This is an optimization exercise on Yosys and OpenROAD, whose aim is small area, not a production implementation.
Where RTL was checked, it was by simulation tests only, not by an equivalence proof against the original.
The series may have gaps, and a smaller design here may also do less where the tests do not look.
No functional check of the RTL was part of runs 10 and 11.
The clock port is modelled as an ideal driver; clocking choices that lean on that would not hold on a real chip.
Power is estimated from default activity; no workload was simulated.

[design/flow/design.v]
module voter_authentication(
    input wire clk,
    input wire reset,
    input wire [7:0] voter_id_input,
    input wire authenticate_voter,
    input wire system_enable,
    input wire [7:0] current_voter_id,
    output wire authenticated,
    output reg already_voted,
    output wire valid_voter
);
    reg [15:0] voted;
    wire id_ok = (voter_id_input[7:4] == 4'h1);
    wire do_auth = system_enable & authenticate_voter;
    assign valid_voter = (current_voter_id[7:4] == 4'h1);
    assign authenticated = valid_voter & ~already_voted;
    always @(posedge clk or posedge reset) begin
        if (reset) begin
            already_voted <= 1'b0;
            voted <= 16'd0;
        end else if (do_auth) begin
            already_voted <= id_ok & voted[voter_id_input[3:0]];
            if (id_ok)
                voted[voter_id_input[3:0]] <= 1'b1;
        end
    end
endmodule
module vote_counter(
    input wire clk,
    input wire reset,
    input wire valid_vote,
    input wire [3:0] candidate,
    input wire result_request,
    output reg [15:0] total_votes_cast,
    output reg [3:0] winning_candidate_id,
    output reg [15:0] winning_candidate_votes,
    output reg results_available
);
    reg [15:0] v0, v1, v2, v3;
    function [15:0] inc16(input [15:0] q, input en);
        integer k;
        reg t;
        begin
            t = en;
            for (k = 0; k < 16; k = k + 1) begin
                inc16[k] = q[k] ^ t;
                t = t & q[k];
            end
        end
    endfunction
    wire vote = valid_vote & ~candidate[3] & ~candidate[2];
    function ge16(input [15:0] a, input [15:0] b);
        integer k;
        reg c;
        begin
            c = 1'b1;
            for (k = 0; k < 16; k = k + 1)
                c = (a[k] & ~b[k]) | ((a[k] | ~b[k]) & c);
            ge16 = c;
        end
    endfunction
    wire g01 = ge16(v0, v1);
    wire g23 = ge16(v2, v3);
    wire [15:0] m01 = g01 ? v0 : v1;
    wire [15:0] m23 = g23 ? v2 : v3;
    wire g = ge16(m01, m23);
    wire [15:0] best_votes = g ? m01 : m23;
    wire [1:0] best_id = g ? {1'b0, ~g01} : {1'b1, ~g23};
    always @(posedge clk or posedge reset) begin
        if (reset) begin
            total_votes_cast <= 0;
            v0 <= 0; v1 <= 0; v2 <= 0; v3 <= 0;
            winning_candidate_id <= 0;
            winning_candidate_votes <= 0;
            results_available <= 0;
        end else begin
            total_votes_cast <= inc16(total_votes_cast, vote);
            v0 <= inc16(v0, vote & (candidate[1:0] == 2'd0));
            v1 <= inc16(v1, vote & (candidate[1:0] == 2'd1));
            v2 <= inc16(v2, vote & (candidate[1:0] == 2'd2));
            v3 <= inc16(v3, vote & (candidate[1:0] == 2'd3));
            results_available <= result_request;
            if (result_request) begin
                winning_candidate_id <= {2'b00, best_id};
                winning_candidate_votes <= best_votes;
            end
        end
    end
endmodule
module voting_system_controller(
    input wire clk,
    input wire reset,
    input wire [7:0] voter_id_input,
    input wire [3:0] candidate_selection,
    input wire submit_vote,
    input wire authenticate_voter,
    input wire display_results_request,
    input wire system_enable,
    output wire [7:0] system_status,
    output reg [7:0] current_voter_id,
    output reg [3:0] current_candidate,
    output reg vote_accepted,
    output reg vote_rejected,
    output reg system_ready,
    output wire [15:0] total_votes_cast,
    output wire [3:0] winning_candidate_id,
    output wire [15:0] winning_candidate_votes,
    output wire results_available,
    output wire [7:0] error_code
);
    wire authenticated, already_voted, valid_voter;
    reg status;
    reg [1:0] err;
    assign system_status = {7'd0, status};
    assign error_code = {6'd0, err};
    voter_authentication auth (
        .clk(clk),
        .reset(reset),
        .voter_id_input(voter_id_input),
        .authenticate_voter(authenticate_voter),
        .system_enable(system_enable),
        .current_voter_id(current_voter_id),
        .authenticated(authenticated),
        .already_voted(already_voted),
        .valid_voter(valid_voter)
    );
    vote_counter vcount (
        .clk(clk),
        .reset(reset),
        .valid_vote(vote_accepted),
        .candidate(candidate_selection),
        .result_request(display_results_request),
        .total_votes_cast(total_votes_cast),
        .winning_candidate_id(winning_candidate_id),
        .winning_candidate_votes(winning_candidate_votes),
        .results_available(results_available)
    );
    wire cand_ok = ~candidate_selection[3] & ~candidate_selection[2];
    always @(posedge clk or posedge reset) begin
        if (reset) begin
            status <= 0;
            current_voter_id <= 0;
            current_candidate <= 0;
            vote_accepted <= 0;
            vote_rejected <= 0;
            system_ready <= 0;
            err <= 0;
        end else begin
            system_ready <= system_enable;
            if (system_enable) begin
                if (authenticate_voter) begin
                    current_voter_id <= voter_id_input;
                    status <= authenticated;
                    err <= !valid_voter ? 2'd1 : already_voted ? 2'd2 : 2'd0;
                end
                if (status && submit_vote) begin
                    current_candidate <= candidate_selection;
                    vote_accepted <= cand_ok;
                    vote_rejected <= ~cand_ok;
                    err <= cand_ok ? 2'd0 : 2'd3;
                end else begin
                    vote_accepted <= 0;
                    vote_rejected <= 0;
                end
            end else begin
                status <= 0;
            end
        end
    end
endmodule
module digital_voting_system_top (
    input wire master_clk,
    input wire reset,
    input wire [7:0] voter_id_input,
    input wire [3:0] candidate_selection,
    input wire submit_vote,
    input wire authenticate_voter,
    input wire display_results_request,
    input wire system_enable,
    output wire [7:0] system_status,
    output wire [7:0] current_voter_id,
    output wire [3:0] current_candidate,
    output wire vote_accepted,
    output wire vote_rejected,
    output wire system_ready,
    output wire [15:0] total_votes_cast,
    output wire [3:0] winning_candidate_id,
    output wire [15:0] winning_candidate_votes,
    output wire results_available,
    output wire [7:0] error_code
);
    voting_system_controller voting_sys (
        .clk(master_clk),
        .reset(reset),
        .voter_id_input(voter_id_input),
        .candidate_selection(candidate_selection),
        .submit_vote(submit_vote),
        .authenticate_voter(authenticate_voter),
        .display_results_request(display_results_request),
        .system_enable(system_enable),
        .system_status(system_status),
        .current_voter_id(current_voter_id),
        .current_candidate(current_candidate),
        .vote_accepted(vote_accepted),
        .vote_rejected(vote_rejected),
        .system_ready(system_ready),
        .total_votes_cast(total_votes_cast),
        .winning_candidate_id(winning_candidate_id),
        .winning_candidate_votes(winning_candidate_votes),
        .results_available(results_available),
        .error_code(error_code)
    );
endmodule
[design/flow/flow/run.sh]
#!/bin/bash
# Own layout flow: the standard synthesis, then an area-oriented re-mapping of
# the combinational logic (flip-flops, half adders and tie cells are kept as
# the standard synthesis made them), then the standard ORFS layout steps with
# small port buffers and a clock tree without dummy loads.
set -euo pipefail
W=$(pwd)
F=$W/flow
R=$W/orfs/results/${FLOW_PLATFORM}/digital_voting_system_top/base
LIB=$FLOW_HOME/platforms/${FLOW_PLATFORM}/lib/sky130_fd_sc_hd__tt_025C_1v80.lib

bash standard.sh synth > $W/synth.log 2>&1

cp $R/1_2_yosys.v $W/standard_1_2_yosys.v
REMAP_LIB=$LIB REMAP_TOP=$FLOW_TOP REMAP_IN=$W/standard_1_2_yosys.v \
REMAP_OUT=$W/remap.v REMAP_ABC=$F/abc_area.script \
    yosys -c $F/remap.tcl > $W/remap.log 2>&1
cp $W/remap.v $R/1_2_yosys.v
rm -f $R/1_synth.odb $R/1_synth.sdc

export BUFFER_PORTS_ARGS="-buffer_cell sky130_fd_sc_hd__buf_1"
export CTS_ARGS="-sink_clustering_enable -repair_clock_nets -dont_use_dummy_load"
bash standard.sh > $W/layout.log 2>&1
[design/flow/flow/abc_area.script]
strash
dch
map -D 5000
topo
stime -c
buffer -c
upsize -c -D 5000
dnsize -c -D 5000
[design/flow/flow/remap.tcl]
yosys -import
set lib $::env(REMAP_LIB)
set top $::env(REMAP_TOP)
read_liberty -wb -ignore_miss_func $lib
read_verilog $::env(REMAP_IN)
hierarchy -top $top
# keep sequential cells, adders and ties as they are
setattr -mod -set keep_hierarchy 1 =sky130_fd_sc_hd__df* =sky130_fd_sc_hd__ha_* =sky130_fd_sc_hd__fa_* =sky130_fd_sc_hd__conb_*
flatten -wb
opt_clean -purge
tee -o $::env(REMAP_OUT).pre.stat stat -liberty $lib
abc -script $::env(REMAP_ABC) -liberty $lib -dont_use sky130_fd_sc_hd__probe_p_8 -dont_use sky130_fd_sc_hd__probec_p_8 -dont_use sky130_fd_sc_hd__lpflow_*
opt_clean -purge
hilomap -singleton -hicell sky130_fd_sc_hd__conb_1 HI -locell sky130_fd_sc_hd__conb_1 LO
splitnets
opt_clean -purge
tee -o $::env(REMAP_OUT).stat stat -liberty $lib
select -module $top
write_verilog -noattr -noexpr -nohex -nodec -selected $::env(REMAP_OUT)
[design/flow/standard.sh]
#!/bin/bash
# synth_recipe.tcl (not shown) runs the flow's synth.tcl, then flattens the netlist and writes it again
# the make line also repeats each setting of config.mk as NAME=value (left out here)
make -C /OpenROAD-flow-scripts/flow DESIGN_CONFIG=/design/flow/config.mk WORK_HOME=/design/flow/orfs CLKGATE_MAP_FILE= SYNTH_SCRIPT=/design/flow/synth_recipe.tcl "${@:-finish}"
[design/flow/config.mk]
export PLATFORM = sky130hd
export DESIGN_NAME = digital_voting_system_top
export DESIGN_NICKNAME = digital_voting_system_top
export VERILOG_FILES = /design/flow/design.v
export SDC_FILE = /design/flow/constraint.sdc
export NUM_CORES = 4
export LEC_CHECK = 0
export CAP_MARGIN = 20
export CORE_MARGIN = 2
export CORE_UTILIZATION = 40
export SLEW_MARGIN = 20
[design/flow/constraint.sdc]
create_clock -name core_clock -period 7.0 [get_ports {master_clk}]
set_input_delay 1.4000 -clock core_clock [delete_from_list [all_inputs] [get_ports {master_clk}]]
set_output_delay 1.4000 -clock core_clock [all_outputs]
set_load 0.01 [all_outputs]
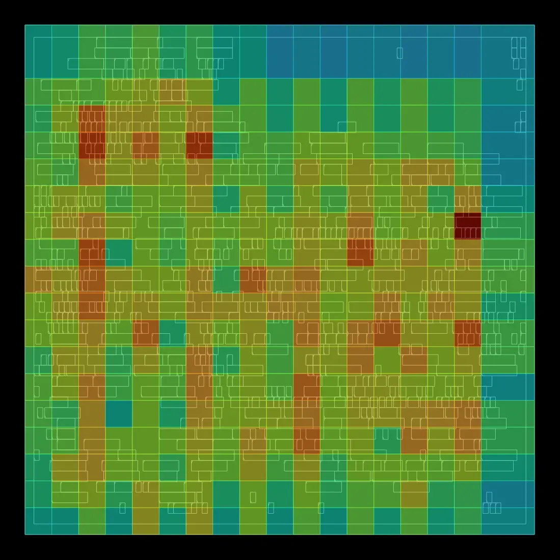
Run 1: routing congestion map
global-route track usage on met1: 21.2%
met2 Usage GRT: 25.1%
WL per Instance: 13.4 µm
GR peak layer: met2
Final Util: 47.1%

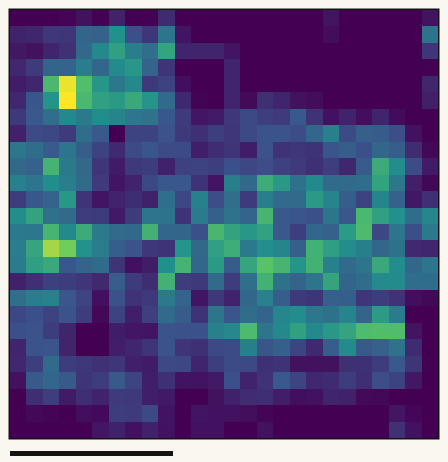
Run 1: routed metal per tile
Bar = 50 µm. 26 x 26 tiles, from dark purple (low) to yellow (high), scaled to the fullest tile. Values are wire area over tile area, all layers added.
nearly empty tiles: 20%
emptiest ninth of the die: north-east
fullest tile: 0.54
tiles over half the peak: 9.5%
mean over tiles: 0.12

==> impl_metrics.yaml, run 1 <==
place:
  portBuffers: 70
  dp_hpwl_mm: 9.64
logic_synthesis:
  synthCells: 644
  syn_area_um2: 6450
  yosys_warnings: 3
run:
  max-cap-violations: 0
drt:
  drt-pass1-iter-count: 4
  dr_total_vias: 4790
  drc: 0
  wl_met3_um: 719
  dr_wl_met2_mm: 5.85
  vias_per_cell: 5.01
cts:
  worstSkewPairLatency_ns: 0.42
  clock-root-buffer: "clkbuf_16"
  cts_buffers: 17
  cts_tree: "done"
floorplan:
  floorplan.initialDensity_pct: 40.8
  num_rows: 46
  die-area_um2: 17200
  fp.dieW_um: 131
  die_h_um: 131
sta:
  fin_crit_sh_pct: 68.0
  hold_violations: 0
  fmax_ghz: 0.210
pwr:
  irDropWorstVdd_mv: 0.177
  swShare_pct: 25.0
  p_sw_uw: 426
worst_setup_path:
  cp.arrival_ns: 5.07
  crit_type: "flip-flop to flip-flop"
  crit_path_max_fanout: 14
  cp.required_ns: 7.31
hold_path:
  hold_class: "flip-flop to flip-flop"
run_status:
  status: "complete, no violations"
finish:
  layout_common_cells: "134 x dfrtp_1, 83 x nand2_1, 79 x ha_1, 75 x inv_1, 70 x buf_1"
global_routing:
  grt_usage_pct: 16.2
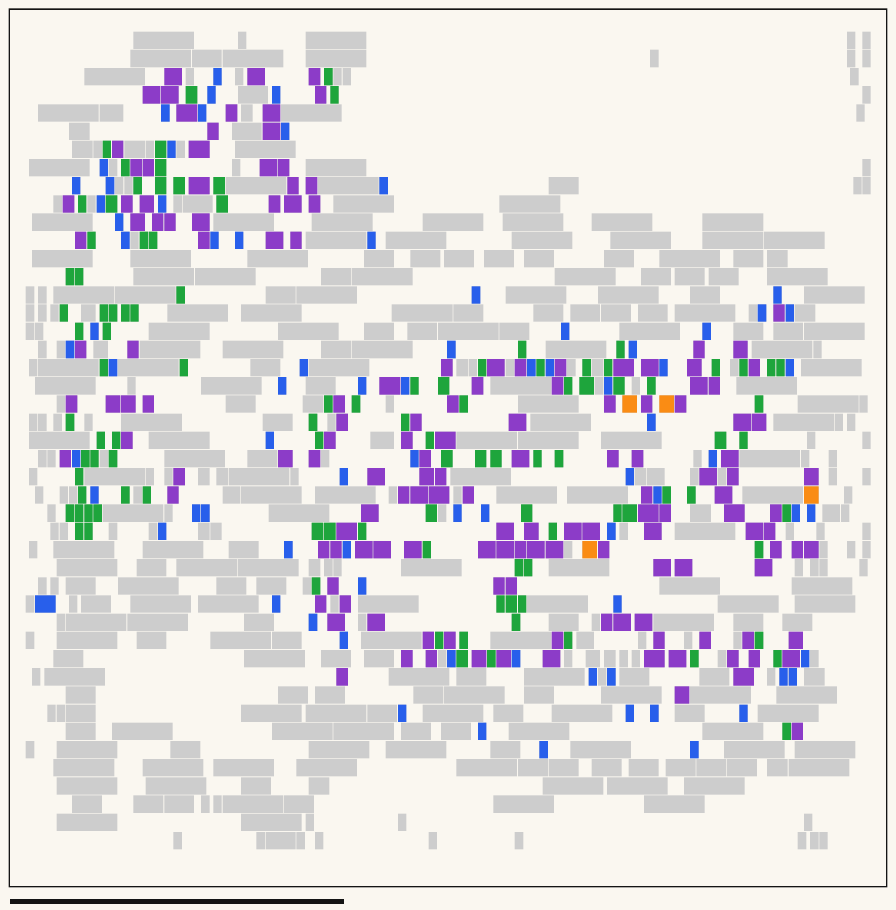
Run 1: logic cells by family
Bar = 50 µm.
legend:
  green:
    family: nand cells
    cells: 105
    most_used: nand2_1
  blue:
    family: inv cells
    cells: 77
    most_used: inv_1
  purple:
    family: aoi and oai cells
    cells: 153
    most_used: o21ai_0
  orange:
    family: and/or cells
    cells: 4
    most_used: or2_2
    where: east

run 1: power groups by stage:
stage                     Combinational [mW]  Sequential [mW]  Clock [mW]
after floorplan                        0.107            0.850           0
after global placement                 0.180            0.841           0
after detailed placement               0.182            0.842           0
after CTS                              0.183            0.830       0.718
after global routing                   0.208            0.833       0.753
final                                  0.183            0.830       0.691
run 1: per-stage QoR:
stage | total power, mW | worst slack [ns] | hold WS (ns) | std cells | cell area (µm²)
floorplan | 0.957 | 2.02 | 0.424 | 658 | 6500
global placement | 1.02 | 2.24 | 0.445 | 939 | 7030
detailed placement | 1.02 | 2.18 | 0.449 | 939 | 7030
CTS | 1.73 | 2.35 | 0.462 | 956 | 7460
global route | 1.79 | 1.66 | 0.484 | 956 | 7460
finish | 1.70 | 2.24 | 0.459 | 956 | 7460
run 1: worst max-delay path, stage by stage, from the launching register on:
cell	delay, ns
dfrtp_1	0.37
inv_1	0.11
nor2_1	0.05
nor3_1	0.13
o21ai_0	0.10
o21ai_0	0.09
o21ai_0	0.12
nand3_1	0.12
a41oi_1	0.13
nor2_1	0.47
buf_4	0.30
clkinv_1	0.25
nor2_1	0.15
a21oi_1	0.05
inv_1	0.10
nor2_1	0.05
inv_1	0.09
o211ai_1	0.09
a21oi_1	0.13
o311ai_0	0.21
nand4_1	0.13
nand2_1	0.22
nor2_1	0.68
inv_1	0.26
o211ai_1	0.23
run 1: final timing paths:
check	end	slack, ns	cells after the start
setup / recovery	voting_sys.vcount.winning_candidate_votes[12]$_DFFE_PP0P_	2.24	24
hold / removal	voting_sys.auth.voted[2]$_DFFE_PP0P_	0.46	2
setup reg to reg	voting_sys.vcount.winning_candidate_votes[12]$_DFFE_PP0P_	2.24	24
hold reg to reg	voting_sys.auth.voted[2]$_DFFE_PP0P_	0.46	2
max in group asynchronous	voting_sys.vcount.winning_candidate_votes[14]$_DFFE_PP0P_	4.70	3
min in group asynchronous	voting_sys.vcount.v0[1]$_DFF_PP0_	1.13	2
run 1: state kept, by name (all words and copies together), names as in the netlist:
signal and flops:
voting_sys.vcount.winning_candidate_id 2, voting_sys.vcount.results_available 1, voting_sys.auth.voted 16, voting_sys.status 1
voting_sys.current_voter_id 8, voting_sys.vcount.v3 16, voting_sys.vcount.v2 16, voting_sys.current_candidate 4
voting_sys.vcount.total_votes_cast 16, voting_sys.vote_accepted 1, voting_sys.auth.already_voted 1, voting_sys.vote_rejected 1
voting_sys.vcount.v1 16, voting_sys.vcount.winning_candidate_votes 16, voting_sys.vcount.v0 16, voting_sys.err 2
voting_sys.system_ready 1
run 1: area by class of cell:
class                   count  area, µm²
multi-input cells         439       2830
well taps                 216        270
clock buffers              17        425
repair buffers             73        285
inverters                  77        294
flip-flops and latches    134       3350
fillers                  1534       8370
run 1: per-layer routing:
layer / GRT usage, % / up-vias
met3: 4.97 / 17
met1: 21.2 / 2249
met5: 0 / -
met2: 25.1 / 121
met4: 6.70 / 0
li1: - / 2403
==> run 2: changes to the inputs <==
--- a/design/flow/config.mk
+++ b/design/flow/config.mk
@@ -10,2 +10,3 @@
 export CORE_UTILIZATION = 40
+export CTS_BUF_LIST = sky130_fd_sc_hd__clkbuf_4 sky130_fd_sc_hd__clkbuf_8
 export SLEW_MARGIN = 20
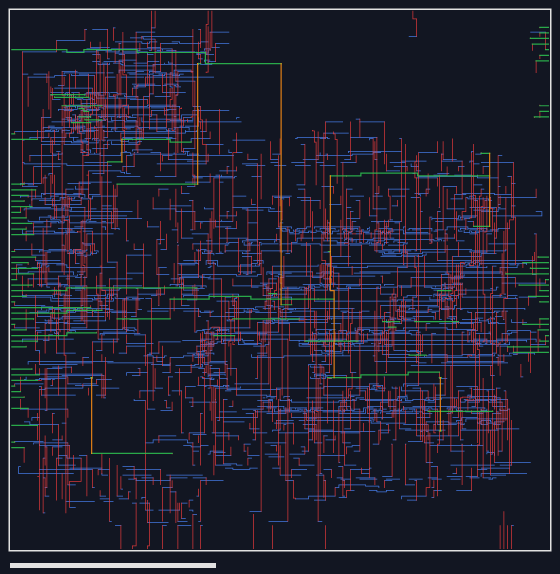
Run 2: routed metal, one colour a layer
Bar = 50 µm.
legend:
  orange:
    layer: M4
    wire_length: 192 µm
  red:
    layer: M2
    wire_length: 5,850 µm
  blue:
    layer: M1
    wire_length: 6,020 µm
  green:
    layer: M3
    wire_length: 719 µm

==> impl_metrics.yaml, run 2 <==
run_status:
  status: "complete, no violations"
worst_setup_path:
  crit_path_max_incr_delay_ns: 0.68
  cp.required_ns: 7.31
  crit_path_max_fanout: 14
  crit_type: "flip-flop to flip-flop"
  critPathSlowestCell: "nor2_1"
  cp.arrival_ns: 5.07
  path_common_cell: "nor2_1"
  cp-start-kind: "flip-flop"
  ff2ff_setup_slack_ns: 2.24
  path_cells: "inv_1 > nor2_1 > nor3_1 > o21ai_0 > o21ai_0 > o21ai_0 > nand3_1 > a41oi_1 > nor2_1 > buf_4 > clkinv_1 > nor2_1 > a21oi_1 > inv_1 > nor2_1 > inv_1 > o211ai_1 > a21oi_1 > o311ai_0 > nand4_1 > nand2_1 > nor2_1 > inv_1 > o211ai_1"
cts:
  worstSkewPairLatency_ns: 0.42
  path_clk_slew_ns: 0.06
  clock_path_buffers: 2
  cts_buffers: 17
  cts_tree: "done"
  clock_sinks: 134
  clock-root-buffer: "clkbuf_16"
logic_synthesis:
  synthCells: 644
  syn_area_um2: 6450
  yosys_warnings: 3
sta:
  final.min_clock_period_ns: 4.76
  setup_ws_ns: 2.24
  hold_violations: 0
  fin_crit_sh_pct: 68.0
  hold_slack_ns: 0.459
  fmax_ghz: 0.210
pwr:
  leakage_nw: 3.92
  irDropWorstVdd_mv: 0.177
  power_mw: 1.70
finish:
  fin_area_um2: 7460
  layout_common_cells: "134 x dfrtp_1, 83 x nand2_1, 79 x ha_1, 75 x inv_1, 70 x buf_1"
  instances_no_fill: 956
  layout_commonest_cell: "dfrtp_1"
  drive_above_1_share_pct: 3.51
  final_core_util_pct: 47.1
  fillers: 1534
drt:
  wl_per_cell_um: 13.4
  dr_total_vias: 4790
  drc: 0
  drt-pass1-iter-count: 4
  vias_per_cell: 5.01
place:
  dp_hpwl_mm: 9.64
  portBuffers: 70
  preCtsSetupSlack_ns: 2.18
  dp.cells: 939
  place_area_um2: 7030
global_routing:
  grt_usage_pct: 16.2
  grt_pass1_vias: 4616
hold_path:
  hold_class: "flip-flop to flip-flop"
floorplan:
  floorplan.initialDensity_pct: 40.8
  fp.dieW_um: 131
  die-area_um2: 17200
  die_h_um: 131
  num_rows: 46
run:
  max-cap-violations: 0
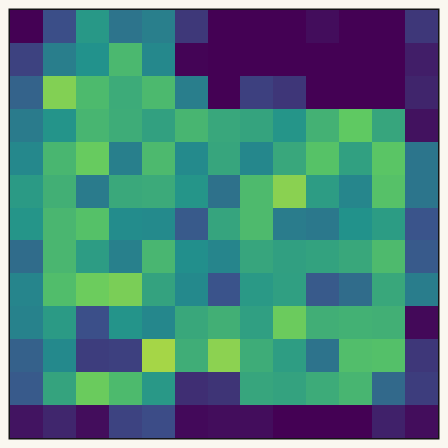
Run 2: cell density map
13 x 13 tiles, from dark purple (low) to yellow (high), 0 to 100% covered.
fullest tile: 86%
nearly empty tiles: 12%
emptiest ninth of the die: north-east

-- run 2: worst paths after layout --
path / end / start / cells past startpoint
setup / recovery: voting_sys.vcount.winning_candidate_votes[12]$_DFFE_PP0P_ / voting_sys.vcount.v0[1]$_DFF_PP0_ / 24
hold / removal: voting_sys.auth.voted[2]$_DFFE_PP0P_ / voting_sys.auth.voted[2]$_DFFE_PP0P_ / 2
setup reg to reg: voting_sys.vcount.winning_candidate_votes[12]$_DFFE_PP0P_ / voting_sys.vcount.v0[1]$_DFF_PP0_ / 24
hold reg to reg: voting_sys.auth.voted[2]$_DFFE_PP0P_ / voting_sys.auth.voted[2]$_DFFE_PP0P_ / 2
max in group asynchronous: voting_sys.vcount.winning_candidate_votes[14]$_DFFE_PP0P_ / reset / 3
min in group asynchronous: voting_sys.vcount.v0[1]$_DFF_PP0_ / reset / 2
-- run 2: area by class of cell --
class	instances	area [µm²]	share of cell area, %
flip-flops and latches	134	3350	44.9
multi-input cells	439	2830	38.0
clock buffers	17	425	5.70
inverters	77	294	3.94
repair buffers	73	285	3.82
well taps	216	270	3.62
-- run 2: report_power, final --
part	switching (mW)	leakage (nW)	total, mW	internal, mW
sequential	0.0213	1.81	0.830	0.809
clock	0.273	0.209	0.691	0.418
combinational	0.131	1.90	0.183	0.0516
total	0.426	3.92	1.70	1.28
-- run 2: metal layers --
layer | GRT usage [%] | vias to the layer above | part of all wire [%]
met5 | 0 | - | 0
met3 | 4.97 | 17 | 5.6
met1 | 21.2 | 2249 | 47
li1 | - | 2403 | -
met4 | 6.70 | 0 | 1.5
met2 | 25.1 | 121 | 46
-- run 2: critical path: cells and delay by family, from the launching register on --
kind,cells,cell delay [ns]
buffers and inverters,6,1.11
AO/OA/AOI/OAI,9,1.15
flip-flops,1,0.37
AND/OR/NAND/NOR,9,2.00
==> run 3: changes to the inputs <==
--- a/design/flow/flow/run.sh
+++ b/design/flow/flow/run.sh
@@ -21,3 +21,3 @@
 export BUFFER_PORTS_ARGS="-buffer_cell sky130_fd_sc_hd__buf_1"
-export CTS_ARGS="-sink_clustering_enable -repair_clock_nets -dont_use_dummy_load"
+export CTS_ARGS="-sink_clustering_enable -repair_clock_nets -dont_use_dummy_load -buf_list {sky130_fd_sc_hd__clkbuf_4 sky130_fd_sc_hd__clkbuf_8} -root_buf sky130_fd_sc_hd__clkbuf_8"
 bash standard.sh > $W/layout.log 2>&1
--- a/design/flow/config.mk
+++ b/design/flow/config.mk
@@ -10,3 +10,2 @@
 export CORE_UTILIZATION = 40
-export CTS_BUF_LIST = sky130_fd_sc_hd__clkbuf_4 sky130_fd_sc_hd__clkbuf_8
 export SLEW_MARGIN = 20
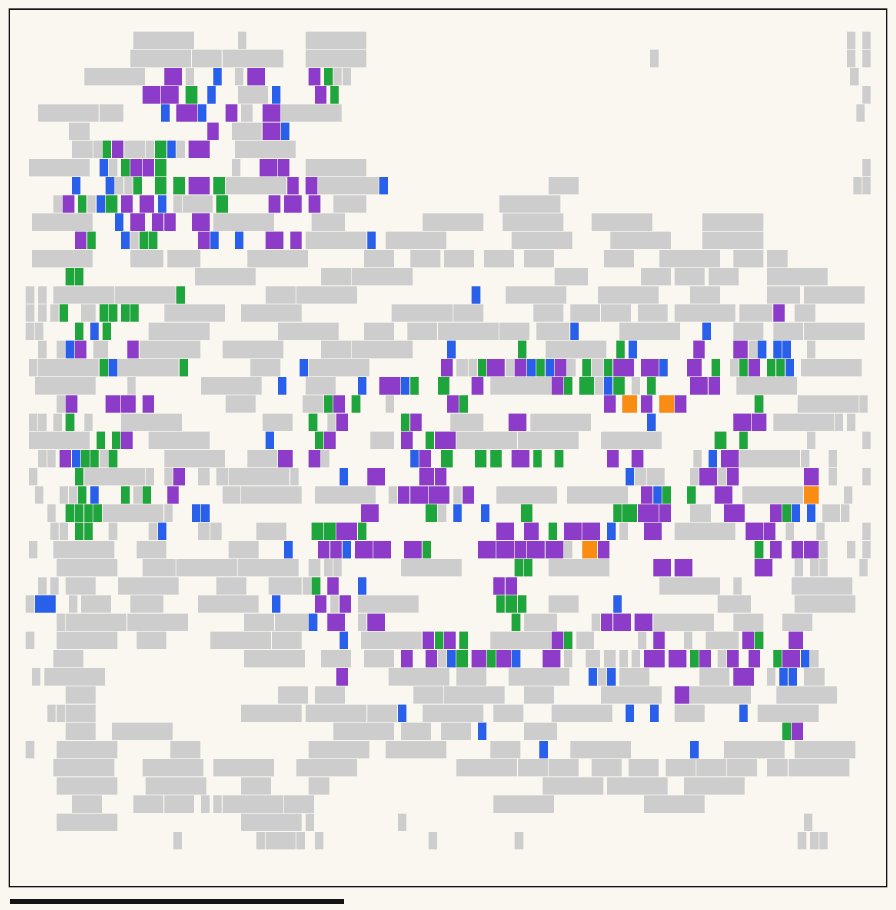
Run 3: logic cells by family
Bar = 50 µm.
legend:
  orange:
    family: and/or cells
    cells: 4
    most_used: or2_2
    where: east
  green:
    family: nand cells
    cells: 105
    most_used: nand2_1
  purple:
    family: aoi and oai cells
    cells: 153
    most_used: o21ai_0
  blue:
    family: inv cells
    cells: 77
    most_used: inv_1

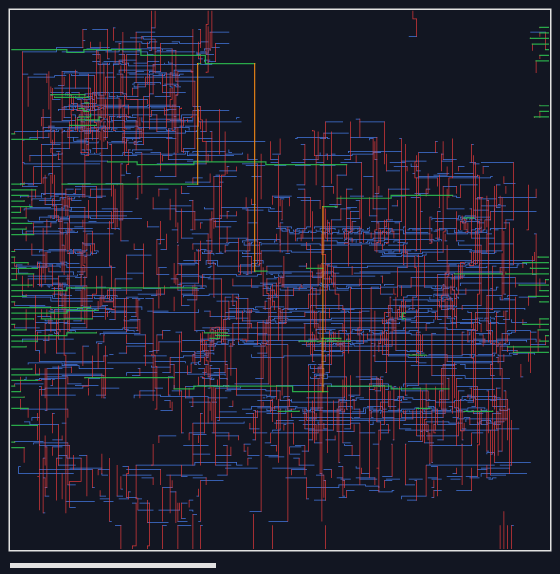
Run 3: routed metal, one colour a layer
Bar = 50 µm.
legend:
  green:
    layer: M3
    wire_length: 735 µm
  orange:
    layer: M4
    wire_length: 124 µm
  blue:
    layer: M1
    wire_length: 6,060 µm
  red:
    layer: M2
    wire_length: 5,810 µm

==> impl_metrics.yaml, run 3 <==
floorplan:
  fp.dieW_um: 131
  die_h_um: 131
  num_rows: 46
  floorplan.initialDensity_pct: 40.8
place:
  dp_hpwl_mm: 9.64
  dp.cells: 939
  portBuffers: 70
pwr:
  irDropWorstVdd_mv: 0.156
  p_comb_share_pct: 12.4
  leakage_nw: 3.83
  swShare_pct: 27.0
  seqPwrFrac_pct: 56.4
  pwr-share-clk_pct: 31.2
  power_mw: 1.47
hold_path:
  hold_class: "flip-flop to flip-flop"
logic_synthesis:
  syn_area_um2: 6450
drt:
  drc: 0
  wl_per_cell_um: 13.3
  vias_per_cell: 5.02
  drt-pass1-iter-count: 5
  dr_total_vias: 4801
worst_setup_path:
  cp-start-kind: "flip-flop"
  critPathSlowestCell: "nor2_1"
  path_buf_inv: 6
  crit_type: "flip-flop to flip-flop"
  cp.required_ns: 7.32
  crit_family: "simple AND/OR/NAND/NOR gates"
  crit_path_max_fanout: 14
  path_cells: "inv_1 > nor2_1 > nor3_1 > o21ai_0 > o21ai_0 > o21ai_0 > nand3_1 > a41oi_1 > nor2_1 > buf_4 > clkinv_1 > nor2_1 > a21oi_1 > inv_1 > nor2_1 > inv_1 > o211ai_1 > a21oi_1 > o311ai_0 > nand4_1 > nand2_1 > nor2_1 > inv_1 > o211ai_1"
  path_common_cell: "nor2_1"
cts:
  clock_path_buffers: 2
  clock-root-buffer: "clkbuf_8"
finish:
  final_core_util_pct: 45.9
  layout_common_cells: "134 x dfrtp_1, 83 x nand2_1, 79 x ha_1, 75 x inv_1, 70 x buf_1"
  drive_above_1_share_pct: 3.51
  instances_no_fill: 956
run:
  max-cap-violations: 0
global_routing:
  grt_pass1_vias: 4589
sta:
  hold_slack_ns: 0.464
  hold_violations: 0
  setup_ws_ns: 2.22
  final.min_clock_period_ns: 4.78
run_status:
  status: "complete, no violations"
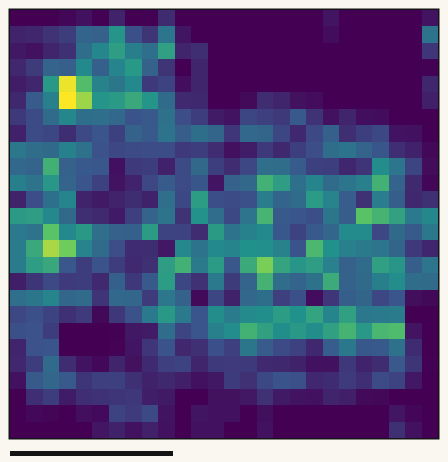
Run 3: routed metal per tile
Bar = 50 µm. 26 x 26 tiles, from dark purple (low) to yellow (high), scaled to the fullest tile. Values are wire area over tile area, all layers added.
tiles over half the peak: 9.5%
emptiest ninth of the die: north-east
nearly empty tiles: 20%
mean over tiles: 0.12
fullest tile: 0.54

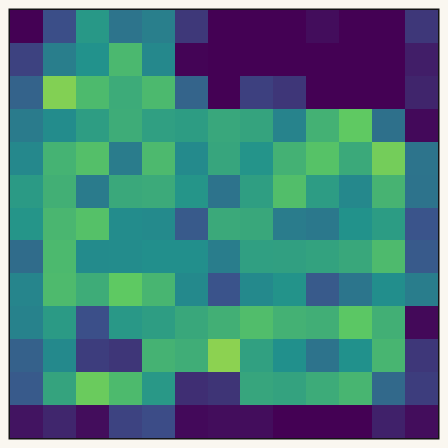
Run 3: cell density map
13 x 13 tiles, from dark purple (low) to yellow (high), 0 to 100% covered.
densest ninth of the die: west
nearly empty tiles: 12%
fullest tile: 82%
emptiest ninth of the die: north-east
tiles over 75% full: 3.0%

## run 3: power by group through the flow
stage | sequential [mW] | combinational [mW] | clock, mW
2_1_floorplan | 0.850 | 0.107 | 0
3_3_place_gp | 0.841 | 0.180 | 0
5_1_grt | 0.832 | 0.208 | 0.517
6_report | 0.828 | 0.182 | 0.457
3_5_place_dp | 0.842 | 0.182 | 0
4_1_cts | 0.829 | 0.183 | 0.478
## run 3: metal layers
layer	part of all wire, %	vias to the layer above	global-route usage, %
met4	0.97	0	4.26
met3	5.8	7	5.33
li1	-	2403	-
met5	0	-	0
met1	48	2263	21.5
met2	46	128	25.1
## run 3: path summary, 6_finish.rpt
path | start | endpoint | slack [ns] | cells after the start
setup / recovery | voting_sys.vcount.v0[1]$_DFF_PP0_ | voting_sys.vcount.winning_candidate_votes[12]$_DFFE_PP0P_ | 2.22 | 24
hold / removal | voting_sys.auth.voted[2]$_DFFE_PP0P_ | voting_sys.auth.voted[2]$_DFFE_PP0P_ | 0.46 | 2
setup reg to reg | voting_sys.vcount.v0[1]$_DFF_PP0_ | voting_sys.vcount.winning_candidate_votes[12]$_DFFE_PP0P_ | 2.22 | 24
hold reg to reg | voting_sys.auth.voted[2]$_DFFE_PP0P_ | voting_sys.auth.voted[2]$_DFFE_PP0P_ | 0.46 | 2
max in group asynchronous | reset | voting_sys.vcount.winning_candidate_id[1]$_DFFE_PP0P_ | 4.72 | 3
min in group asynchronous | reset | voting_sys.vcount.v0[1]$_DFF_PP0_ | 1.11 | 2
## run 3: area by class of cell
class | count | area (µm²)
Clock buffer | 17 | 234
Fill cell | 1557 | 8560
Inverter | 77 | 294
Multi-Input combinational cell | 439 | 2830
Sequential cell | 134 | 3350
Tap cell | 216 | 270
Timing Repair Buffer | 73 | 285
## run 3: worst min-delay path: stages (launching register included)
cell and delay (ns):
dfrtp_1 0.32, inv_1 0.05, o21ai_0 0.06
==> run 4: changes to the inputs <==
--- a/design/flow/flow/run.sh
+++ b/design/flow/flow/run.sh
@@ -21,3 +21,3 @@
 export BUFFER_PORTS_ARGS="-buffer_cell sky130_fd_sc_hd__buf_1"
-export CTS_ARGS="-sink_clustering_enable -repair_clock_nets -dont_use_dummy_load -buf_list {sky130_fd_sc_hd__clkbuf_4 sky130_fd_sc_hd__clkbuf_8} -root_buf sky130_fd_sc_hd__clkbuf_8"
+export CTS_ARGS="-sink_clustering_enable -repair_clock_nets -dont_use_dummy_load -buf_list {sky130_fd_sc_hd__clkbuf_2 sky130_fd_sc_hd__clkbuf_4} -root_buf sky130_fd_sc_hd__clkbuf_4 -sink_clustering_size 20"
 bash standard.sh > $W/layout.log 2>&1
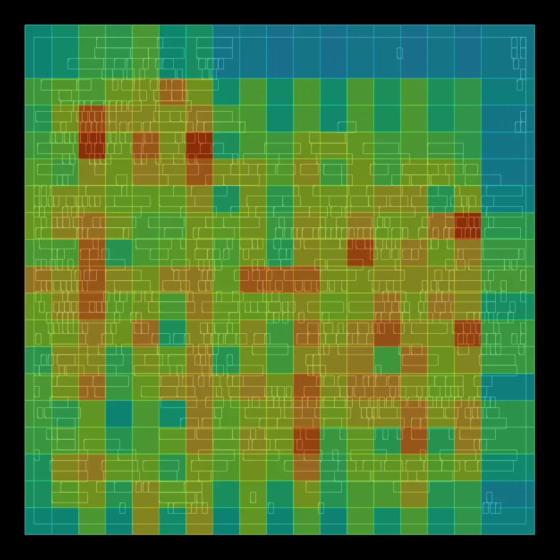
Run 4: routing congestion map
global-route track usage on met1: 21.5%
gr usage total: 16.0%
WL per Instance: 13.3 µm
met2 Usage GRT: 24.7%

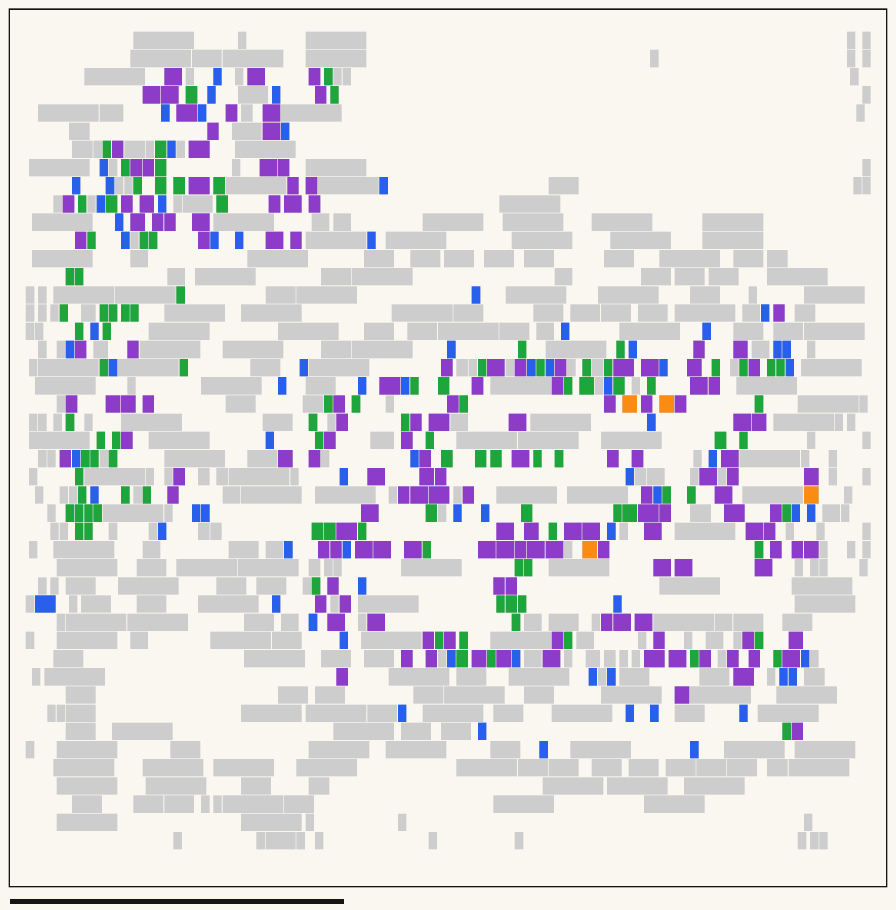
Run 4: logic cells by family
Bar = 50 µm.
legend:
  blue:
    family: inv cells
    cells: 77
    most_used: inv_1
  green:
    family: nand cells
    cells: 105
    most_used: nand2_1
  orange:
    family: and/or cells
    cells: 4
    most_used: or2_2
    where: east
  purple:
    family: aoi and oai cells
    cells: 153
    most_used: o21ai_0

==> impl_metrics.yaml, run 4 <==
run_status:
  status: "complete, no violations"
floorplan:
  die-area_um2: 17200
  core_um2: 15800
  num_rows: 46
  floorplan.initialDensity_pct: 40.8
  fp.dieW_um: 131
sta:
  hold_violations: 0
  slew_headroom_pct: 41.0
  final.min_clock_period_ns: 4.78
  fmax_ghz: 0.209
  fin_crit_sh_pct: 68.3
finish:
  layout_commonest_cell: "dfrtp_1"
  instances_no_fill: 957
  layout_common_cells: "134 x dfrtp_1, 83 x nand2_1, 79 x ha_1, 75 x inv_1, 70 x buf_1"
place:
  portBuffers: 70
  dp_hpwl_mm: 9.64
  dp.cells: 939
cts:
  path_clk_slew_ns: 0.12
  cts_tree: "done"
  clock_path_buffers: 2
  clock-root-buffer: "clkbuf_4"
  cts_buffers: 17
run:
  max-cap-violations: 0
worst_setup_path:
  crit_path_end_kind: "flip-flop"
  cp-start-kind: "flip-flop"
  cp.arrival_ns: 5.18
  cp.required_ns: 7.40
  crit_type: "flip-flop to flip-flop"
  crit_path_max_fanout: 14
drt:
  drc: 0
  drt-initial-drc-count: 391
  dr_total_vias: 4806
  drt-pass1-iter-count: 5
  antenna_left: 0
  vias_per_cell: 5.02
pwr:
  seqPwrFrac_pct: 61.4
  p_comb_share_pct: 13.5
  irDropWorstVdd_mv: 0.126
  power_density_nw_per_um2: 188
  leakage_nw: 3.79
  swShare_pct: 28.1
  pwr-share-clk_pct: 25.1
logic_synthesis:
  synthCells: 644
  yosys_warnings: 3
  syn_area_um2: 6450
global_routing:
  grt_pass1_wl_mm: 21.5
  grt_pass1_vias: 4595
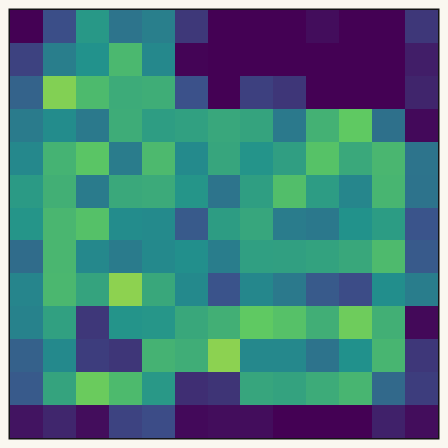
Run 4: cell density map
13 x 13 tiles, from dark purple (low) to yellow (high), 0 to 100% covered.
mean over tiles: 40%
densest ninth of the die: west
tiles over 75% full: 4.1%

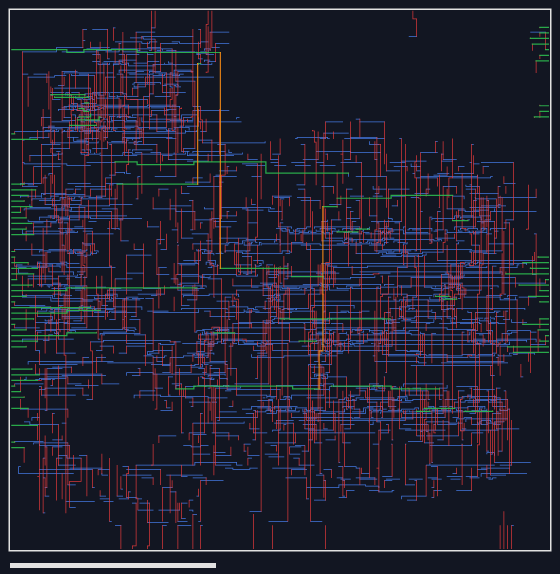
Run 4: routed metal, one colour a layer
Bar = 50 µm.
legend:
  green:
    layer: M3
    wire_length: 696 µm
  orange:
    layer: M4
    wire_length: 127 µm
  red:
    layer: M2
    wire_length: 5,760 µm
  blue:
    layer: M1
    wire_length: 6,110 µm

-- run 4: through the flow --
stage / setup WS (ns) / util [%] / hold WS (ns) / total power [mW] / area, µm²
after global placement: 2.24 / 44.4 / 0.445 / 1.02 / 7030
final: 2.22 / 45.3 / 0.473 / 1.35 / 7170
after global routing: 1.58 / 45.3 / 0.494 / 1.44 / 7170
after floorplan: 2.02 / - / 0.424 / 0.957 / 6500
after CTS: 2.30 / 45.2 / 0.477 / 1.37 / 7160
after detailed placement: 2.18 / 44.4 / 0.449 / 1.02 / 7030
-- run 4: power groups by stage --
stage / clock network [mW] / logic [mW] / registers [mW]
global route: 0.398 / 0.208 / 0.832
floorplan: 0 / 0.107 / 0.850
detailed placement: 0 / 0.182 / 0.842
finish: 0.339 / 0.182 / 0.827
global placement: 0 / 0.180 / 0.841
CTS: 0.360 / 0.183 / 0.828
-- run 4: final timing paths --
check,startpoint,end,slack [ns],cells past startpoint
setup / recovery,voting_sys.vcount.v0[1]$_DFF_PP0_,voting_sys.vcount.winning_candidate_votes[12]$_DFFE_PP0P_,2.22,24
setup reg to reg,voting_sys.vcount.v0[1]$_DFF_PP0_,voting_sys.vcount.winning_candidate_votes[12]$_DFFE_PP0P_,2.22,24
hold reg to reg,voting_sys.auth.voted[2]$_DFFE_PP0P_,voting_sys.auth.voted[2]$_DFFE_PP0P_,0.47,2
min in group asynchronous,reset,voting_sys.vcount.v0[1]$_DFF_PP0_,1.01,2
hold / removal,voting_sys.auth.voted[2]$_DFFE_PP0P_,voting_sys.auth.voted[2]$_DFFE_PP0P_,0.47,2
max in group asynchronous,reset,voting_sys.vcount.winning_candidate_votes[14]$_DFFE_PP0P_,4.80,3
-- run 4: area by class of cell --
cell class	count	area (µm²)
sequential	134	3350
tap	216	270
multi-input combinational	439	2830
inverter	77	294
antenna	1	2.50
timing repair buffer	73	285
clock buffer	17	128
fill	1565	8660
-- run 4: worst max-delay path, cell delays in order (launching register included) --
cell and delay (ns):
dfrtp_1 0.40, inv_1 0.11, nor2_1 0.05, nor3_1 0.13, o21ai_0 0.10, o21ai_0 0.09, o21ai_0 0.12, nand3_1 0.12
a41oi_1 0.13, nor2_1 0.48, buf_4 0.30, clkinv_1 0.25, nor2_1 0.15, a21oi_1 0.05, inv_1 0.10, nor2_1 0.05
inv_1 0.10, o211ai_1 0.09, a21oi_1 0.13, o311ai_0 0.19, nand4_1 0.12, nand2_1 0.21, nor2_1 0.67, inv_1 0.26
o211ai_1 0.23
-- run 4: metal layers --
layer,vias to the layer above,global-route usage (%),wire [µm],share of wire (%)
met5,-,0,0,0
met4,0,4.63,126,0.99
met3,7,5.46,695,5.5
met2,120,24.7,5760,45
met1,2278,21.5,6110,48
li1,2401,-,-,-
==> run 5: changes to the inputs <==
--- a/design/flow/config.mk
+++ b/design/flow/config.mk
@@ -9,3 +9,3 @@
 export CORE_MARGIN = 2
-export CORE_UTILIZATION = 40
+export CORE_UTILIZATION = 65
 export SLEW_MARGIN = 20
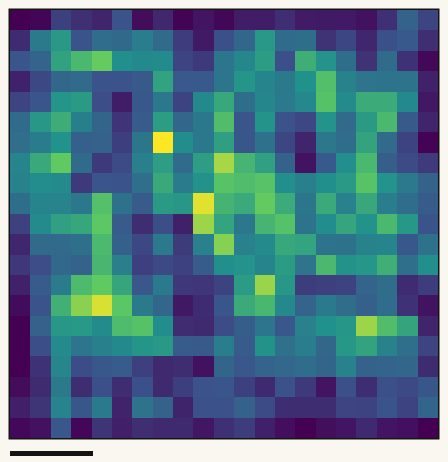
Run 5: routed metal per tile
Bar = 20 µm. 21 x 21 tiles, from dark purple (low) to yellow (high), scaled to the fullest tile. Values are wire area over tile area, all layers added.
tiles over half the peak: 23%
nearly empty tiles: 2.5%
mean over tiles: 0.19
densest ninth of the die: centre
fullest tile: 0.53

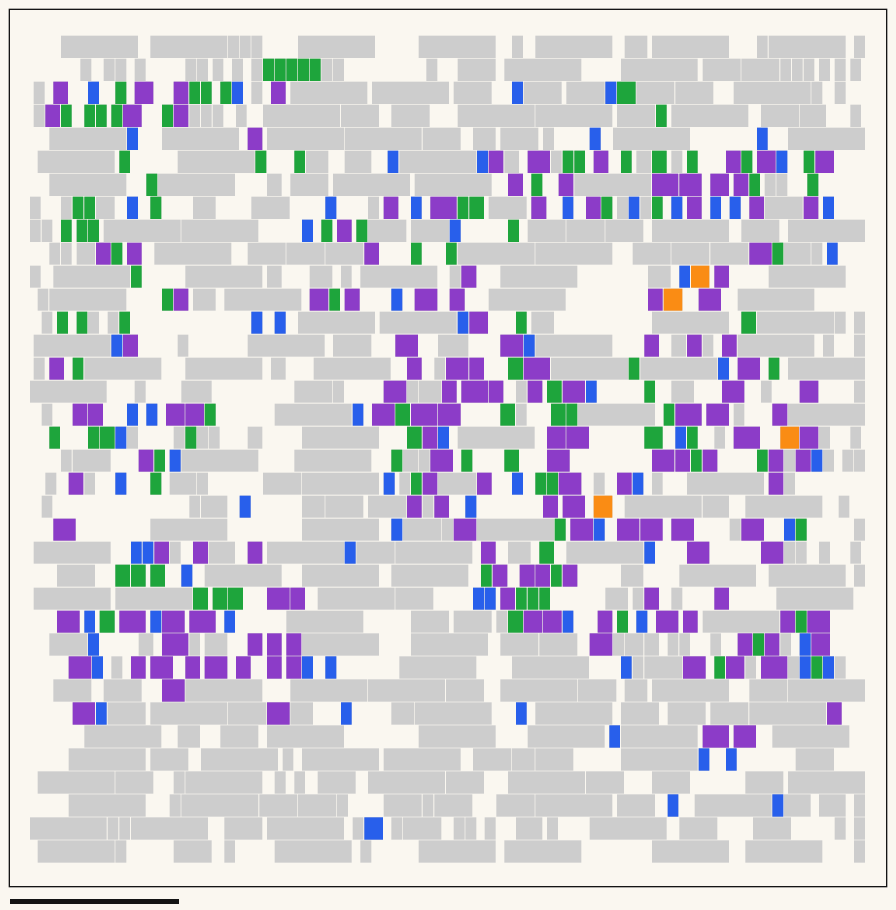
Run 5: logic cells by family
Bar = 20 µm.
legend:
  purple:
    family: aoi and oai cells
    cells: 153
    most_used: o21ai_0
  green:
    family: nand cells
    cells: 105
    most_used: nand2_1
  blue:
    family: inv cells
    cells: 77
    most_used: inv_1
    where: spread over the die
  orange:
    family: and/or cells
    cells: 4
    most_used: or2_2
    where: east

==> impl_metrics.yaml, run 5 <==
run_status:
  status: "complete, no violations"
place:
  portBuffers: 70
  dp_hpwl_mm: 9.59
floorplan:
  floorplan.initialDensity_pct: 66.6
  die_h_um: 104
  die-area_um2: 10700
sta:
  fmax_ghz: 0.213
  hold_violations: 0
  fin_crit_sh_pct: 67.2
  final.min_clock_period_ns: 4.70
cts:
  worstSkewPairLatency_ns: 0.53
  path_clk_slew_ns: 0.09
  clock_sinks: 134
  clock-root-buffer: "clkbuf_4"
worst_setup_path:
  startpoint: "voting_sys.vcount.v3[3]$_DFF_PP0_"
  ff2ff_setup_slack_ns: 2.30
  crit_path_max_fanout: 30
  crit_type: "flip-flop to flip-flop"
  cp.arrival_ns: 5.14
  endpoint: "voting_sys.vcount.winning_candidate_votes[4]$_DFFE_PP0P_"
  cp-start-kind: "flip-flop"
  cp.required_ns: 7.43
  regToRegEndpoint: "voting_sys.vcount.winning_candidate_votes[4]$_DFFE_PP0P_"
  r2r_start: "voting_sys.vcount.v3[3]$_DFF_PP0_"
global_routing:
  grt_usage_pct: 25.1
  grt_pass1_vias: 4848
  grt_pass1_wl_mm: 21.5
run:
  max-cap-violations: 0
logic_synthesis:
  synthCells: 644
  syn_area_um2: 6450
  yosys_warnings: 3
drt:
  drt-pass1-iter-count: 4
  drt-initial-drc-count: 263
  drc: 0
  antenna_left: 0
  wl_per_cell_um: 14.4
  dr_total_vias: 4891
finish:
  fin_area_um2: 7050
  layout_common_cells: "134 x dfrtp_1, 83 x nand2_1, 79 x ha_1, 75 x inv_1, 70 x buf_1"
  drive_above_1_share_pct: 3.38
  antennaDiodeCount: 0
  fillers: 790
pwr:
  power_density_nw_per_um2: 190
  irDropWorstVdd_mv: 0.134
  leakage_nw: 3.78
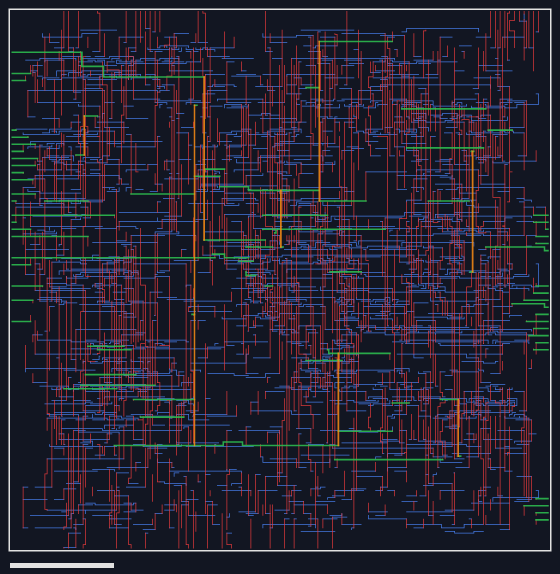
Run 5: routed metal, one colour a layer
Bar = 20 µm.
legend:
  red:
    layer: M2
    wire_length: 6,580 µm
  green:
    layer: M3
    wire_length: 607 µm
  orange:
    layer: M4
    wire_length: 197 µm
  blue:
    layer: M1
    wire_length: 5,150 µm

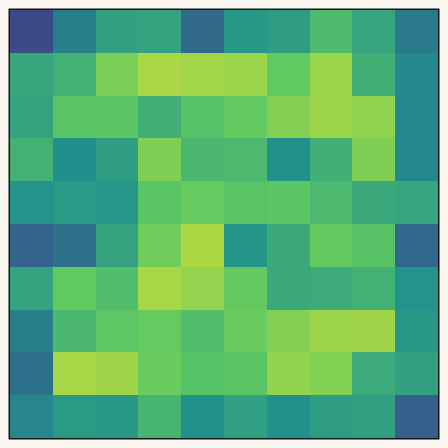
Run 5: cell density map
10 x 10 tiles, from dark purple (low) to yellow (high), 0 to 100% covered.
tiles over 75% full: 30%
fullest tile: 88%
mean over tiles: 64%

-- run 5: how the worst min path moves through the flow --
stage / startpoint / endpoint / slack [ns] / cells past startpoint
floorplan: voting_sys.auth.voted[9]$_DFFE_PP0P_ / voting_sys.auth.voted[9]$_DFFE_PP0P_ / 0.42 / 2
detailed placement: voting_sys.vcount.total_votes_cast[15]$_DFF_PP0_ / voting_sys.vcount.total_votes_cast[15]$_DFF_PP0_ / 0.45 / 1
global placement: voting_sys.auth.voted[9]$_DFFE_PP0P_ / voting_sys.auth.voted[9]$_DFFE_PP0P_ / 0.45 / 2
global route: voting_sys.auth.voted[5]$_DFFE_PP0P_ / voting_sys.auth.voted[5]$_DFFE_PP0P_ / 0.50 / 1
finish: voting_sys.vcount.total_votes_cast[15]$_DFF_PP0_ / voting_sys.vcount.total_votes_cast[15]$_DFF_PP0_ / 0.47 / 1
CTS: voting_sys.vcount.total_votes_cast[15]$_DFF_PP0_ / voting_sys.vcount.total_votes_cast[15]$_DFF_PP0_ / 0.47 / 1
-- run 5: critical path, stage by stage, from the launching register on --
cell	delay, ns
dfrtp_1	0.44
nand2_1	0.09
o21ai_0	0.09
a31o_2	0.23
o221ai_1	0.07
nand3_1	0.13
nand4_1	0.11
nand3_1	0.64
o21ai_0	0.67
nor2_1	0.13
a31oi_1	0.15
o211ai_1	0.12
a21oi_1	0.14
o311ai_0	0.20
nand4_1	0.13
nand2_1	0.20
nor2_1	0.64
inv_1	0.23
o211ai_1	0.21
-- run 5: routing by layer --
metal / track usage [%] / wire (µm)
met2: 44.7 / 6580
met3: 6.61 / 606
met4: 9.56 / 197
met5: 0 / 0
met1: 29.0 / 5150
-- run 5: area by class of cell --
class / instances / area, µm² / share of cell area (%)
Sequential cell: 134 / 3350 / 47.6
Multi-Input combinational cell: 439 / 2830 / 40.2
Inverter: 77 / 292 / 4.14
Timing Repair Buffer: 72 / 278 / 3.94
Tap cell: 133 / 166 / 2.36
Clock buffer: 17 / 128 / 1.81
-- run 5: stage by stage --
stage	cells	hold slack, ns	setup slack [ns]	util, %	total power, mW
2_1_floorplan	658	0.424	2.02	-	0.957
6_report	872	0.466	2.30	72.8	1.34
3_3_place_gp	855	0.445	2.24	71.5	1.02
4_1_cts	872	0.469	2.36	72.8	1.35
5_1_grt	872	0.502	1.74	72.8	1.42
3_5_place_dp	855	0.454	2.16	71.5	1.02
-- run 5: report_power, final --
part	internal [mW]	switching [mW]
combinational	0.0513	0.131
sequential	0.806	0.0197
clock	0.111	0.224
total	0.968	0.374
==> run 6: changes to the inputs <==
--- a/design/flow/flow/run.sh
+++ b/design/flow/flow/run.sh
@@ -21,3 +21,3 @@
 export BUFFER_PORTS_ARGS="-buffer_cell sky130_fd_sc_hd__buf_1"
-export CTS_ARGS="-sink_clustering_enable -repair_clock_nets -dont_use_dummy_load -buf_list {sky130_fd_sc_hd__clkbuf_2 sky130_fd_sc_hd__clkbuf_4} -root_buf sky130_fd_sc_hd__clkbuf_4 -sink_clustering_size 20"
+export CTS_ARGS="-sink_clustering_enable -repair_clock_nets -dont_use_dummy_load -buf_list {sky130_fd_sc_hd__clkbuf_4} -root_buf sky130_fd_sc_hd__clkbuf_8"
 bash standard.sh > $W/layout.log 2>&1
--- a/design/flow/config.mk
+++ b/design/flow/config.mk
@@ -9,3 +9,3 @@
 export CORE_MARGIN = 2
-export CORE_UTILIZATION = 65
+export CORE_UTILIZATION = 40
 export SLEW_MARGIN = 20
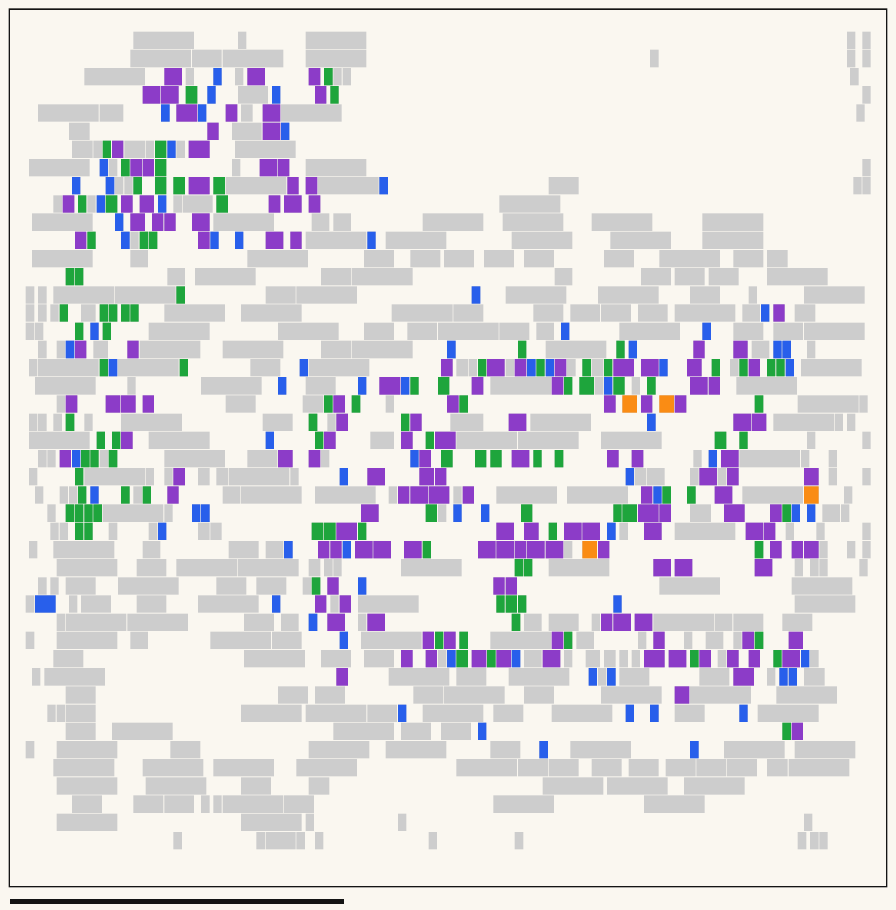
Run 6: logic cells by family
Bar = 50 µm.
legend:
  blue:
    family: inv cells
    cells: 77
    most_used: inv_1
  green:
    family: nand cells
    cells: 105
    most_used: nand2_1
  purple:
    family: aoi and oai cells
    cells: 153
    most_used: o21ai_0
  orange:
    family: and/or cells
    cells: 4
    most_used: or2_2
    where: east

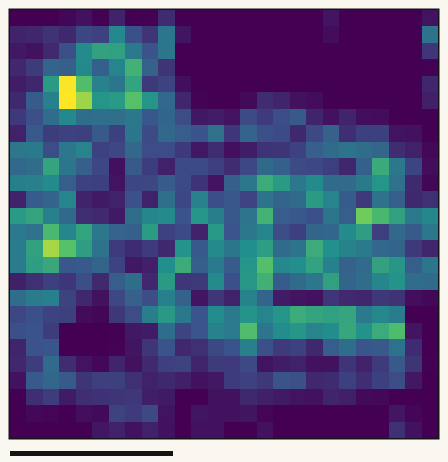
Run 6: routed metal per tile
Bar = 50 µm. 26 x 26 tiles, from dark purple (low) to yellow (high), scaled to the fullest tile. Values are wire area over tile area, all layers added.
mean over tiles: 0.12
emptiest ninth of the die: north-east
fullest tile: 0.54
nearly empty tiles: 21%

==> impl_metrics.yaml, run 6 <==
run_status:
  status: "complete, no violations"
floorplan:
  floorplan.initialDensity_pct: 40.8
  fp.dieW_um: 131
  core_um2: 15800
  die_h_um: 131
  num_rows: 46
  die-area_um2: 17200
finish:
  layout_common_cells: "134 x dfrtp_1, 83 x nand2_1, 79 x ha_1, 75 x inv_1, 70 x buf_1"
  instances_no_fill: 956
  fillers: 1563
  fin_area_um2: 7170
  drive_above_1_share_pct: 3.51
  layout_commonest_cell: "dfrtp_1"
  antennaDiodeCount: 0
drt:
  wl_per_cell_um: 13.2
  antenna_left: 0
  drc: 0
  drt-pass1-iter-count: 5
  drt-initial-drc-count: 347
  vias_per_cell: 5.00
place:
  place_area_um2: 7030
sta:
  setup_ws_ns: 2.20
  final.min_clock_period_ns: 4.80
  fmax_ghz: 0.208
worst_setup_path:
  cp.required_ns: 7.30
  startpoint: "voting_sys.vcount.v0[1]$_DFF_PP0_"
  crit_path_end_kind: "flip-flop"
  r2r_start: "voting_sys.vcount.v0[1]$_DFF_PP0_"
  cp.arrival_ns: 5.10
  critPathSlowestCell: "nor2_1"
  cp-start-kind: "flip-flop"
  crit_path_max_fanout: 14
  path_common_cell: "nor2_1"
global_routing:
  grt_pass1_wl_mm: 21.5
  grt_pass1_vias: 4595
  grt_usage_pct: 16.0
cts:
  clock-root-buffer: "clkbuf_8"
  cts_buffers: 17
  path_clk_slew_ns: 0.12
  clock_path_buffers: 2
  cts_tree: "done"
pwr:
  leakage_nw: 3.79
  power_density_nw_per_um2: 189
hold_path:
  hold_class: "flip-flop to flip-flop"
  hp-start: "voting_sys.auth.voted[2]$_DFFE_PP0P_"
logic_synthesis:
  yosys_warnings: 3
  syn_area_um2: 6450
  synthCells: 644
run:
  max-cap-violations: 0
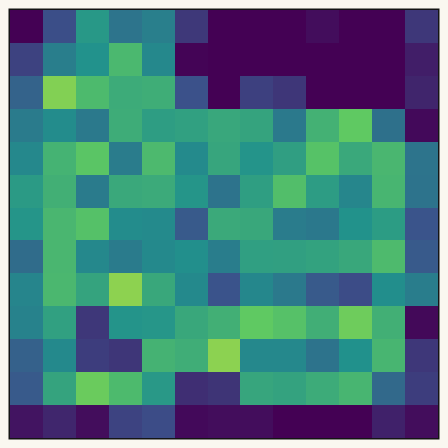
Run 6: cell density map
13 x 13 tiles, from dark purple (low) to yellow (high), 0 to 100% covered.
nearly empty tiles: 12%
mean over tiles: 40%
fullest tile: 83%
tiles over 75% full: 4.1%

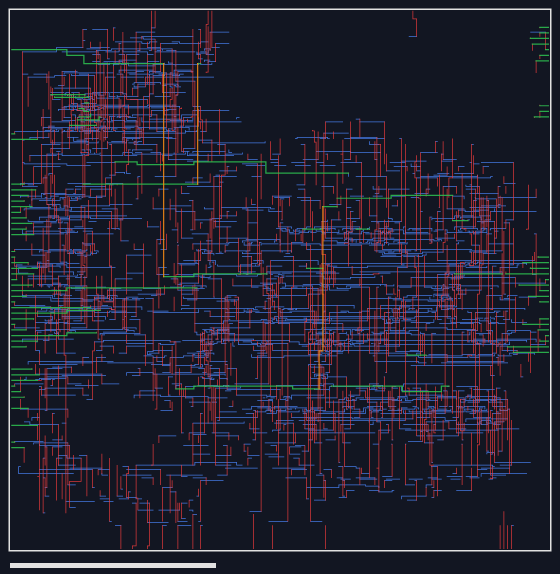
Run 6: routed metal, one colour a layer
Bar = 50 µm.
legend:
  blue:
    layer: M1
    wire_length: 6,140 µm
  orange:
    layer: M4
    wire_length: 126 µm
  green:
    layer: M3
    wire_length: 658 µm
  red:
    layer: M2
    wire_length: 5,730 µm

[run 6: through the flow]
stage / hold WS [ns] / power, mW / util [%]
after CTS: 0.477 / 1.38 / 45.3
after floorplan: 0.424 / 0.957 / -
final: 0.473 / 1.36 / 45.3
after global placement: 0.445 / 1.02 / 44.4
after detailed placement: 0.449 / 1.02 / 44.4
after global routing: 0.494 / 1.44 / 45.3
[run 6: worst max-delay path, delay by kind of cell, from the launching register on]
kind | cells | cell delay (ns)
DFF | 1 | 0.40
and+or+nand+nor | 9 | 2.01
AOI/OAI and AO/OA | 9 | 1.14
buffers and inverters | 6 | 1.12
[run 6: per-layer routing]
metal / up-vias / track usage (%) / routed length (µm)
met5: - / 0 / 0
met4: 0 / 4.63 / 126
met3: 7 / 5.33 / 657
met2: 108 / 24.7 / 5730
met1: 2261 / 21.5 / 6140
li1: 2404 / - / -
[run 6: final cells by class]
type	instances	area [µm²]	area share [%]
Inverter	77	294	4.10
Clock buffer	17	134	1.87
Tap cell	216	270	3.77
Timing Repair Buffer	73	285	3.98
Multi-Input combinational cell	439	2830	39.5
Sequential cell	134	3350	46.8
[run 6: power breakdown]
| group | switching [mW] | internal, mW |
|---|---|---|
| sequential | 0.0213 | 0.806 |
| combinational | 0.131 | 0.0516 |
| clock | 0.228 | 0.119 |
| total | 0.380 | 0.977 |
[run 6: worst paths after layout]
check,slack (ns),to,cells past startpoint
hold / removal,0.47,voting_sys.auth.voted[2]$_DFFE_PP0P_,2
min in group asynchronous,1.11,voting_sys.vcount.v0[1]$_DFF_PP0_,2
setup reg to reg,2.20,voting_sys.vcount.winning_candidate_votes[12]$_DFFE_PP0P_,24
setup / recovery,2.20,voting_sys.vcount.winning_candidate_votes[12]$_DFFE_PP0P_,24
max in group asynchronous,4.69,voting_sys.vcount.winning_candidate_votes[14]$_DFFE_PP0P_,3
hold reg to reg,0.47,voting_sys.auth.voted[2]$_DFFE_PP0P_,2
==> run 7: changes to the inputs <==
--- a/design/flow/config.mk
+++ b/design/flow/config.mk
@@ -9,3 +9,3 @@
 export CORE_MARGIN = 2
-export CORE_UTILIZATION = 40
+export CORE_UTILIZATION = 65
 export SLEW_MARGIN = 20
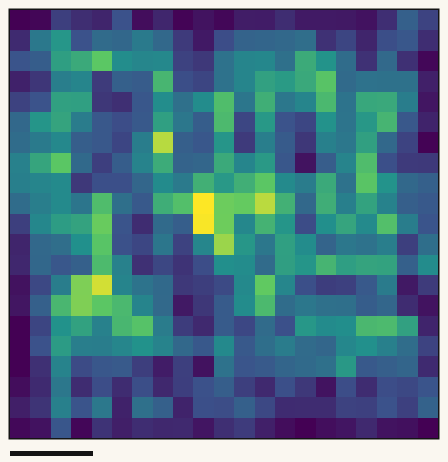
Run 7: routed metal per tile
Bar = 20 µm. 21 x 21 tiles, from dark purple (low) to yellow (high), scaled to the fullest tile. Values are wire area over tile area, all layers added.
fullest tile: 0.54
densest ninth of the die: centre
tiles over half the peak: 21%

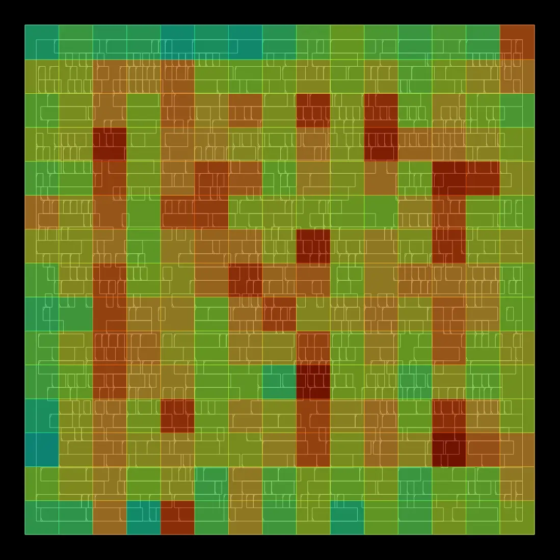
Run 7: routing congestion map
WL per Instance: 14.4 µm
grt met3 use: 6.99%

==> impl_metrics.yaml, run 7 <==
place:
  place_area_um2: 6920
  dp.cells: 855
  dp_hpwl_mm: 9.59
  portBuffers: 70
cts:
  path_clk_slew_ns: 0.09
  worstSkewPairLatency_ns: 0.42
  cts_buffers: 17
  cts_tree: "done"
  clock-root-buffer: "clkbuf_8"
run_status:
  status: "complete, no violations"
worst_setup_path:
  crit_family: "simple AND/OR/NAND/NOR gates"
  crit_type: "flip-flop to flip-flop"
  cp.arrival_ns: 5.00
  path_buf_inv: 1
  cp-start-kind: "flip-flop"
  crit_path_max_incr_delay_ns: 0.66
  crit_cells: 18
  r2r_cells: 18
  cp.required_ns: 7.32
floorplan:
  die-area_um2: 10700
  num_rows: 36
  fp.dieW_um: 104
drt:
  dr_total_vias: 4933
  drt-pass1-iter-count: 5
  drt-initial-drc-count: 273
finish:
  fin_area_um2: 7060
  layout_commonest_cell: "dfrtp_1"
  antennaDiodeCount: 0
  instances_no_fill: 872
  layout_common_cells: "134 x dfrtp_1, 83 x nand2_1, 79 x ha_1, 75 x inv_1, 70 x buf_1"
logic_synthesis:
  yosys_warnings: 3
  synthCells: 644
  syn_area_um2: 6450
sta:
  slew_headroom_pct: 37.7
  hold_violations: 0
  final.min_clock_period_ns: 4.68
  fin_crit_sh_pct: 66.9
global_routing:
  grt_pass1_vias: 4863
  grt_pass1_wl_mm: 21.6
  grt_usage_pct: 25.1
pwr:
  power_density_nw_per_um2: 191
  leakage_nw: 3.79
hold_path:
  hold_depth: 1
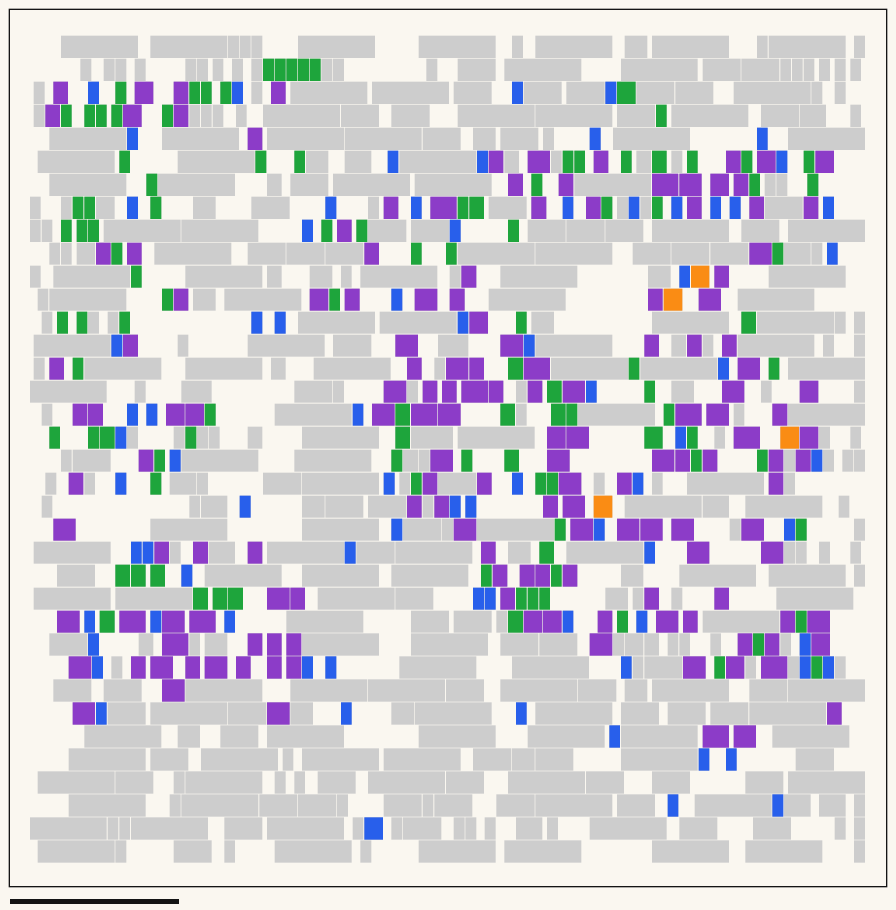
Run 7: logic cells by family
Bar = 20 µm.
legend:
  orange:
    family: and/or cells
    cells: 4
    most_used: or2_2
    where: east
  blue:
    family: inv cells
    cells: 77
    most_used: inv_1
    where: spread over the die
  purple:
    family: aoi and oai cells
    cells: 153
    most_used: o21ai_0
  green:
    family: nand cells
    cells: 105
    most_used: nand2_1

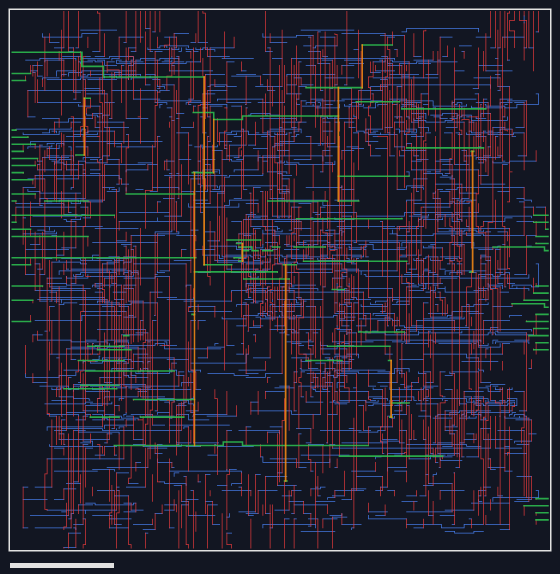
Run 7: routed metal, one colour a layer
Bar = 20 µm.
legend:
  blue:
    layer: M1
    wire_length: 5,070 µm
  red:
    layer: M2
    wire_length: 6,590 µm
  orange:
    layer: M4
    wire_length: 218 µm
  green:
    layer: M3
    wire_length: 664 µm

[run 7: cell count changes in the layout (fill, tap and decap cells not counted)]
| cell | delta |
|---|---|
| inv_4 | +1 |
| inv_6 | -1 |
| buf_4 | -1 |
[run 7: per-stage QoR]
| stage | power, mW | setup slack [ns] |
|---|---|---|
| after global placement | 1.02 | 2.24 |
| after detailed placement | 1.02 | 2.16 |
| final | 1.35 | 2.32 |
| after CTS | 1.36 | 2.36 |
| after global routing | 1.43 | 1.75 |
| after floorplan | 0.957 | 2.02 |
[run 7: final timing paths]
kind / from / to / slack (ns)
setup reg to reg: voting_sys.vcount.v3[3]$_DFF_PP0_ / voting_sys.vcount.winning_candidate_votes[4]$_DFFE_PP0P_ / 2.32
hold reg to reg: voting_sys.vcount.total_votes_cast[15]$_DFF_PP0_ / voting_sys.vcount.total_votes_cast[15]$_DFF_PP0_ / 0.47
hold / removal: voting_sys.vcount.total_votes_cast[15]$_DFF_PP0_ / voting_sys.vcount.total_votes_cast[15]$_DFF_PP0_ / 0.47
max in group asynchronous: reset / voting_sys.vcount.v3[6]$_DFF_PP0_ / 4.51
min in group asynchronous: reset / voting_sys.vcount.v0[10]$_DFF_PP0_ / 1.11
setup / recovery: voting_sys.vcount.v3[3]$_DFF_PP0_ / voting_sys.vcount.winning_candidate_votes[4]$_DFFE_PP0P_ / 2.32
[run 7: layout make-up]
type / instances / area [µm²]
Sequential cell: 134 / 3350
Multi-Input combinational cell: 439 / 2830
Fill cell: 792 / 2630
Inverter: 77 / 292
Timing Repair Buffer: 72 / 278
Tap cell: 133 / 166
Clock buffer: 17 / 134
[run 7: power breakdown]
part | switching [mW] | internal [mW] | total, mW
clock network | 0.224 | 0.119 | 0.343
registers | 0.0198 | 0.806 | 0.825
logic | 0.131 | 0.0513 | 0.182
total | 0.375 | 0.976 | 1.35
[run 7: routing by layer]
layer  vias up  GRT usage [%]  share of wire [%]
li1       2403              -                  -
met1      2378           29.1                 40
met2       126           44.7                 53
met3        26           6.99                5.3
met4         0           8.98                1.7
met5         -              0                  0
==> run 8: changes to the inputs <==
--- a/design/flow/flow/run.sh
+++ b/design/flow/flow/run.sh
@@ -21,3 +21,3 @@
 export BUFFER_PORTS_ARGS="-buffer_cell sky130_fd_sc_hd__buf_1"
-export CTS_ARGS="-sink_clustering_enable -repair_clock_nets -dont_use_dummy_load -buf_list {sky130_fd_sc_hd__clkbuf_4} -root_buf sky130_fd_sc_hd__clkbuf_8"
+export CTS_ARGS="-sink_clustering_enable -repair_clock_nets -dont_use_dummy_load -buf_list {sky130_fd_sc_hd__clkbuf_8} -root_buf sky130_fd_sc_hd__clkbuf_8 -sink_clustering_size 40 -sink_clustering_max_diameter 200"
 bash standard.sh > $W/layout.log 2>&1
--- a/design/flow/config.mk
+++ b/design/flow/config.mk
@@ -9,3 +9,3 @@
 export CORE_MARGIN = 2
-export CORE_UTILIZATION = 65
+export CORE_UTILIZATION = 40
 export SLEW_MARGIN = 20
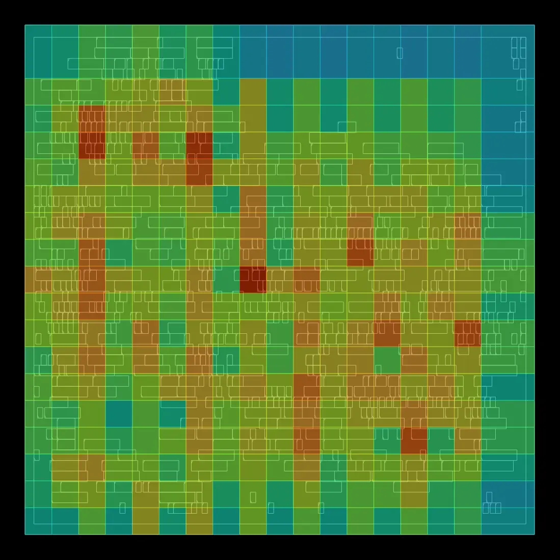
Run 8: routing congestion map
met2 Usage GRT: 25.1%
grt met3 use: 5.33%

==> impl_metrics.yaml, run 8 <==
logic_synthesis:
  yosys_warnings: 3
  synthCells: 644
  syn_area_um2: 6450
floorplan:
  floorplan.initialDensity_pct: 40.8
  num_rows: 46
  die_h_um: 131
  fp.dieW_um: 131
  die-area_um2: 17200
  core_um2: 15800
cts:
  clock_sinks: 134
  cts_tree: "done"
  path_clk_slew_ns: 0.08
  clock-root-buffer: "clkbuf_8"
  hold_buffers: 0
  worstSkewPairLatency_ns: 0.43
  clock_path_buffers: 2
place:
  dp_hpwl_mm: 9.64
  portBuffers: 70
  place_area_um2: 7030
pwr:
  leakage_nw: 3.83
  irDropWorstVdd_mv: 0.156
  power_density_nw_per_um2: 202
  power_mw: 1.47
sta:
  slew_headroom_pct: 40.1
  hold_violations: 0
  hold_slack_ns: 0.464
  final.min_clock_period_ns: 4.78
  fmax_ghz: 0.209
  fin_crit_sh_pct: 68.3
global_routing:
  grt_pass1_wl_mm: 21.5
  grt_usage_pct: 16.0
  grt_pass1_vias: 4589
finish:
  layout_common_cells: "134 x dfrtp_1, 83 x nand2_1, 79 x ha_1, 75 x inv_1, 70 x buf_1"
  antennaDiodeCount: 0
  fin_area_um2: 7270
  layout_commonest_cell: "dfrtp_1"
  final_core_util_pct: 45.9
worst_setup_path:
  cp.required_ns: 7.32
  crit_path_end_kind: "flip-flop"
  cp.arrival_ns: 5.11
  crit_type: "flip-flop to flip-flop"
  cp-start-kind: "flip-flop"
  crit_path_max_fanout: 14
drt:
  drt-pass1-iter-count: 5
  drc: 0
  vias_per_cell: 5.02
  wl_per_cell_um: 13.3
  antenna_left: 0
run_status:
  status: "complete, no violations"
run:
  max-cap-violations: 0
hold_path:
  hold_class: "flip-flop to flip-flop"
-- run 8: area by class of cell --
class | instances | area [µm²]
Clock buffer | 17 | 234
Fill cell | 1557 | 8560
Inverter | 77 | 294
Multi-Input combinational cell | 439 | 2830
Sequential cell | 134 | 3350
Tap cell | 216 | 270
Timing Repair Buffer | 73 | 285
-- run 8: power by group --
part | internal, mW | leakage [nW] | switching, mW | total (mW)
clock network | 0.213 | 0.122 | 0.244 | 0.457
logic | 0.0517 | 1.90 | 0.131 | 0.182
registers | 0.807 | 1.81 | 0.0214 | 0.828
total | 1.07 | 3.83 | 0.396 | 1.47
-- run 8: worst paths after layout --
path	startpoint	slack (ns)	depth (start not counted)	endpoint
worst max-delay path	voting_sys.vcount.v0[1]$_DFF_PP0_	2.22	24	voting_sys.vcount.winning_candidate_votes[12]$_DFFE_PP0P_
worst min-delay path	voting_sys.auth.voted[2]$_DFFE_PP0P_	0.46	2	voting_sys.auth.voted[2]$_DFFE_PP0P_
worst max register to register	voting_sys.vcount.v0[1]$_DFF_PP0_	2.22	24	voting_sys.vcount.winning_candidate_votes[12]$_DFFE_PP0P_
worst min register to register	voting_sys.auth.voted[2]$_DFFE_PP0P_	0.46	2	voting_sys.auth.voted[2]$_DFFE_PP0P_
max in group asynchronous	reset	4.72	3	voting_sys.vcount.winning_candidate_id[1]$_DFFE_PP0P_
min in group asynchronous	reset	1.11	2	voting_sys.vcount.v0[1]$_DFF_PP0_
-- run 8: stage by stage --
step / worst slack [ns] / instances
floorplan: 2.02 / 658
global placement: 2.24 / 939
detailed placement: 2.18 / 939
CTS: 2.30 / 956
global route: 1.62 / 956
finish: 2.22 / 956
-- run 8: critical path, cell delays in order, from the launching register on --
cell	delay (ns)
dfrtp_1	0.38
inv_1	0.11
nor2_1	0.05
nor3_1	0.12
o21ai_0	0.10
o21ai_0	0.09
o21ai_0	0.12
nand3_1	0.12
a41oi_1	0.15
nor2_1	0.50
buf_4	0.30
clkinv_1	0.25
nor2_1	0.15
a21oi_1	0.05
inv_1	0.10
nor2_1	0.05
inv_1	0.09
o211ai_1	0.09
a21oi_1	0.13
o311ai_0	0.19
nand4_1	0.12
nand2_1	0.22
nor2_1	0.68
inv_1	0.26
o211ai_1	0.23
-- run 8: metal layers --
layer,wire [µm],track usage (%),part of all wire (%)
met5,0,0,0
met4,124,4.26,0.97
met3,734,5.33,5.8
met2,5810,25.1,46
met1,6060,21.5,48
==> run 9: changes to the inputs <==
--- a/design/flow/design.v
+++ b/design/flow/design.v
@@ -14,2 +14,9 @@
     wire do_auth = system_enable & authenticate_voter;
+    wire [15:0] sel;
+    genvar g;
+    generate
+        for (g = 0; g < 16; g = g + 1) begin : g_sel
+            assign sel[g] = (voter_id_input[3:0] == g);
+        end
+    endgenerate
     assign valid_voter = (current_voter_id[7:4] == 4'h1);
@@ -20,6 +27,6 @@
             voted <= 16'd0;
-        end else if (do_auth) begin
-            already_voted <= id_ok & voted[voter_id_input[3:0]];
-            if (id_ok)
-                voted[voter_id_input[3:0]] <= 1'b1;
+        end else begin
+            if (do_auth)
+                already_voted <= id_ok & |(voted & sel);
+            voted <= voted | ({16{do_auth & id_ok}} & sel);
         end
--- a/design/flow/flow/run.sh
+++ b/design/flow/flow/run.sh
@@ -21,3 +21,3 @@
 export BUFFER_PORTS_ARGS="-buffer_cell sky130_fd_sc_hd__buf_1"
-export CTS_ARGS="-sink_clustering_enable -repair_clock_nets -dont_use_dummy_load -buf_list {sky130_fd_sc_hd__clkbuf_8} -root_buf sky130_fd_sc_hd__clkbuf_8 -sink_clustering_size 40 -sink_clustering_max_diameter 200"
+export CTS_ARGS="-sink_clustering_enable -repair_clock_nets -dont_use_dummy_load -buf_list {sky130_fd_sc_hd__clkbuf_2 sky130_fd_sc_hd__clkbuf_4} -root_buf sky130_fd_sc_hd__clkbuf_4 -sink_clustering_size 20"
 bash standard.sh > $W/layout.log 2>&1
==> design/flow/flow/abc_area.script (replaced) <==
strash
dc2
&get -n
&st
&dch -f
&nf -p -F 8 -A 4 -R 1000
&put
topo
--- a/design/flow/config.mk
+++ b/design/flow/config.mk
@@ -9,3 +9,3 @@
 export CORE_MARGIN = 2
-export CORE_UTILIZATION = 40
+export CORE_UTILIZATION = 65
 export SLEW_MARGIN = 20
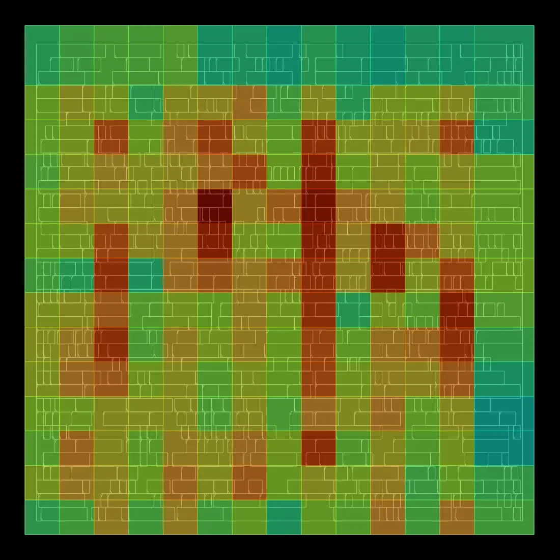
Run 9: routing congestion map
met2 Usage GRT: 39.8%
gr usage total: 23.6%
Final Util: 74.3%
WL per Instance: 14.6 µm

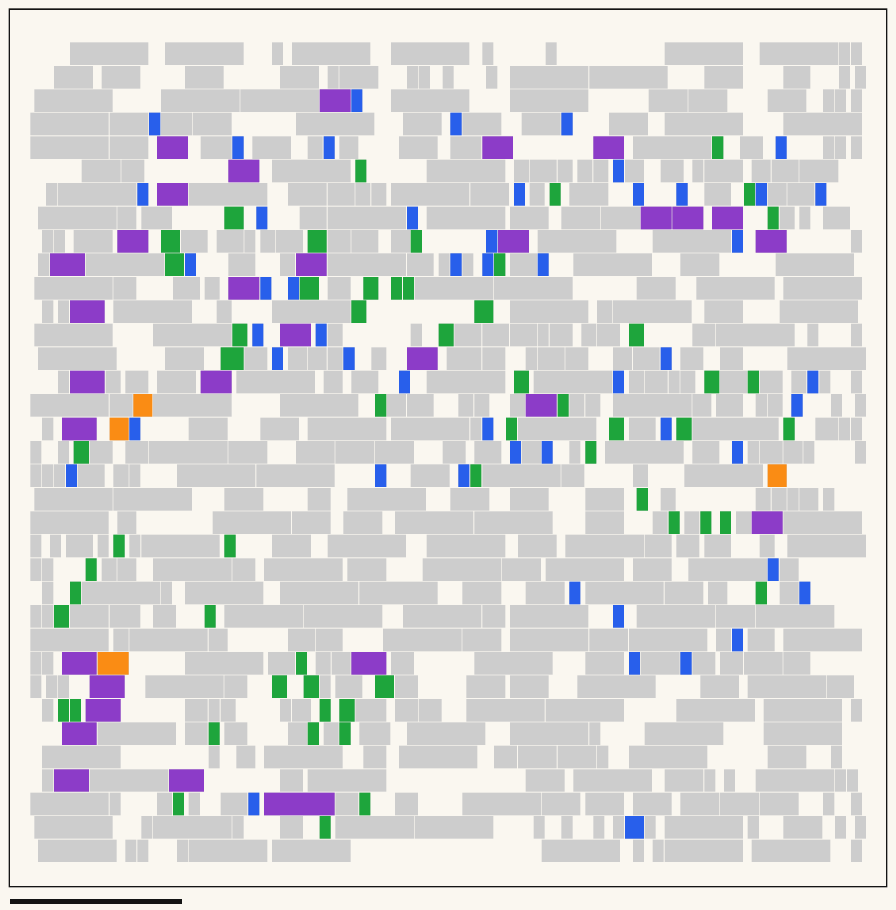
Run 9: logic cells by family
Bar = 20 µm.
legend:
  orange:
    family: and/or cells
    cells: 4
  blue:
    family: inv cells
    cells: 51
    most_used: clkinv_1
  purple:
    family: mux cells
    cells: 31
    most_used: mux2i_1
    where: spread over the die
  green:
    family: nand cells
    cells: 58
    most_used: nand2_1

==> impl_metrics.yaml, run 9 <==
run_status:
  status: "complete, no violations"
hold_path:
  hold_class: "flip-flop to flip-flop"
cts:
  clock_sinks: 134
  hold_buffers: 0
  cts_buffers: 17
  cts_tree: "done"
  worstSkewPairLatency_ns: 0.50
  clock_path_buffers: 2
  clock-root-buffer: "clkbuf_4"
drt:
  antenna_left: 0
  drc: 0
  vias_per_cell: 5.77
  drt-pass1-iter-count: 6
worst_setup_path:
  crit_path_max_fanout: 19
  path_cells: "nor2b_1 > maj3_1 > maj3_1 > maj3_1 > a21oi_1 > o22ai_1 > maj3_1 > a21oi_1 > o21ai_0 > a31oi_2 > buf_4 > mux2i_1 > a211oi_1 > a211o_1 > a211oi_1 > a21oi_1 > nor2_1 > nand2_1 > o22ai_1 > a21oi_1"
sta:
  fin_crit_sh_pct: 75.0
  slew_headroom_pct: 29.3
place:
  portBuffers: 70
global_routing:
  use_met1_pct: 29.3
  grt-busiest-layer: "met2"
  grt_pass1_wl_mm: 18.9
  use_met3_pct: 6.07
logic_synthesis:
  yosys_warnings: 3
run:
  max-cap-violations: 0
pwr:
  irDropWorstVdd_mv: 0.155
floorplan:
  num_rows: 35
  die_h_um: 102
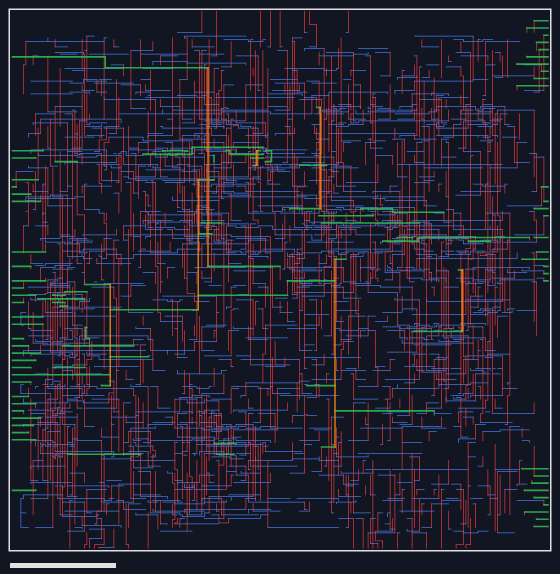
Run 9: routed metal, one colour a layer
Bar = 20 µm.
legend:
  orange:
    layer: M4
    wire_length: 150 µm
  blue:
    layer: M1
    wire_length: 4,710 µm
  green:
    layer: M3
    wire_length: 564 µm
  red:
    layer: M2
    wire_length: 5,560 µm

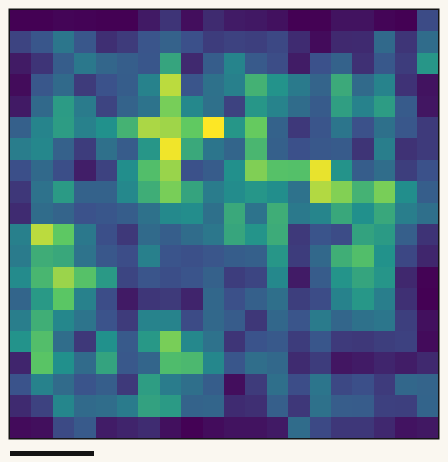
Run 9: routed metal per tile
Bar = 20 µm. 20 x 20 tiles, from dark purple (low) to yellow (high), scaled to the fullest tile. Values are wire area over tile area, all layers added.
nearly empty tiles: 3.3%
fullest tile: 0.50
mean over tiles: 0.17
tiles over half the peak: 20%

run 9: critical path: cells and delay by family, from the launching register on:
| kind | cells | cell delay (ns) |
|---|---|---|
| fa+ha+maj | 4 | 1.44 |
| flops | 1 | 0.40 |
| buf+inv | 1 | 0.30 |
| simple gates | 3 | 0.92 |
| compound gates | 11 | 1.67 |
| mux | 1 | 0.38 |
run 9: final cells by class:
cell class | instances | area [µm²]
clock buffers | 17 | 128
multi-input cells | 349 | 2740
repair buffers | 74 | 297
well taps | 129 | 161
inverters | 51 | 194
flip-flops and latches | 134 | 3350
fillers | 658 | 2370
run 9: power breakdown:
group	total (mW)	leakage, nW	internal (mW)	switching [mW]
registers	0.828	1.82	0.806	0.0216
clock network	0.337	0.0782	0.111	0.226
logic	0.161	1.69	0.0566	0.105
total	1.33	3.59	0.974	0.352
run 9: path summary, 6_finish.rpt:
check | start | end | slack [ns] | cells past startpoint
worst min-delay path | voting_sys.auth.voted[1]$_DFF_PP0_ | voting_sys.auth.voted[1]$_DFF_PP0_ | 0.46 | 1
min in group asynchronous | reset | voting_sys.vcount.total_votes_cast[6]$_DFF_PP0_ | 0.97 | 2
worst min register to register | voting_sys.auth.voted[1]$_DFF_PP0_ | voting_sys.auth.voted[1]$_DFF_PP0_ | 0.46 | 1
worst max-delay path | voting_sys.vcount.v1[0]$_DFF_PP0_ | voting_sys.vcount.winning_candidate_id[0]$_DFFE_PP0P_ | 1.75 | 20
worst max register to register | voting_sys.vcount.v1[0]$_DFF_PP0_ | voting_sys.vcount.winning_candidate_id[0]$_DFFE_PP0P_ | 1.75 | 20
max in group asynchronous | reset | voting_sys.vcount.v2[8]$_DFF_PP0_ | 4.83 | 3
run 9: metrics by stage:
stage,hold WS (ns),setup WS (ns),cell area [µm²],instances,total power [mW]
floorplan,0.428,1.19,6250,534,0.944
global placement,0.437,1.89,6730,737,0.999
detailed placement,0.447,1.84,6730,737,1.01
CTS,0.470,1.81,6860,754,1.34
global route,0.486,1.37,6870,754,1.39
finish,0.462,1.75,6870,754,1.33
run 9: metal layers:
layer / wire length, µm / part of all wire [%]
met1: 4710 / 43
met2: 5560 / 51
met3: 564 / 5.1
met4: 149 / 1.4
met5: 0 / 0
==> run 10: changes to the inputs <==
--- a/design/flow/design.v
+++ b/design/flow/design.v
@@ -14,9 +14,2 @@
     wire do_auth = system_enable & authenticate_voter;
-    wire [15:0] sel;
-    genvar g;
-    generate
-        for (g = 0; g < 16; g = g + 1) begin : g_sel
-            assign sel[g] = (voter_id_input[3:0] == g);
-        end
-    endgenerate
     assign valid_voter = (current_voter_id[7:4] == 4'h1);
@@ -27,6 +20,6 @@
             voted <= 16'd0;
-        end else begin
-            if (do_auth)
-                already_voted <= id_ok & |(voted & sel);
-            voted <= voted | ({16{do_auth & id_ok}} & sel);
+        end else if (do_auth) begin
+            already_voted <= id_ok & voted[voter_id_input[3:0]];
+            if (id_ok)
+                voted[voter_id_input[3:0]] <= 1'b1;
         end
@@ -58,19 +51,16 @@
     wire vote = valid_vote & ~candidate[3] & ~candidate[2];
-    function ge16(input [15:0] a, input [15:0] b);
-        integer k;
-        reg c;
-        begin
-            c = 1'b1;
-            for (k = 0; k < 16; k = k + 1)
-                c = (a[k] & ~b[k]) | ((a[k] | ~b[k]) & c);
-            ge16 = c;
-        end
-    endfunction
-    wire g01 = ge16(v0, v1);
-    wire g23 = ge16(v2, v3);
-    wire [15:0] m01 = g01 ? v0 : v1;
-    wire [15:0] m23 = g23 ? v2 : v3;
-    wire g = ge16(m01, m23);
-    wire [15:0] best_votes = g ? m01 : m23;
-    wire [1:0] best_id = g ? {1'b0, ~g01} : {1'b1, ~g23};
+    reg [3:0] alive;
+    reg [15:0] best_votes;
+    reg [1:0] best_id;
+    integer b;
+    always @(*) begin
+        alive = 4'b1111;
+        for (b = 15; b >= 0; b = b - 1) begin
+            best_votes[b] = (alive[0] & v0[b]) | (alive[1] & v1[b]) |
+                            (alive[2] & v2[b]) | (alive[3] & v3[b]);
+            if (best_votes[b])
+                alive = alive & {v3[b], v2[b], v1[b], v0[b]};
+        end
+        best_id = alive[0] ? 2'd0 : alive[1] ? 2'd1 : alive[2] ? 2'd2 : 2'd3;
+    end
     always @(posedge clk or posedge reset) begin
--- a/design/flow/flow/run.sh
+++ b/design/flow/flow/run.sh
@@ -21,3 +21,3 @@
 export BUFFER_PORTS_ARGS="-buffer_cell sky130_fd_sc_hd__buf_1"
-export CTS_ARGS="-sink_clustering_enable -repair_clock_nets -dont_use_dummy_load -buf_list {sky130_fd_sc_hd__clkbuf_2 sky130_fd_sc_hd__clkbuf_4} -root_buf sky130_fd_sc_hd__clkbuf_4 -sink_clustering_size 20"
+export CTS_ARGS="-sink_clustering_enable -repair_clock_nets -dont_use_dummy_load"
 bash standard.sh > $W/layout.log 2>&1
==> design/flow/flow/abc_area.script (replaced) <==
strash
&get -n
&st
&dch
&nf -R 1000
&put
topo
--- a/design/flow/config.mk
+++ b/design/flow/config.mk
@@ -9,3 +9,3 @@
 export CORE_MARGIN = 2
-export CORE_UTILIZATION = 65
+export CORE_UTILIZATION = 40
 export SLEW_MARGIN = 20
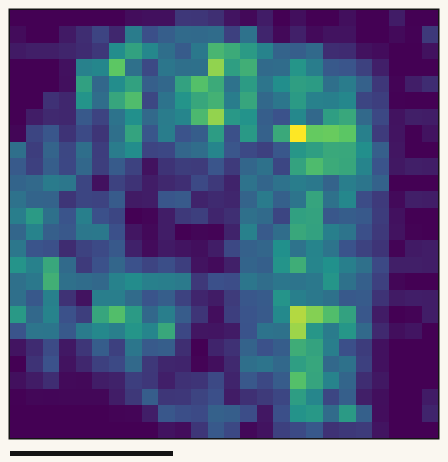
Run 10: routed metal per tile
Bar = 50 µm. 26 x 26 tiles, from dark purple (low) to yellow (high), scaled to the fullest tile. Values are wire area over tile area, all layers added.
densest ninth of the die: north
emptiest ninth of the die: south-west
fullest tile: 0.64

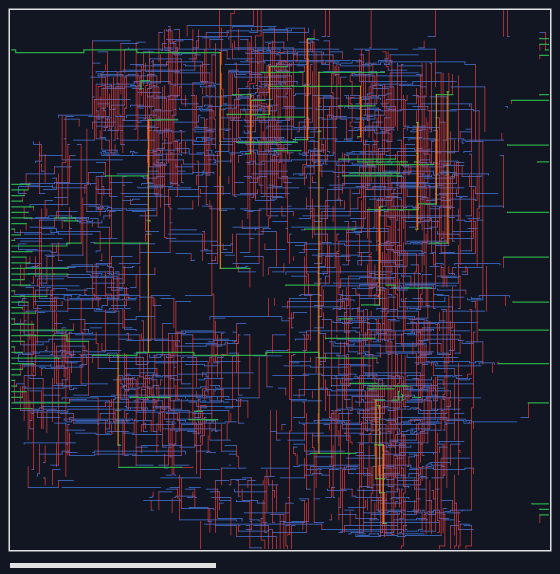
Run 10: routed metal, one colour a layer
Bar = 50 µm.
legend:
  green:
    layer: M3
    wire_length: 841 µm
  blue:
    layer: M1
    wire_length: 7,330 µm
  orange:
    layer: M4
    wire_length: 458 µm
  red:
    layer: M2
    wire_length: 8,700 µm

==> impl_metrics.yaml, run 10 <==
drt:
  drt-pass1-iter-count: 4
  wl_per_cell_um: 15.9
  drc: 0
  dr_total_vias: 5654
  vias_per_cell: 5.19
  drt-initial-drc-count: 323
floorplan:
  die_h_um: 131
  fp.dieW_um: 131
  floorplan.initialDensity_pct: 40.8
  die-area_um2: 17200
  num_rows: 46
global_routing:
  grt_pass1_wl_mm: 26.7
worst_setup_path:
  r2r_cells: 58
  crit_type: "flip-flop to flip-flop"
  crit_path_max_incr_delay_ns: 0.40
  cp.arrival_ns: 8.84
  crit_path_max_fanout: 3
  cp.required_ns: 7.30
  path_common_cell: "and2_4"
  critPathSlowestCell: "dfrtp_1"
  crit_path_end_kind: "flip-flop"
cts:
  clock_path_buffers: 2
  path_clk_slew_ns: 0.05
  worstSkewPairLatency_ns: 0.42
  clock-root-buffer: "clkbuf_16"
run_status:
  violations: "negative setup slack"
  status: "finished with violations"
place:
  dp_hpwl_mm: 10.6
  portBuffers: 70
  place_area_um2: 8000
pwr:
  irDropWorstVdd_mv: 0.147
  leakage_nw: 5.10
  p_sw_uw: 395
  pwr-share-clk_pct: 41.7
  power_density_nw_per_um2: 174
  swShare_pct: 23.5
  power_mw: 1.68
sta:
  final.min_clock_period_ns: 8.55
  setup_viol: 6
  slew_headroom_pct: 43.1
  setup_ws_ns: -1.55
  fin_crit_sh_pct: 122
  fmax_ghz: 0.117
  hold_violations: 0
  hold_slack_ns: 0.451
hold_path:
  hold_depth: 1
finish:
  layout_commonest_cell: "buf_4"
  antennaDiodeCount: 0
  layout_common_cells: "163 x buf_4, 134 x dfrtp_1, 79 x ha_1, 69 x buf_1, 51 x nand2_1"
  fin_area_um2: 9640
  final_core_util_pct: 60.9
run:
  max-cap-violations: 0
logic_synthesis:
  synthCells: 585
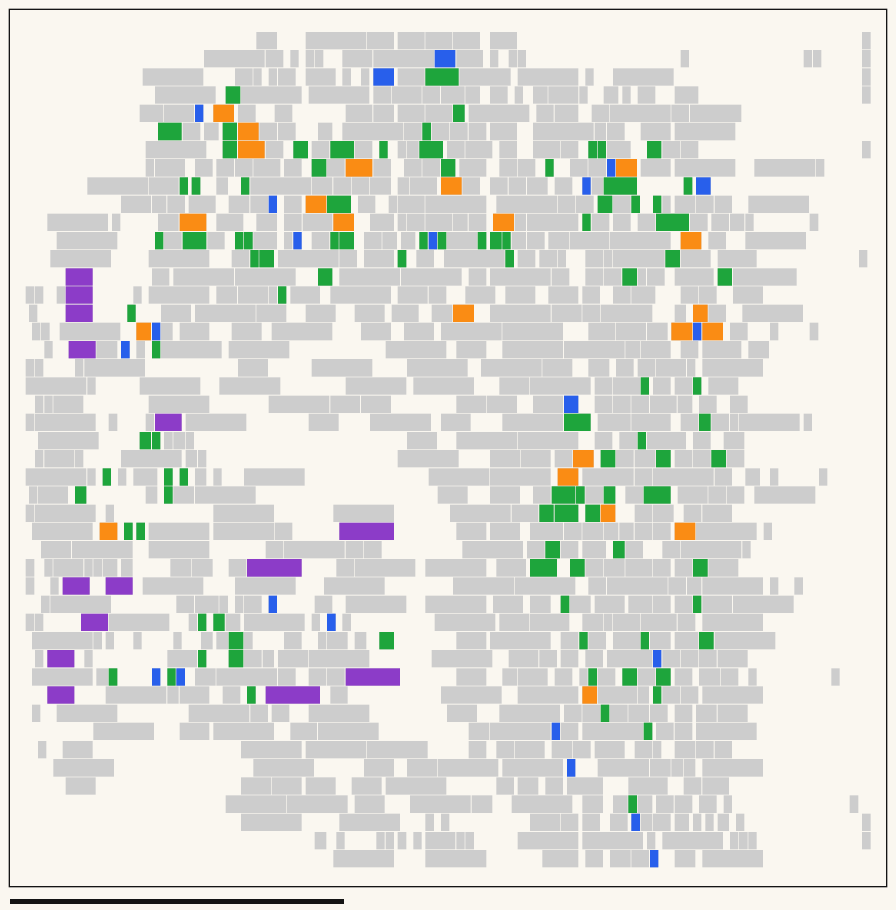
Run 10: logic cells by family
Bar = 50 µm.
legend:
  purple:
    family: mux cells
    cells: 14
    most_used: mux2_1
  orange:
    family: and/or cells
    cells: 22
    most_used: and2_4
  green:
    family: nand cells
    cells: 100
    most_used: nand2_1
  blue:
    family: inv cells
    cells: 22
    most_used: clkinv_1

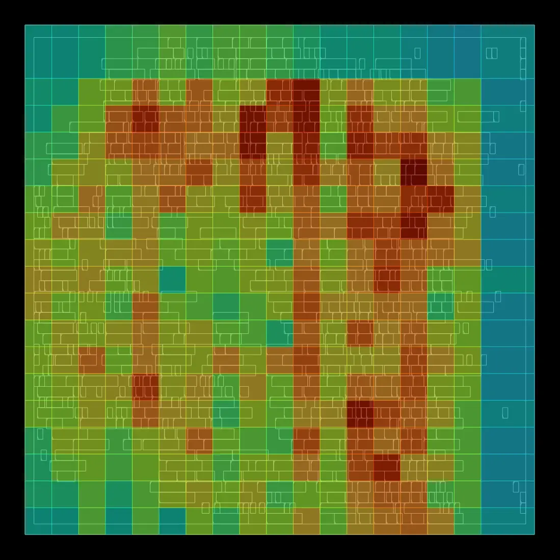
Run 10: routing congestion map
met2 Usage GRT: 32.4%
gr usage total: 19.9%

==> run 10: critical path, delay by kind of cell, from the launching register on <==
kind / cells / cell delay (ns)
AO/OA/AOI/OAI: 17 / 2.71
buffers and inverters: 6 / 0.76
flip-flops: 1 / 0.40
AND/OR/NAND/NOR: 35 / 4.54
==> run 10: area by class of cell <==
type,count,area (µm²)
fill,1225,6180
multi-input combinational,443,3740
sequential,134,3350
timing repair buffer,257,1760
clock buffer,17,425
tap,216,270
inverter,22,97.6
==> run 10: power groups by stage <==
stage / Clock, mW / Sequential, mW / Combinational [mW]
final: 0.700 / 0.834 / 0.147
after detailed placement: 0 / 0.846 / 0.137
after global placement: 0 / 0.844 / 0.133
after global routing: 0.754 / 0.838 / 0.164
after floorplan: 0 / 0.856 / 0.0645
after CTS: 0.717 / 0.834 / 0.144
==> run 10: layer usage <==
metal / vias up / global-route usage [%] / share of wire, %
met5: - / 0 / 0
met4: 0 / 7.76 / 2.6
met3: 37 / 4.95 / 4.8
met2: 161 / 32.4 / 50
met1: 2787 / 25.6 / 42
li1: 2669 / - / -
==> run 10: path summary, 6_finish.rpt <==
path | startpoint | endpoint | slack, ns
min in group asynchronous | reset | voting_sys.vcount.v2[4]$_DFF_PP0_ | 1.03
worst max-delay path | voting_sys.vcount.v1[14]$_DFF_PP0_ | voting_sys.vcount.winning_candidate_id[0]$_DFFE_PP0P_ | -1.55
worst min register to register | voting_sys.auth.voted[7]$_DFFE_PP0P_ | voting_sys.auth.voted[7]$_DFFE_PP0P_ | 0.45
worst max register to register | voting_sys.vcount.v1[14]$_DFF_PP0_ | voting_sys.vcount.winning_candidate_id[0]$_DFFE_PP0P_ | -1.55
max in group asynchronous | reset | voting_sys.vcount.v2[7]$_DFF_PP0_ | 4.84
worst min-delay path | voting_sys.auth.voted[7]$_DFFE_PP0P_ | voting_sys.auth.voted[7]$_DFFE_PP0P_ | 0.45
==> run 10: repair_timing <==
item / in CTS / in global routing
setup buffers: 60 / 20
resized for setup: 76 / 78
gates cloned: 0 / 0
pin swaps: 63 / 34
setup endpoints to repair: 5 / 6
==> run 11: changes to the inputs <==
==> design/flow/run.sh (new file) <==
#!/bin/bash
# synth_recipe.tcl (not shown) runs the flow's synth.tcl, then flattens the netlist and writes it again
# the make line also repeats each setting of config.mk as NAME=value (left out here)
make -C /OpenROAD-flow-scripts/flow DESIGN_CONFIG=/design/flow/config.mk WORK_HOME=/design/flow/orfs CLKGATE_MAP_FILE= SYNTH_SCRIPT=/design/flow/synth_recipe.tcl finish
removed: design/flow/flow/run.sh
removed: design/flow/flow/abc_area.script
removed: design/flow/flow/remap.tcl
removed: design/flow/standard.sh
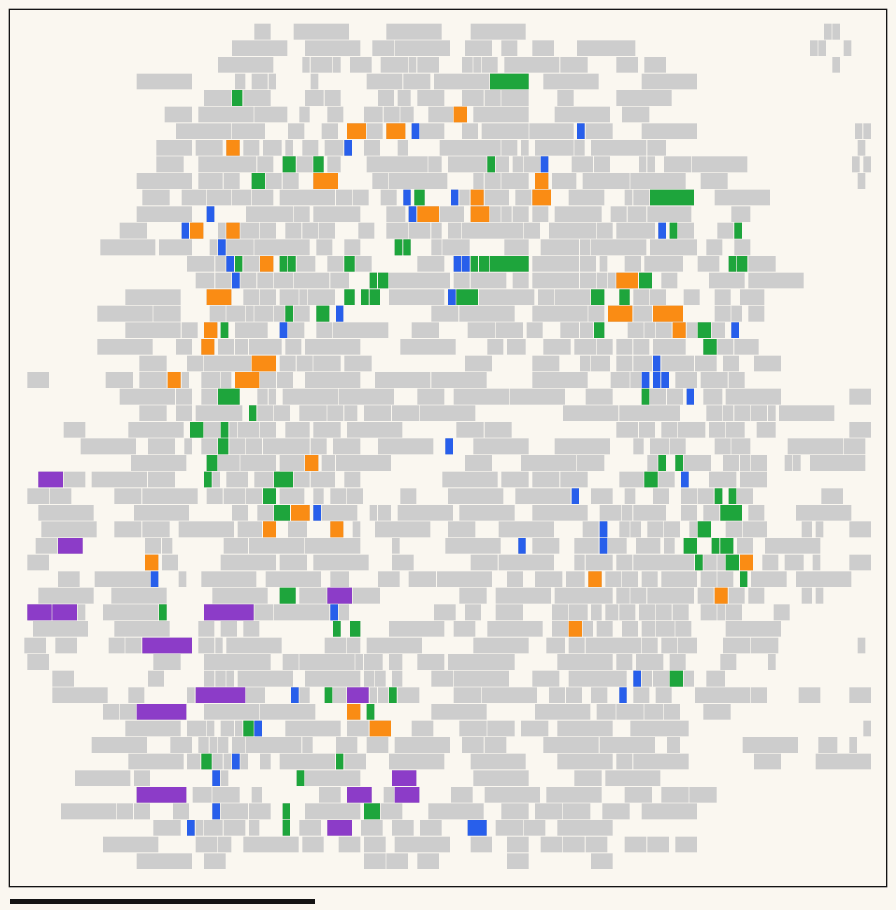
Run 11: logic cells by family
Bar = 50 µm.
legend:
  blue:
    family: inv cells
    cells: 42
    most_used: inv_1
  purple:
    family: mux cells
    cells: 15
    most_used: mux2_2
  green:
    family: nand cells
    cells: 75
    most_used: nand2_1
  orange:
    family: and/or cells
    cells: 34
    most_used: and2_1

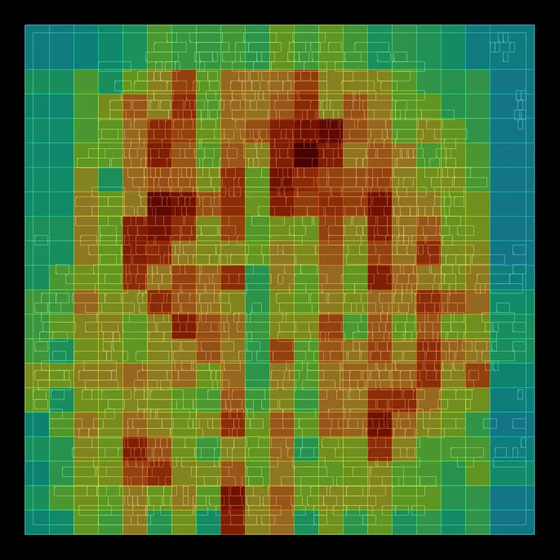
Run 11: routing congestion map
grt met3 use: 3.47%
Final Util: 57.8%
global-route track usage on met1: 24.5%
WL per Instance: 17.4 µm

==> impl_metrics.yaml, run 11 <==
pwr:
  leakage_nw: 5.43
  power_density_nw_per_um2: 170
global_routing:
  grt_usage_pct: 21.1
  grt-busiest-layer: "met2"
  grt_pass1_wl_mm: 34.4
floorplan:
  num_rows: 51
finish:
  layout_commonest_cell: "buf_4"
  drive_above_1_share_pct: 34.1
sta:
  hold_slack_ns: 0.453
  setup_ws_ns: -0.472
  setup_viol: 5
hold_path:
  hold_class: "flip-flop to flip-flop"
worst_setup_path:
  crit_type: "flip-flop to flip-flop"
  critPathSlowestCell: "or4b_4"
  ff2ff_setup_slack_ns: -0.47
  crit_path_max_incr_delay_ns: 0.54
  crit_path_end_kind: "flip-flop"
run_status:
  status: "finished with violations"
  violations: "negative setup slack"
drt:
  dr_total_vias: 6855
  vias_per_cell: 5.57
  antenna_left: 0
place:
  dp_hpwl_mm: 14.2
run:
  max-cap-violations: 0
cts:
  clock_path_buffers: 2
  path_clk_slew_ns: 0.07
  hold_buffers: 0
logic_synthesis:
  yosys_warnings: 3
  synthCells: 722
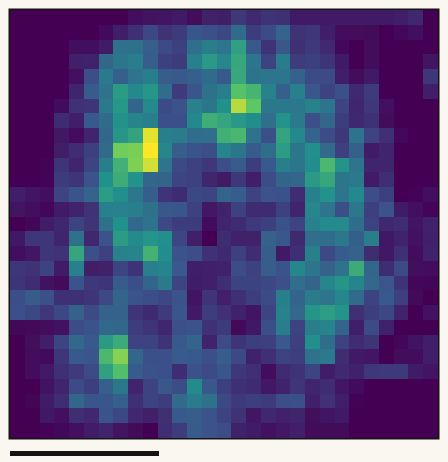
Run 11: routed metal per tile
Bar = 50 µm. 29 x 29 tiles, from dark purple (low) to yellow (high), scaled to the fullest tile. Values are wire area over tile area, all layers added.
densest ninth of the die: north
fullest tile: 0.79
nearly empty tiles: 16%
tiles over half the peak: 6.4%
mean over tiles: 0.16

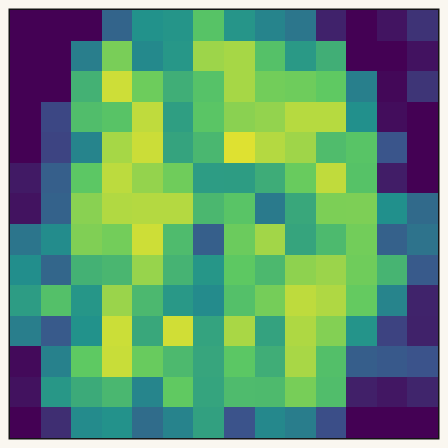
Run 11: cell density map
14 x 14 tiles, from dark purple (low) to yellow (high), 0 to 100% covered.
tiles over 75% full: 29%
mean over tiles: 52%
emptiest ninth of the die: north-east
fullest tile: 95%
nearly empty tiles: 9.7%

[run 11: power by group]
group	total, mW	switching [mW]	internal [mW]	leakage, nW
Clock	0.917	0.382	0.535	0.282
Combinational	0.156	0.0778	0.0784	3.34
Sequential	0.819	0.0172	0.802	1.81
Total	1.89	0.477	1.42	5.43
[run 11: timing repair]
action | 4_1_cts | 5_1_grt
gates resized for setup | 90 | 36
pin swaps | 70 | 41
buffers inserted | 45 | 17
setup endpoints to repair | 3 | 5
[run 11: final cells by class]
class | instances | area [µm²] | area share, %
tap | 265 | 332 | 2.97
multi-input combinational | 530 | 4780 | 42.9
inverter | 42 | 163 | 1.46
timing repair buffer | 228 | 1920 | 17.2
clock inverter | 14 | 166 | 1.49
clock buffer | 18 | 429 | 3.85
sequential | 134 | 3360 | 30.1
[run 11: worst max-delay path, delay by kind of cell (launching register included)]
family,cells,cell delay [ns]
flops,1,0.40
buf+inv,4,0.49
simple gates,5,1.54
compound gates,21,4.94
[run 11: worst min-delay path by stage]
stage	from	end	slack (ns)	depth (start not counted)
2_1_floorplan	voting_sys.auth.voted[10]$_DFFE_PP0P_	voting_sys.auth.voted[10]$_DFFE_PP0P_	0.42	1
3_3_place_gp	voting_sys.auth.voted[14]$_DFFE_PP0P_	voting_sys.auth.voted[14]$_DFFE_PP0P_	0.43	1
3_5_place_dp	voting_sys.auth.voted[14]$_DFFE_PP0P_	voting_sys.auth.voted[14]$_DFFE_PP0P_	0.44	1
4_1_cts	voting_sys.auth.voted[14]$_DFFE_PP0P_	voting_sys.auth.voted[14]$_DFFE_PP0P_	0.46	1
5_1_grt	voting_sys.auth.voted[11]$_DFFE_PP0P_	voting_sys.auth.voted[11]$_DFFE_PP0P_	0.47	1
6_report	voting_sys.auth.voted[15]$_DFFE_PP0P_	voting_sys.auth.voted[15]$_DFFE_PP0P_	0.45	1
[run 11: cell families (layout without fill, tap and decap cells)]
family / Yosys count / in the layout / synth area share (%)
flops: 134 / 134 / 43.0
other cells: 1 / 15 / 0.0481
xor+xnor: 7 / 7 / 0.786
fa+ha+maj: 84 / 84 / 13.3
buf+inv: 72 / 302 / 4.38
mux: 15 / 15 / 2.87
compound gates: 213 / 213 / 22.6
simple gates: 196 / 196 / 13.0
[run 11: metal layers]
layer | vias to the layer above | part of all wire [%]
li1 | 3173 | -
met1 | 3436 | 42
met2 | 193 | 52
met3 | 53 | 2.9
met4 | 0 | 3.0
met5 | - | 0
[run 11: metrics by stage]
step                instances  area [µm²]  setup slack (ns)
floorplan                 736        7850             0.120
global placement         1138        9430            -0.355
detailed placement       1138        9430            -0.487
CTS                      1214       10900            -0.174
global route             1231       11100            -0.862
finish                   1231       11100            -0.472
==> run 12: changes to the inputs <==
--- a/design/flow/design.v
+++ b/design/flow/design.v
@@ -14,2 +14,9 @@
     wire do_auth = system_enable & authenticate_voter;
+    wire [15:0] sel;
+    genvar g;
+    generate
+        for (g = 0; g < 16; g = g + 1) begin : g_sel
+            assign sel[g] = (voter_id_input[3:0] == g);
+        end
+    endgenerate
     assign valid_voter = (current_voter_id[7:4] == 4'h1);
@@ -20,6 +27,6 @@
             voted <= 16'd0;
-        end else if (do_auth) begin
-            already_voted <= id_ok & voted[voter_id_input[3:0]];
-            if (id_ok)
-                voted[voter_id_input[3:0]] <= 1'b1;
+        end else begin
+            if (do_auth)
+                already_voted <= id_ok & |(voted & sel);
+            voted <= voted | ({16{do_auth & id_ok}} & sel);
         end
@@ -51,16 +58,19 @@
     wire vote = valid_vote & ~candidate[3] & ~candidate[2];
-    reg [3:0] alive;
-    reg [15:0] best_votes;
-    reg [1:0] best_id;
-    integer b;
-    always @(*) begin
-        alive = 4'b1111;
-        for (b = 15; b >= 0; b = b - 1) begin
-            best_votes[b] = (alive[0] & v0[b]) | (alive[1] & v1[b]) |
-                            (alive[2] & v2[b]) | (alive[3] & v3[b]);
-            if (best_votes[b])
-                alive = alive & {v3[b], v2[b], v1[b], v0[b]};
-        end
-        best_id = alive[0] ? 2'd0 : alive[1] ? 2'd1 : alive[2] ? 2'd2 : 2'd3;
-    end
+    function ge16(input [15:0] a, input [15:0] b);
+        integer k;
+        reg c;
+        begin
+            c = 1'b1;
+            for (k = 0; k < 16; k = k + 1)
+                c = (a[k] & ~b[k]) | ((a[k] | ~b[k]) & c);
+            ge16 = c;
+        end
+    endfunction
+    wire g01 = ge16(v0, v1);
+    wire g23 = ge16(v2, v3);
+    wire [15:0] m01 = g01 ? v0 : v1;
+    wire [15:0] m23 = g23 ? v2 : v3;
+    wire g = ge16(m01, m23);
+    wire [15:0] best_votes = g ? m01 : m23;
+    wire [1:0] best_id = g ? {1'b0, ~g01} : {1'b1, ~g23};
     always @(posedge clk or posedge reset) begin
==> design/flow/flow/run.sh (new file) <==
#!/bin/bash
# Own layout flow: the standard synthesis, then an area-oriented re-mapping of
# the combinational logic (flip-flops, half adders and tie cells are kept as
# the standard synthesis made them), then the standard ORFS layout steps with
# small port buffers, one tie cell per constant, a clock tree of small buffers
# without dummy loads, and the leaf clock buffers upsized where their
# flip-flops would see a slow clock slew.
set -euo pipefail
W=$(pwd)
F=$W/flow
R=$W/orfs/results/${FLOW_PLATFORM}/digital_voting_system_top/base
LIB=$FLOW_HOME/platforms/${FLOW_PLATFORM}/lib/sky130_fd_sc_hd__tt_025C_1v80.lib

bash standard.sh synth > $W/synth.log 2>&1

cp $R/1_2_yosys.v $W/standard_1_2_yosys.v
REMAP_LIB=$LIB REMAP_TOP=$FLOW_TOP REMAP_IN=$W/standard_1_2_yosys.v \
REMAP_OUT=$W/remap.v REMAP_ABC=$F/abc_area.script \
    yosys -c $F/remap.tcl > $W/remap.log 2>&1
cp $W/remap.v $R/1_2_yosys.v
rm -f $R/1_synth.odb $R/1_synth.sdc

export BUFFER_PORTS_ARGS="-buffer_cell sky130_fd_sc_hd__buf_1"
export SKIP_REPAIR_TIE_FANOUT=1
export CTS_ARGS="-sink_clustering_enable -repair_clock_nets -dont_use_dummy_load -buf_list {sky130_fd_sc_hd__clkbuf_2 sky130_fd_sc_hd__clkbuf_4} -root_buf sky130_fd_sc_hd__clkbuf_4 -sink_clustering_size 20"
bash standard.sh cts > $W/layout_to_cts.log 2>&1

FIXCLK_RESULTS=$R FIXCLK_SLEW=0.095 FIXCLK_CELL=sky130_fd_sc_hd__clkbuf_8 \
    openroad -no_init -exit $F/fix_clk.tcl > $W/fix_clk.log 2>&1

bash standard.sh > $W/layout.log 2>&1
==> design/flow/flow/abc_area.script (new file) <==
strash
dc2
&get -n
&st
&dch -f
&nf -p -F 8 -A 4 -R 1000
&put
topo
==> design/flow/flow/fix_clk.tcl (new file) <==
# Upsize the clock tree's leaf buffers whose flip-flop clock pins see a slow
# slew, then legalise the placement again.
set P $::env(FLOW_HOME)/platforms/$::env(FLOW_PLATFORM)
set R $::env(FIXCLK_RESULTS)
read_db $R/4_cts.odb
read_liberty $P/lib/sky130_fd_sc_hd__tt_025C_1v80.lib
read_sdc $R/4_cts.sdc
source $P/setRC.tcl
set_propagated_clock [all_clocks]
estimate_parasitics -placement
set thr $::env(FIXCLK_SLEW)
set big $::env(FIXCLK_CELL)
set n 0
foreach inst [get_cells clkbuf_*] {
  set worst 0
  foreach pin [get_pins -of_objects [get_nets -of_objects [get_pins -of_objects $inst -filter "direction == output"]] -filter "direction == input"] {
    set s [get_property $pin slew_max]
    if {$s > $worst} { set worst $s }
  }
  if {$worst > $thr} {
    puts "upsize [get_property $inst name] [get_property $inst ref_name] slew $worst"
    replace_cell $inst $big
    incr n
  }
}
puts "upsized $n clock buffers"
if {$n > 0} {
  detailed_placement
  check_placement -verbose
  estimate_parasitics -placement
}
set worst 0
foreach pin [get_pins -hierarchical */CLK] {
  set s [get_property $pin slew_max]
  if {$s > $worst} { set worst $s }
}
puts "worst clock pin slew after: $worst"
write_db $R/4_cts.odb
==> design/flow/flow/remap.tcl (new file) <==
yosys -import
set lib $::env(REMAP_LIB)
set top $::env(REMAP_TOP)
read_liberty -wb -ignore_miss_func $lib
read_verilog $::env(REMAP_IN)
hierarchy -top $top
# keep sequential cells, adders and ties as they are
setattr -mod -set keep_hierarchy 1 =sky130_fd_sc_hd__df* =sky130_fd_sc_hd__ha_* =sky130_fd_sc_hd__fa_* =sky130_fd_sc_hd__conb_*
flatten -wb
opt_clean -purge
tee -o $::env(REMAP_OUT).pre.stat stat -liberty $lib
abc -script $::env(REMAP_ABC) -liberty $lib -dont_use sky130_fd_sc_hd__probe_p_8 -dont_use sky130_fd_sc_hd__probec_p_8 -dont_use sky130_fd_sc_hd__lpflow_*
opt_clean -purge
hilomap -singleton -hicell sky130_fd_sc_hd__conb_1 HI -locell sky130_fd_sc_hd__conb_1 LO
splitnets
opt_clean -purge
tee -o $::env(REMAP_OUT).stat stat -liberty $lib
select -module $top
write_verilog -noattr -noexpr -nohex -nodec -selected $::env(REMAP_OUT)
==> design/flow/standard.sh (new file) <==
#!/bin/bash
# synth_recipe.tcl (not shown) runs the flow's synth.tcl, then flattens the netlist and writes it again
# the make line also repeats each setting of config.mk as NAME=value (left out here)
make -C /OpenROAD-flow-scripts/flow DESIGN_CONFIG=/design/flow/config.mk WORK_HOME=/design/flow/orfs CLKGATE_MAP_FILE= SYNTH_SCRIPT=/design/flow/synth_recipe.tcl "${@:-finish}"
--- a/design/flow/config.mk
+++ b/design/flow/config.mk
@@ -7,5 +7,5 @@
 export LEC_CHECK = 0
-export CAP_MARGIN = 20
+export CAP_MARGIN = 5
 export CORE_MARGIN = 2
-export CORE_UTILIZATION = 40
-export SLEW_MARGIN = 20
+export CORE_UTILIZATION = 65
+export SLEW_MARGIN = 5
removed: design/flow/run.sh
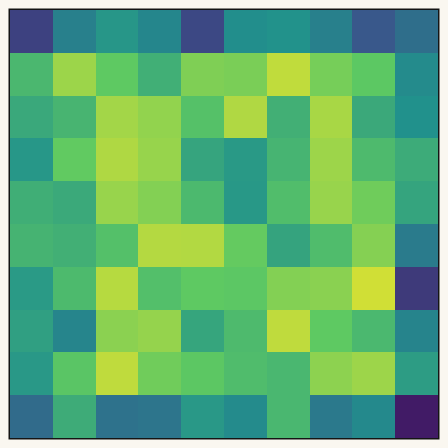
Run 12: cell density map
10 x 10 tiles, from dark purple (low) to yellow (high), 0 to 100% covered.
mean over tiles: 65%
fullest tile: 93%
tiles over 75% full: 32%

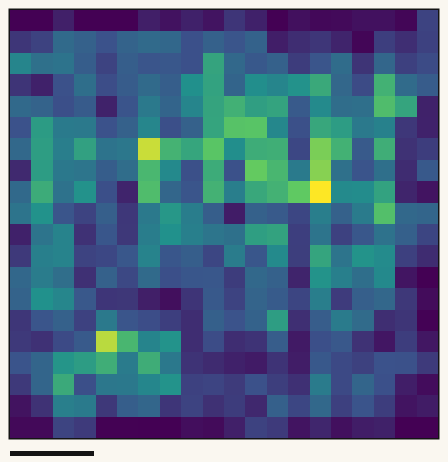
Run 12: routed metal per tile
Bar = 20 µm. 20 x 20 tiles, from dark purple (low) to yellow (high), scaled to the fullest tile. Values are wire area over tile area, all layers added.
emptiest ninth of the die: south-east
tiles over half the peak: 15%
fullest tile: 0.56

==> impl_metrics.yaml, run 12 <==
worst_setup_path:
  cp.arrival_ns: 5.59
  path_buf_inv: 3
  cp-start-kind: "flip-flop"
  cp.required_ns: 7.26
  regToRegEndpoint: "voting_sys.vcount.winning_candidate_votes[8]$_DFFE_PP0P_"
  r2r_start: "voting_sys.vcount.v1[0]$_DFF_PP0_"
  crit_type: "flip-flop to flip-flop"
  crit_path_max_fanout: 19
  path_cells: "nor2b_1 > maj3_1 > maj3_1 > maj3_1 > a21oi_1 > o22ai_1 > maj3_1 > a21oi_1 > o21ai_0 > a31oi_2 > buf_4 > mux2i_1 > a211oi_1 > a211o_1 > a211oi_1 > a21oi_1 > o21ai_0 > buf_4 > clkinv_1 > nand2_1 > o221ai_1"
  crit_family: "compound AO/OA/AOI/OAI gates"
  path_common_cell: "maj3_1"
  crit_path_end_kind: "flip-flop"
drt:
  drc: 0
  dr_total_vias: 4248
  drt-initial-drc-count: 150
  vias_per_cell: 5.74
  drt-pass1-iter-count: 4
hold_path:
  holdPathEnd: "voting_sys.vcount.total_votes_cast[15]$_DFF_PP0_"
  hold_class: "flip-flop to flip-flop"
  hp-start: "voting_sys.vcount.total_votes_cast[15]$_DFF_PP0_"
  hold_depth: 1
cts:
  cts_setup_buffers: 0
  cts_tree: "done"
  cts_buffers: 17
global_routing:
  grt_pass1_wl_mm: 19.1
  grt-busiest-layer: "met2"
  use_met1_pct: 28.3
  grt_use_met2_pct: 41.1
  grt_pass1_vias: 4289
finish:
  layout_commonest_cell: "dfrtp_1"
  fillers: 663
  drive_above_1_share_pct: 4.09
  antennaDiodeCount: 0
  layout_common_cells: "134 x dfrtp_1, 75 x ha_1, 70 x buf_1, 50 x clkinv_1, 36 x nand2_1"
floorplan:
  fp.dieW_um: 102
  die_h_um: 102
  floorplan.initialDensity_pct: 67.1
  die-area_um2: 10300
sta:
  fin_crit_sh_pct: 76.2
  setup_ws_ns: 1.67
  setup_viol: 0
  fmax_ghz: 0.188
  slew_headroom_pct: 27.2
  hold_violations: 0
  final.min_clock_period_ns: 5.33
  hold_slack_ns: 0.463
run_status:
  status: "complete, no violations"
place:
  dp.cells: 723
  preCtsSetupSlack_ns: 1.78
  portBuffers: 70
pwr:
  power_mw: 1.37
  leakage_nw: 3.56
logic_synthesis:
  synthCells: 520
run:
  max-cap-violations: 0
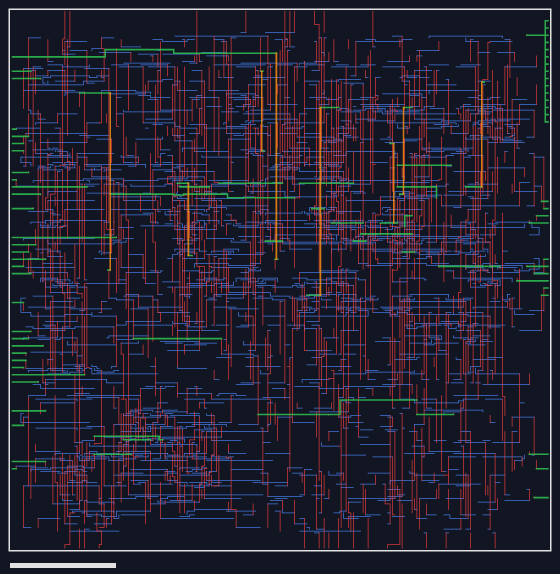
Run 12: routed metal, one colour a layer
Bar = 20 µm.
legend:
  orange:
    layer: M4
    wire_length: 187 µm
  green:
    layer: M3
    wire_length: 479 µm
  red:
    layer: M2
    wire_length: 5,780 µm
  blue:
    layer: M1
    wire_length: 4,710 µm

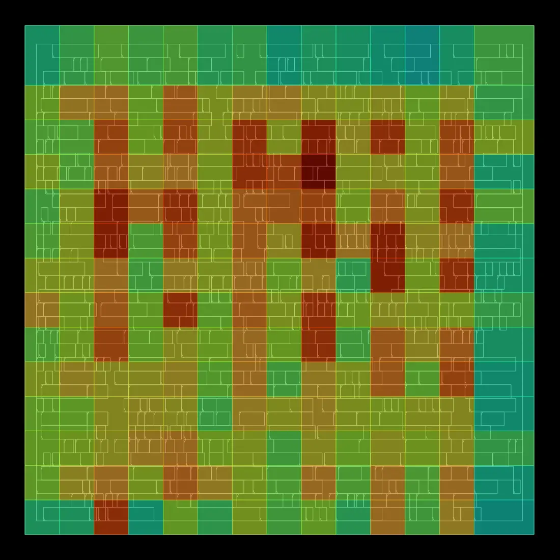
Run 12: routing congestion map
Final Util: 74.1%
WL per Instance: 15.1 µm
gr usage total: 23.9%

==> run 12: report_power, final <==
| part | total [mW] | switching, mW | internal [mW] |
|---|---|---|---|
| sequential | 0.828 | 0.0214 | 0.807 |
| clock | 0.384 | 0.229 | 0.155 |
| combinational | 0.160 | 0.103 | 0.0565 |
| total | 1.37 | 0.354 | 1.02 |
==> run 12: worst max-delay path by stage <==
stage	start	to	slack [ns]	cells after the start
after floorplan	voting_sys.vcount.v1[0]$_DFF_PP0_	voting_sys.vcount.winning_candidate_votes[8]$_DFFE_PP0P_	1.19	19
after global placement	voting_sys.vcount.v1[0]$_DFF_PP0_	voting_sys.vcount.winning_candidate_votes[8]$_DFFE_PP0P_	2.06	21
after detailed placement	voting_sys.vcount.v1[0]$_DFF_PP0_	voting_sys.vcount.winning_candidate_votes[5]$_DFFE_PP0P_	1.78	21
after CTS	voting_sys.vcount.v1[0]$_DFF_PP0_	voting_sys.vcount.winning_candidate_votes[8]$_DFFE_PP0P_	1.66	21
after global routing	voting_sys.vcount.v1[0]$_DFF_PP0_	voting_sys.vcount.winning_candidate_votes[8]$_DFFE_PP0P_	1.32	21
final	voting_sys.vcount.v1[0]$_DFF_PP0_	voting_sys.vcount.winning_candidate_votes[8]$_DFFE_PP0P_	1.67	21
==> run 12: per-stage QoR <==
stage	instance area, µm²	util (%)
after floorplan	6200	-
after global placement	6680	72.3
after detailed placement	6680	72.3
after CTS	6810	73.7
after global routing	6850	74.1
final	6850	74.1
==> run 12: area by class of cell <==
class,instances,area [µm²],area share (%)
inverter,51,194,2.83
sequential,134,3350,48.9
multi-input combinational,335,2680,39.1
tap,129,161,2.36
clock buffer,17,171,2.50
timing repair buffer,74,293,4.27
==> run 12: routing by layer <==
metal	wire length (µm)	up-vias	share of wire [%]
met3	479	18	4.3
met2	5780	107	52
met1	4710	2051	42
met5	0	-	0
met4	187	0	1.7
li1	-	2072	-

-- port drivers added, routing unchanged --
Ports are ideal in the flow. The routed layouts listed here were re-timed in OpenROAD. Step 1, drivers: a clkbuf_16 drives master_clk and a buf_2 each remaining input, both assumed. Step 2 also shifts input and output timing later by t, the mid clock arrival at the registers, as if the neighbouring blocks saw the same clock. Slacks: no drivers / after step 1 / after step 2; pairs: no drivers / after step 1.
run | t (ns) | setup WS [ns] | hold WS [ns] | clock arrival spread, ns | worst slew at a driven data input, ns
run 1 | 0.453 | 2.242 / 2.242 / 2.192 | 0.459 / 0.459 / 0.459 | 0.021 / 0.021 | 0.04
run 2 | 0.453 | 2.242 / 2.242 / 2.192 | 0.459 / 0.459 / 0.459 | 0.021 / 0.021 | 0.04
run 3 | 0.456 | 2.217 / 2.217 / 2.193 | 0.464 / 0.464 / 0.464 | 0.026 / 0.027 | 0.04
run 4 | 0.540 | 2.222 / 2.222 / 2.202 | 0.473 / 0.473 / 0.473 | 0.044 / 0.045 | 0.04
run 5 | 0.546 | 2.296 / 2.296 / 2.164 | 0.466 / 0.466 / 0.466 | 0.032 / 0.031 | 0.04
run 6 | 0.435 | 2.203 / 2.203 / 2.203 | 0.473 / 0.473 / 0.473 | 0.044 / 0.044 | 0.04
run 7 | 0.437 | 2.319 / 2.319 / 2.166 | 0.465 / 0.465 / 0.465 | 0.034 / 0.034 | 0.04
run 8 | 0.456 | 2.217 / 2.217 / 2.193 | 0.464 / 0.464 / 0.464 | 0.026 / 0.027 | 0.04
run 9 | 0.518 | 1.752 / 1.752 / 1.752 | 0.462 / 0.462 / 0.462 | 0.035 / 0.035 | 0.03
run 10 | 0.453 | -1.545 / -1.545 / -1.545 | 0.451 / 0.451 / 0.451 | 0.013 / 0.014 | 0.04
run 11 | 0.472 | -0.472 / -0.472 / -0.472 | 0.453 / 0.453 / 0.453 | 0.011 / 0.011 | 0.05
run 12 | 0.428 | 1.668 / 1.668 / 1.668 | 0.463 / 0.463 / 0.463 | 0.030 / 0.030 | 0.03
The setup slack of run 7, which loses most, moves by 0.000 ns with the drivers and by -0.153 ns with both steps.
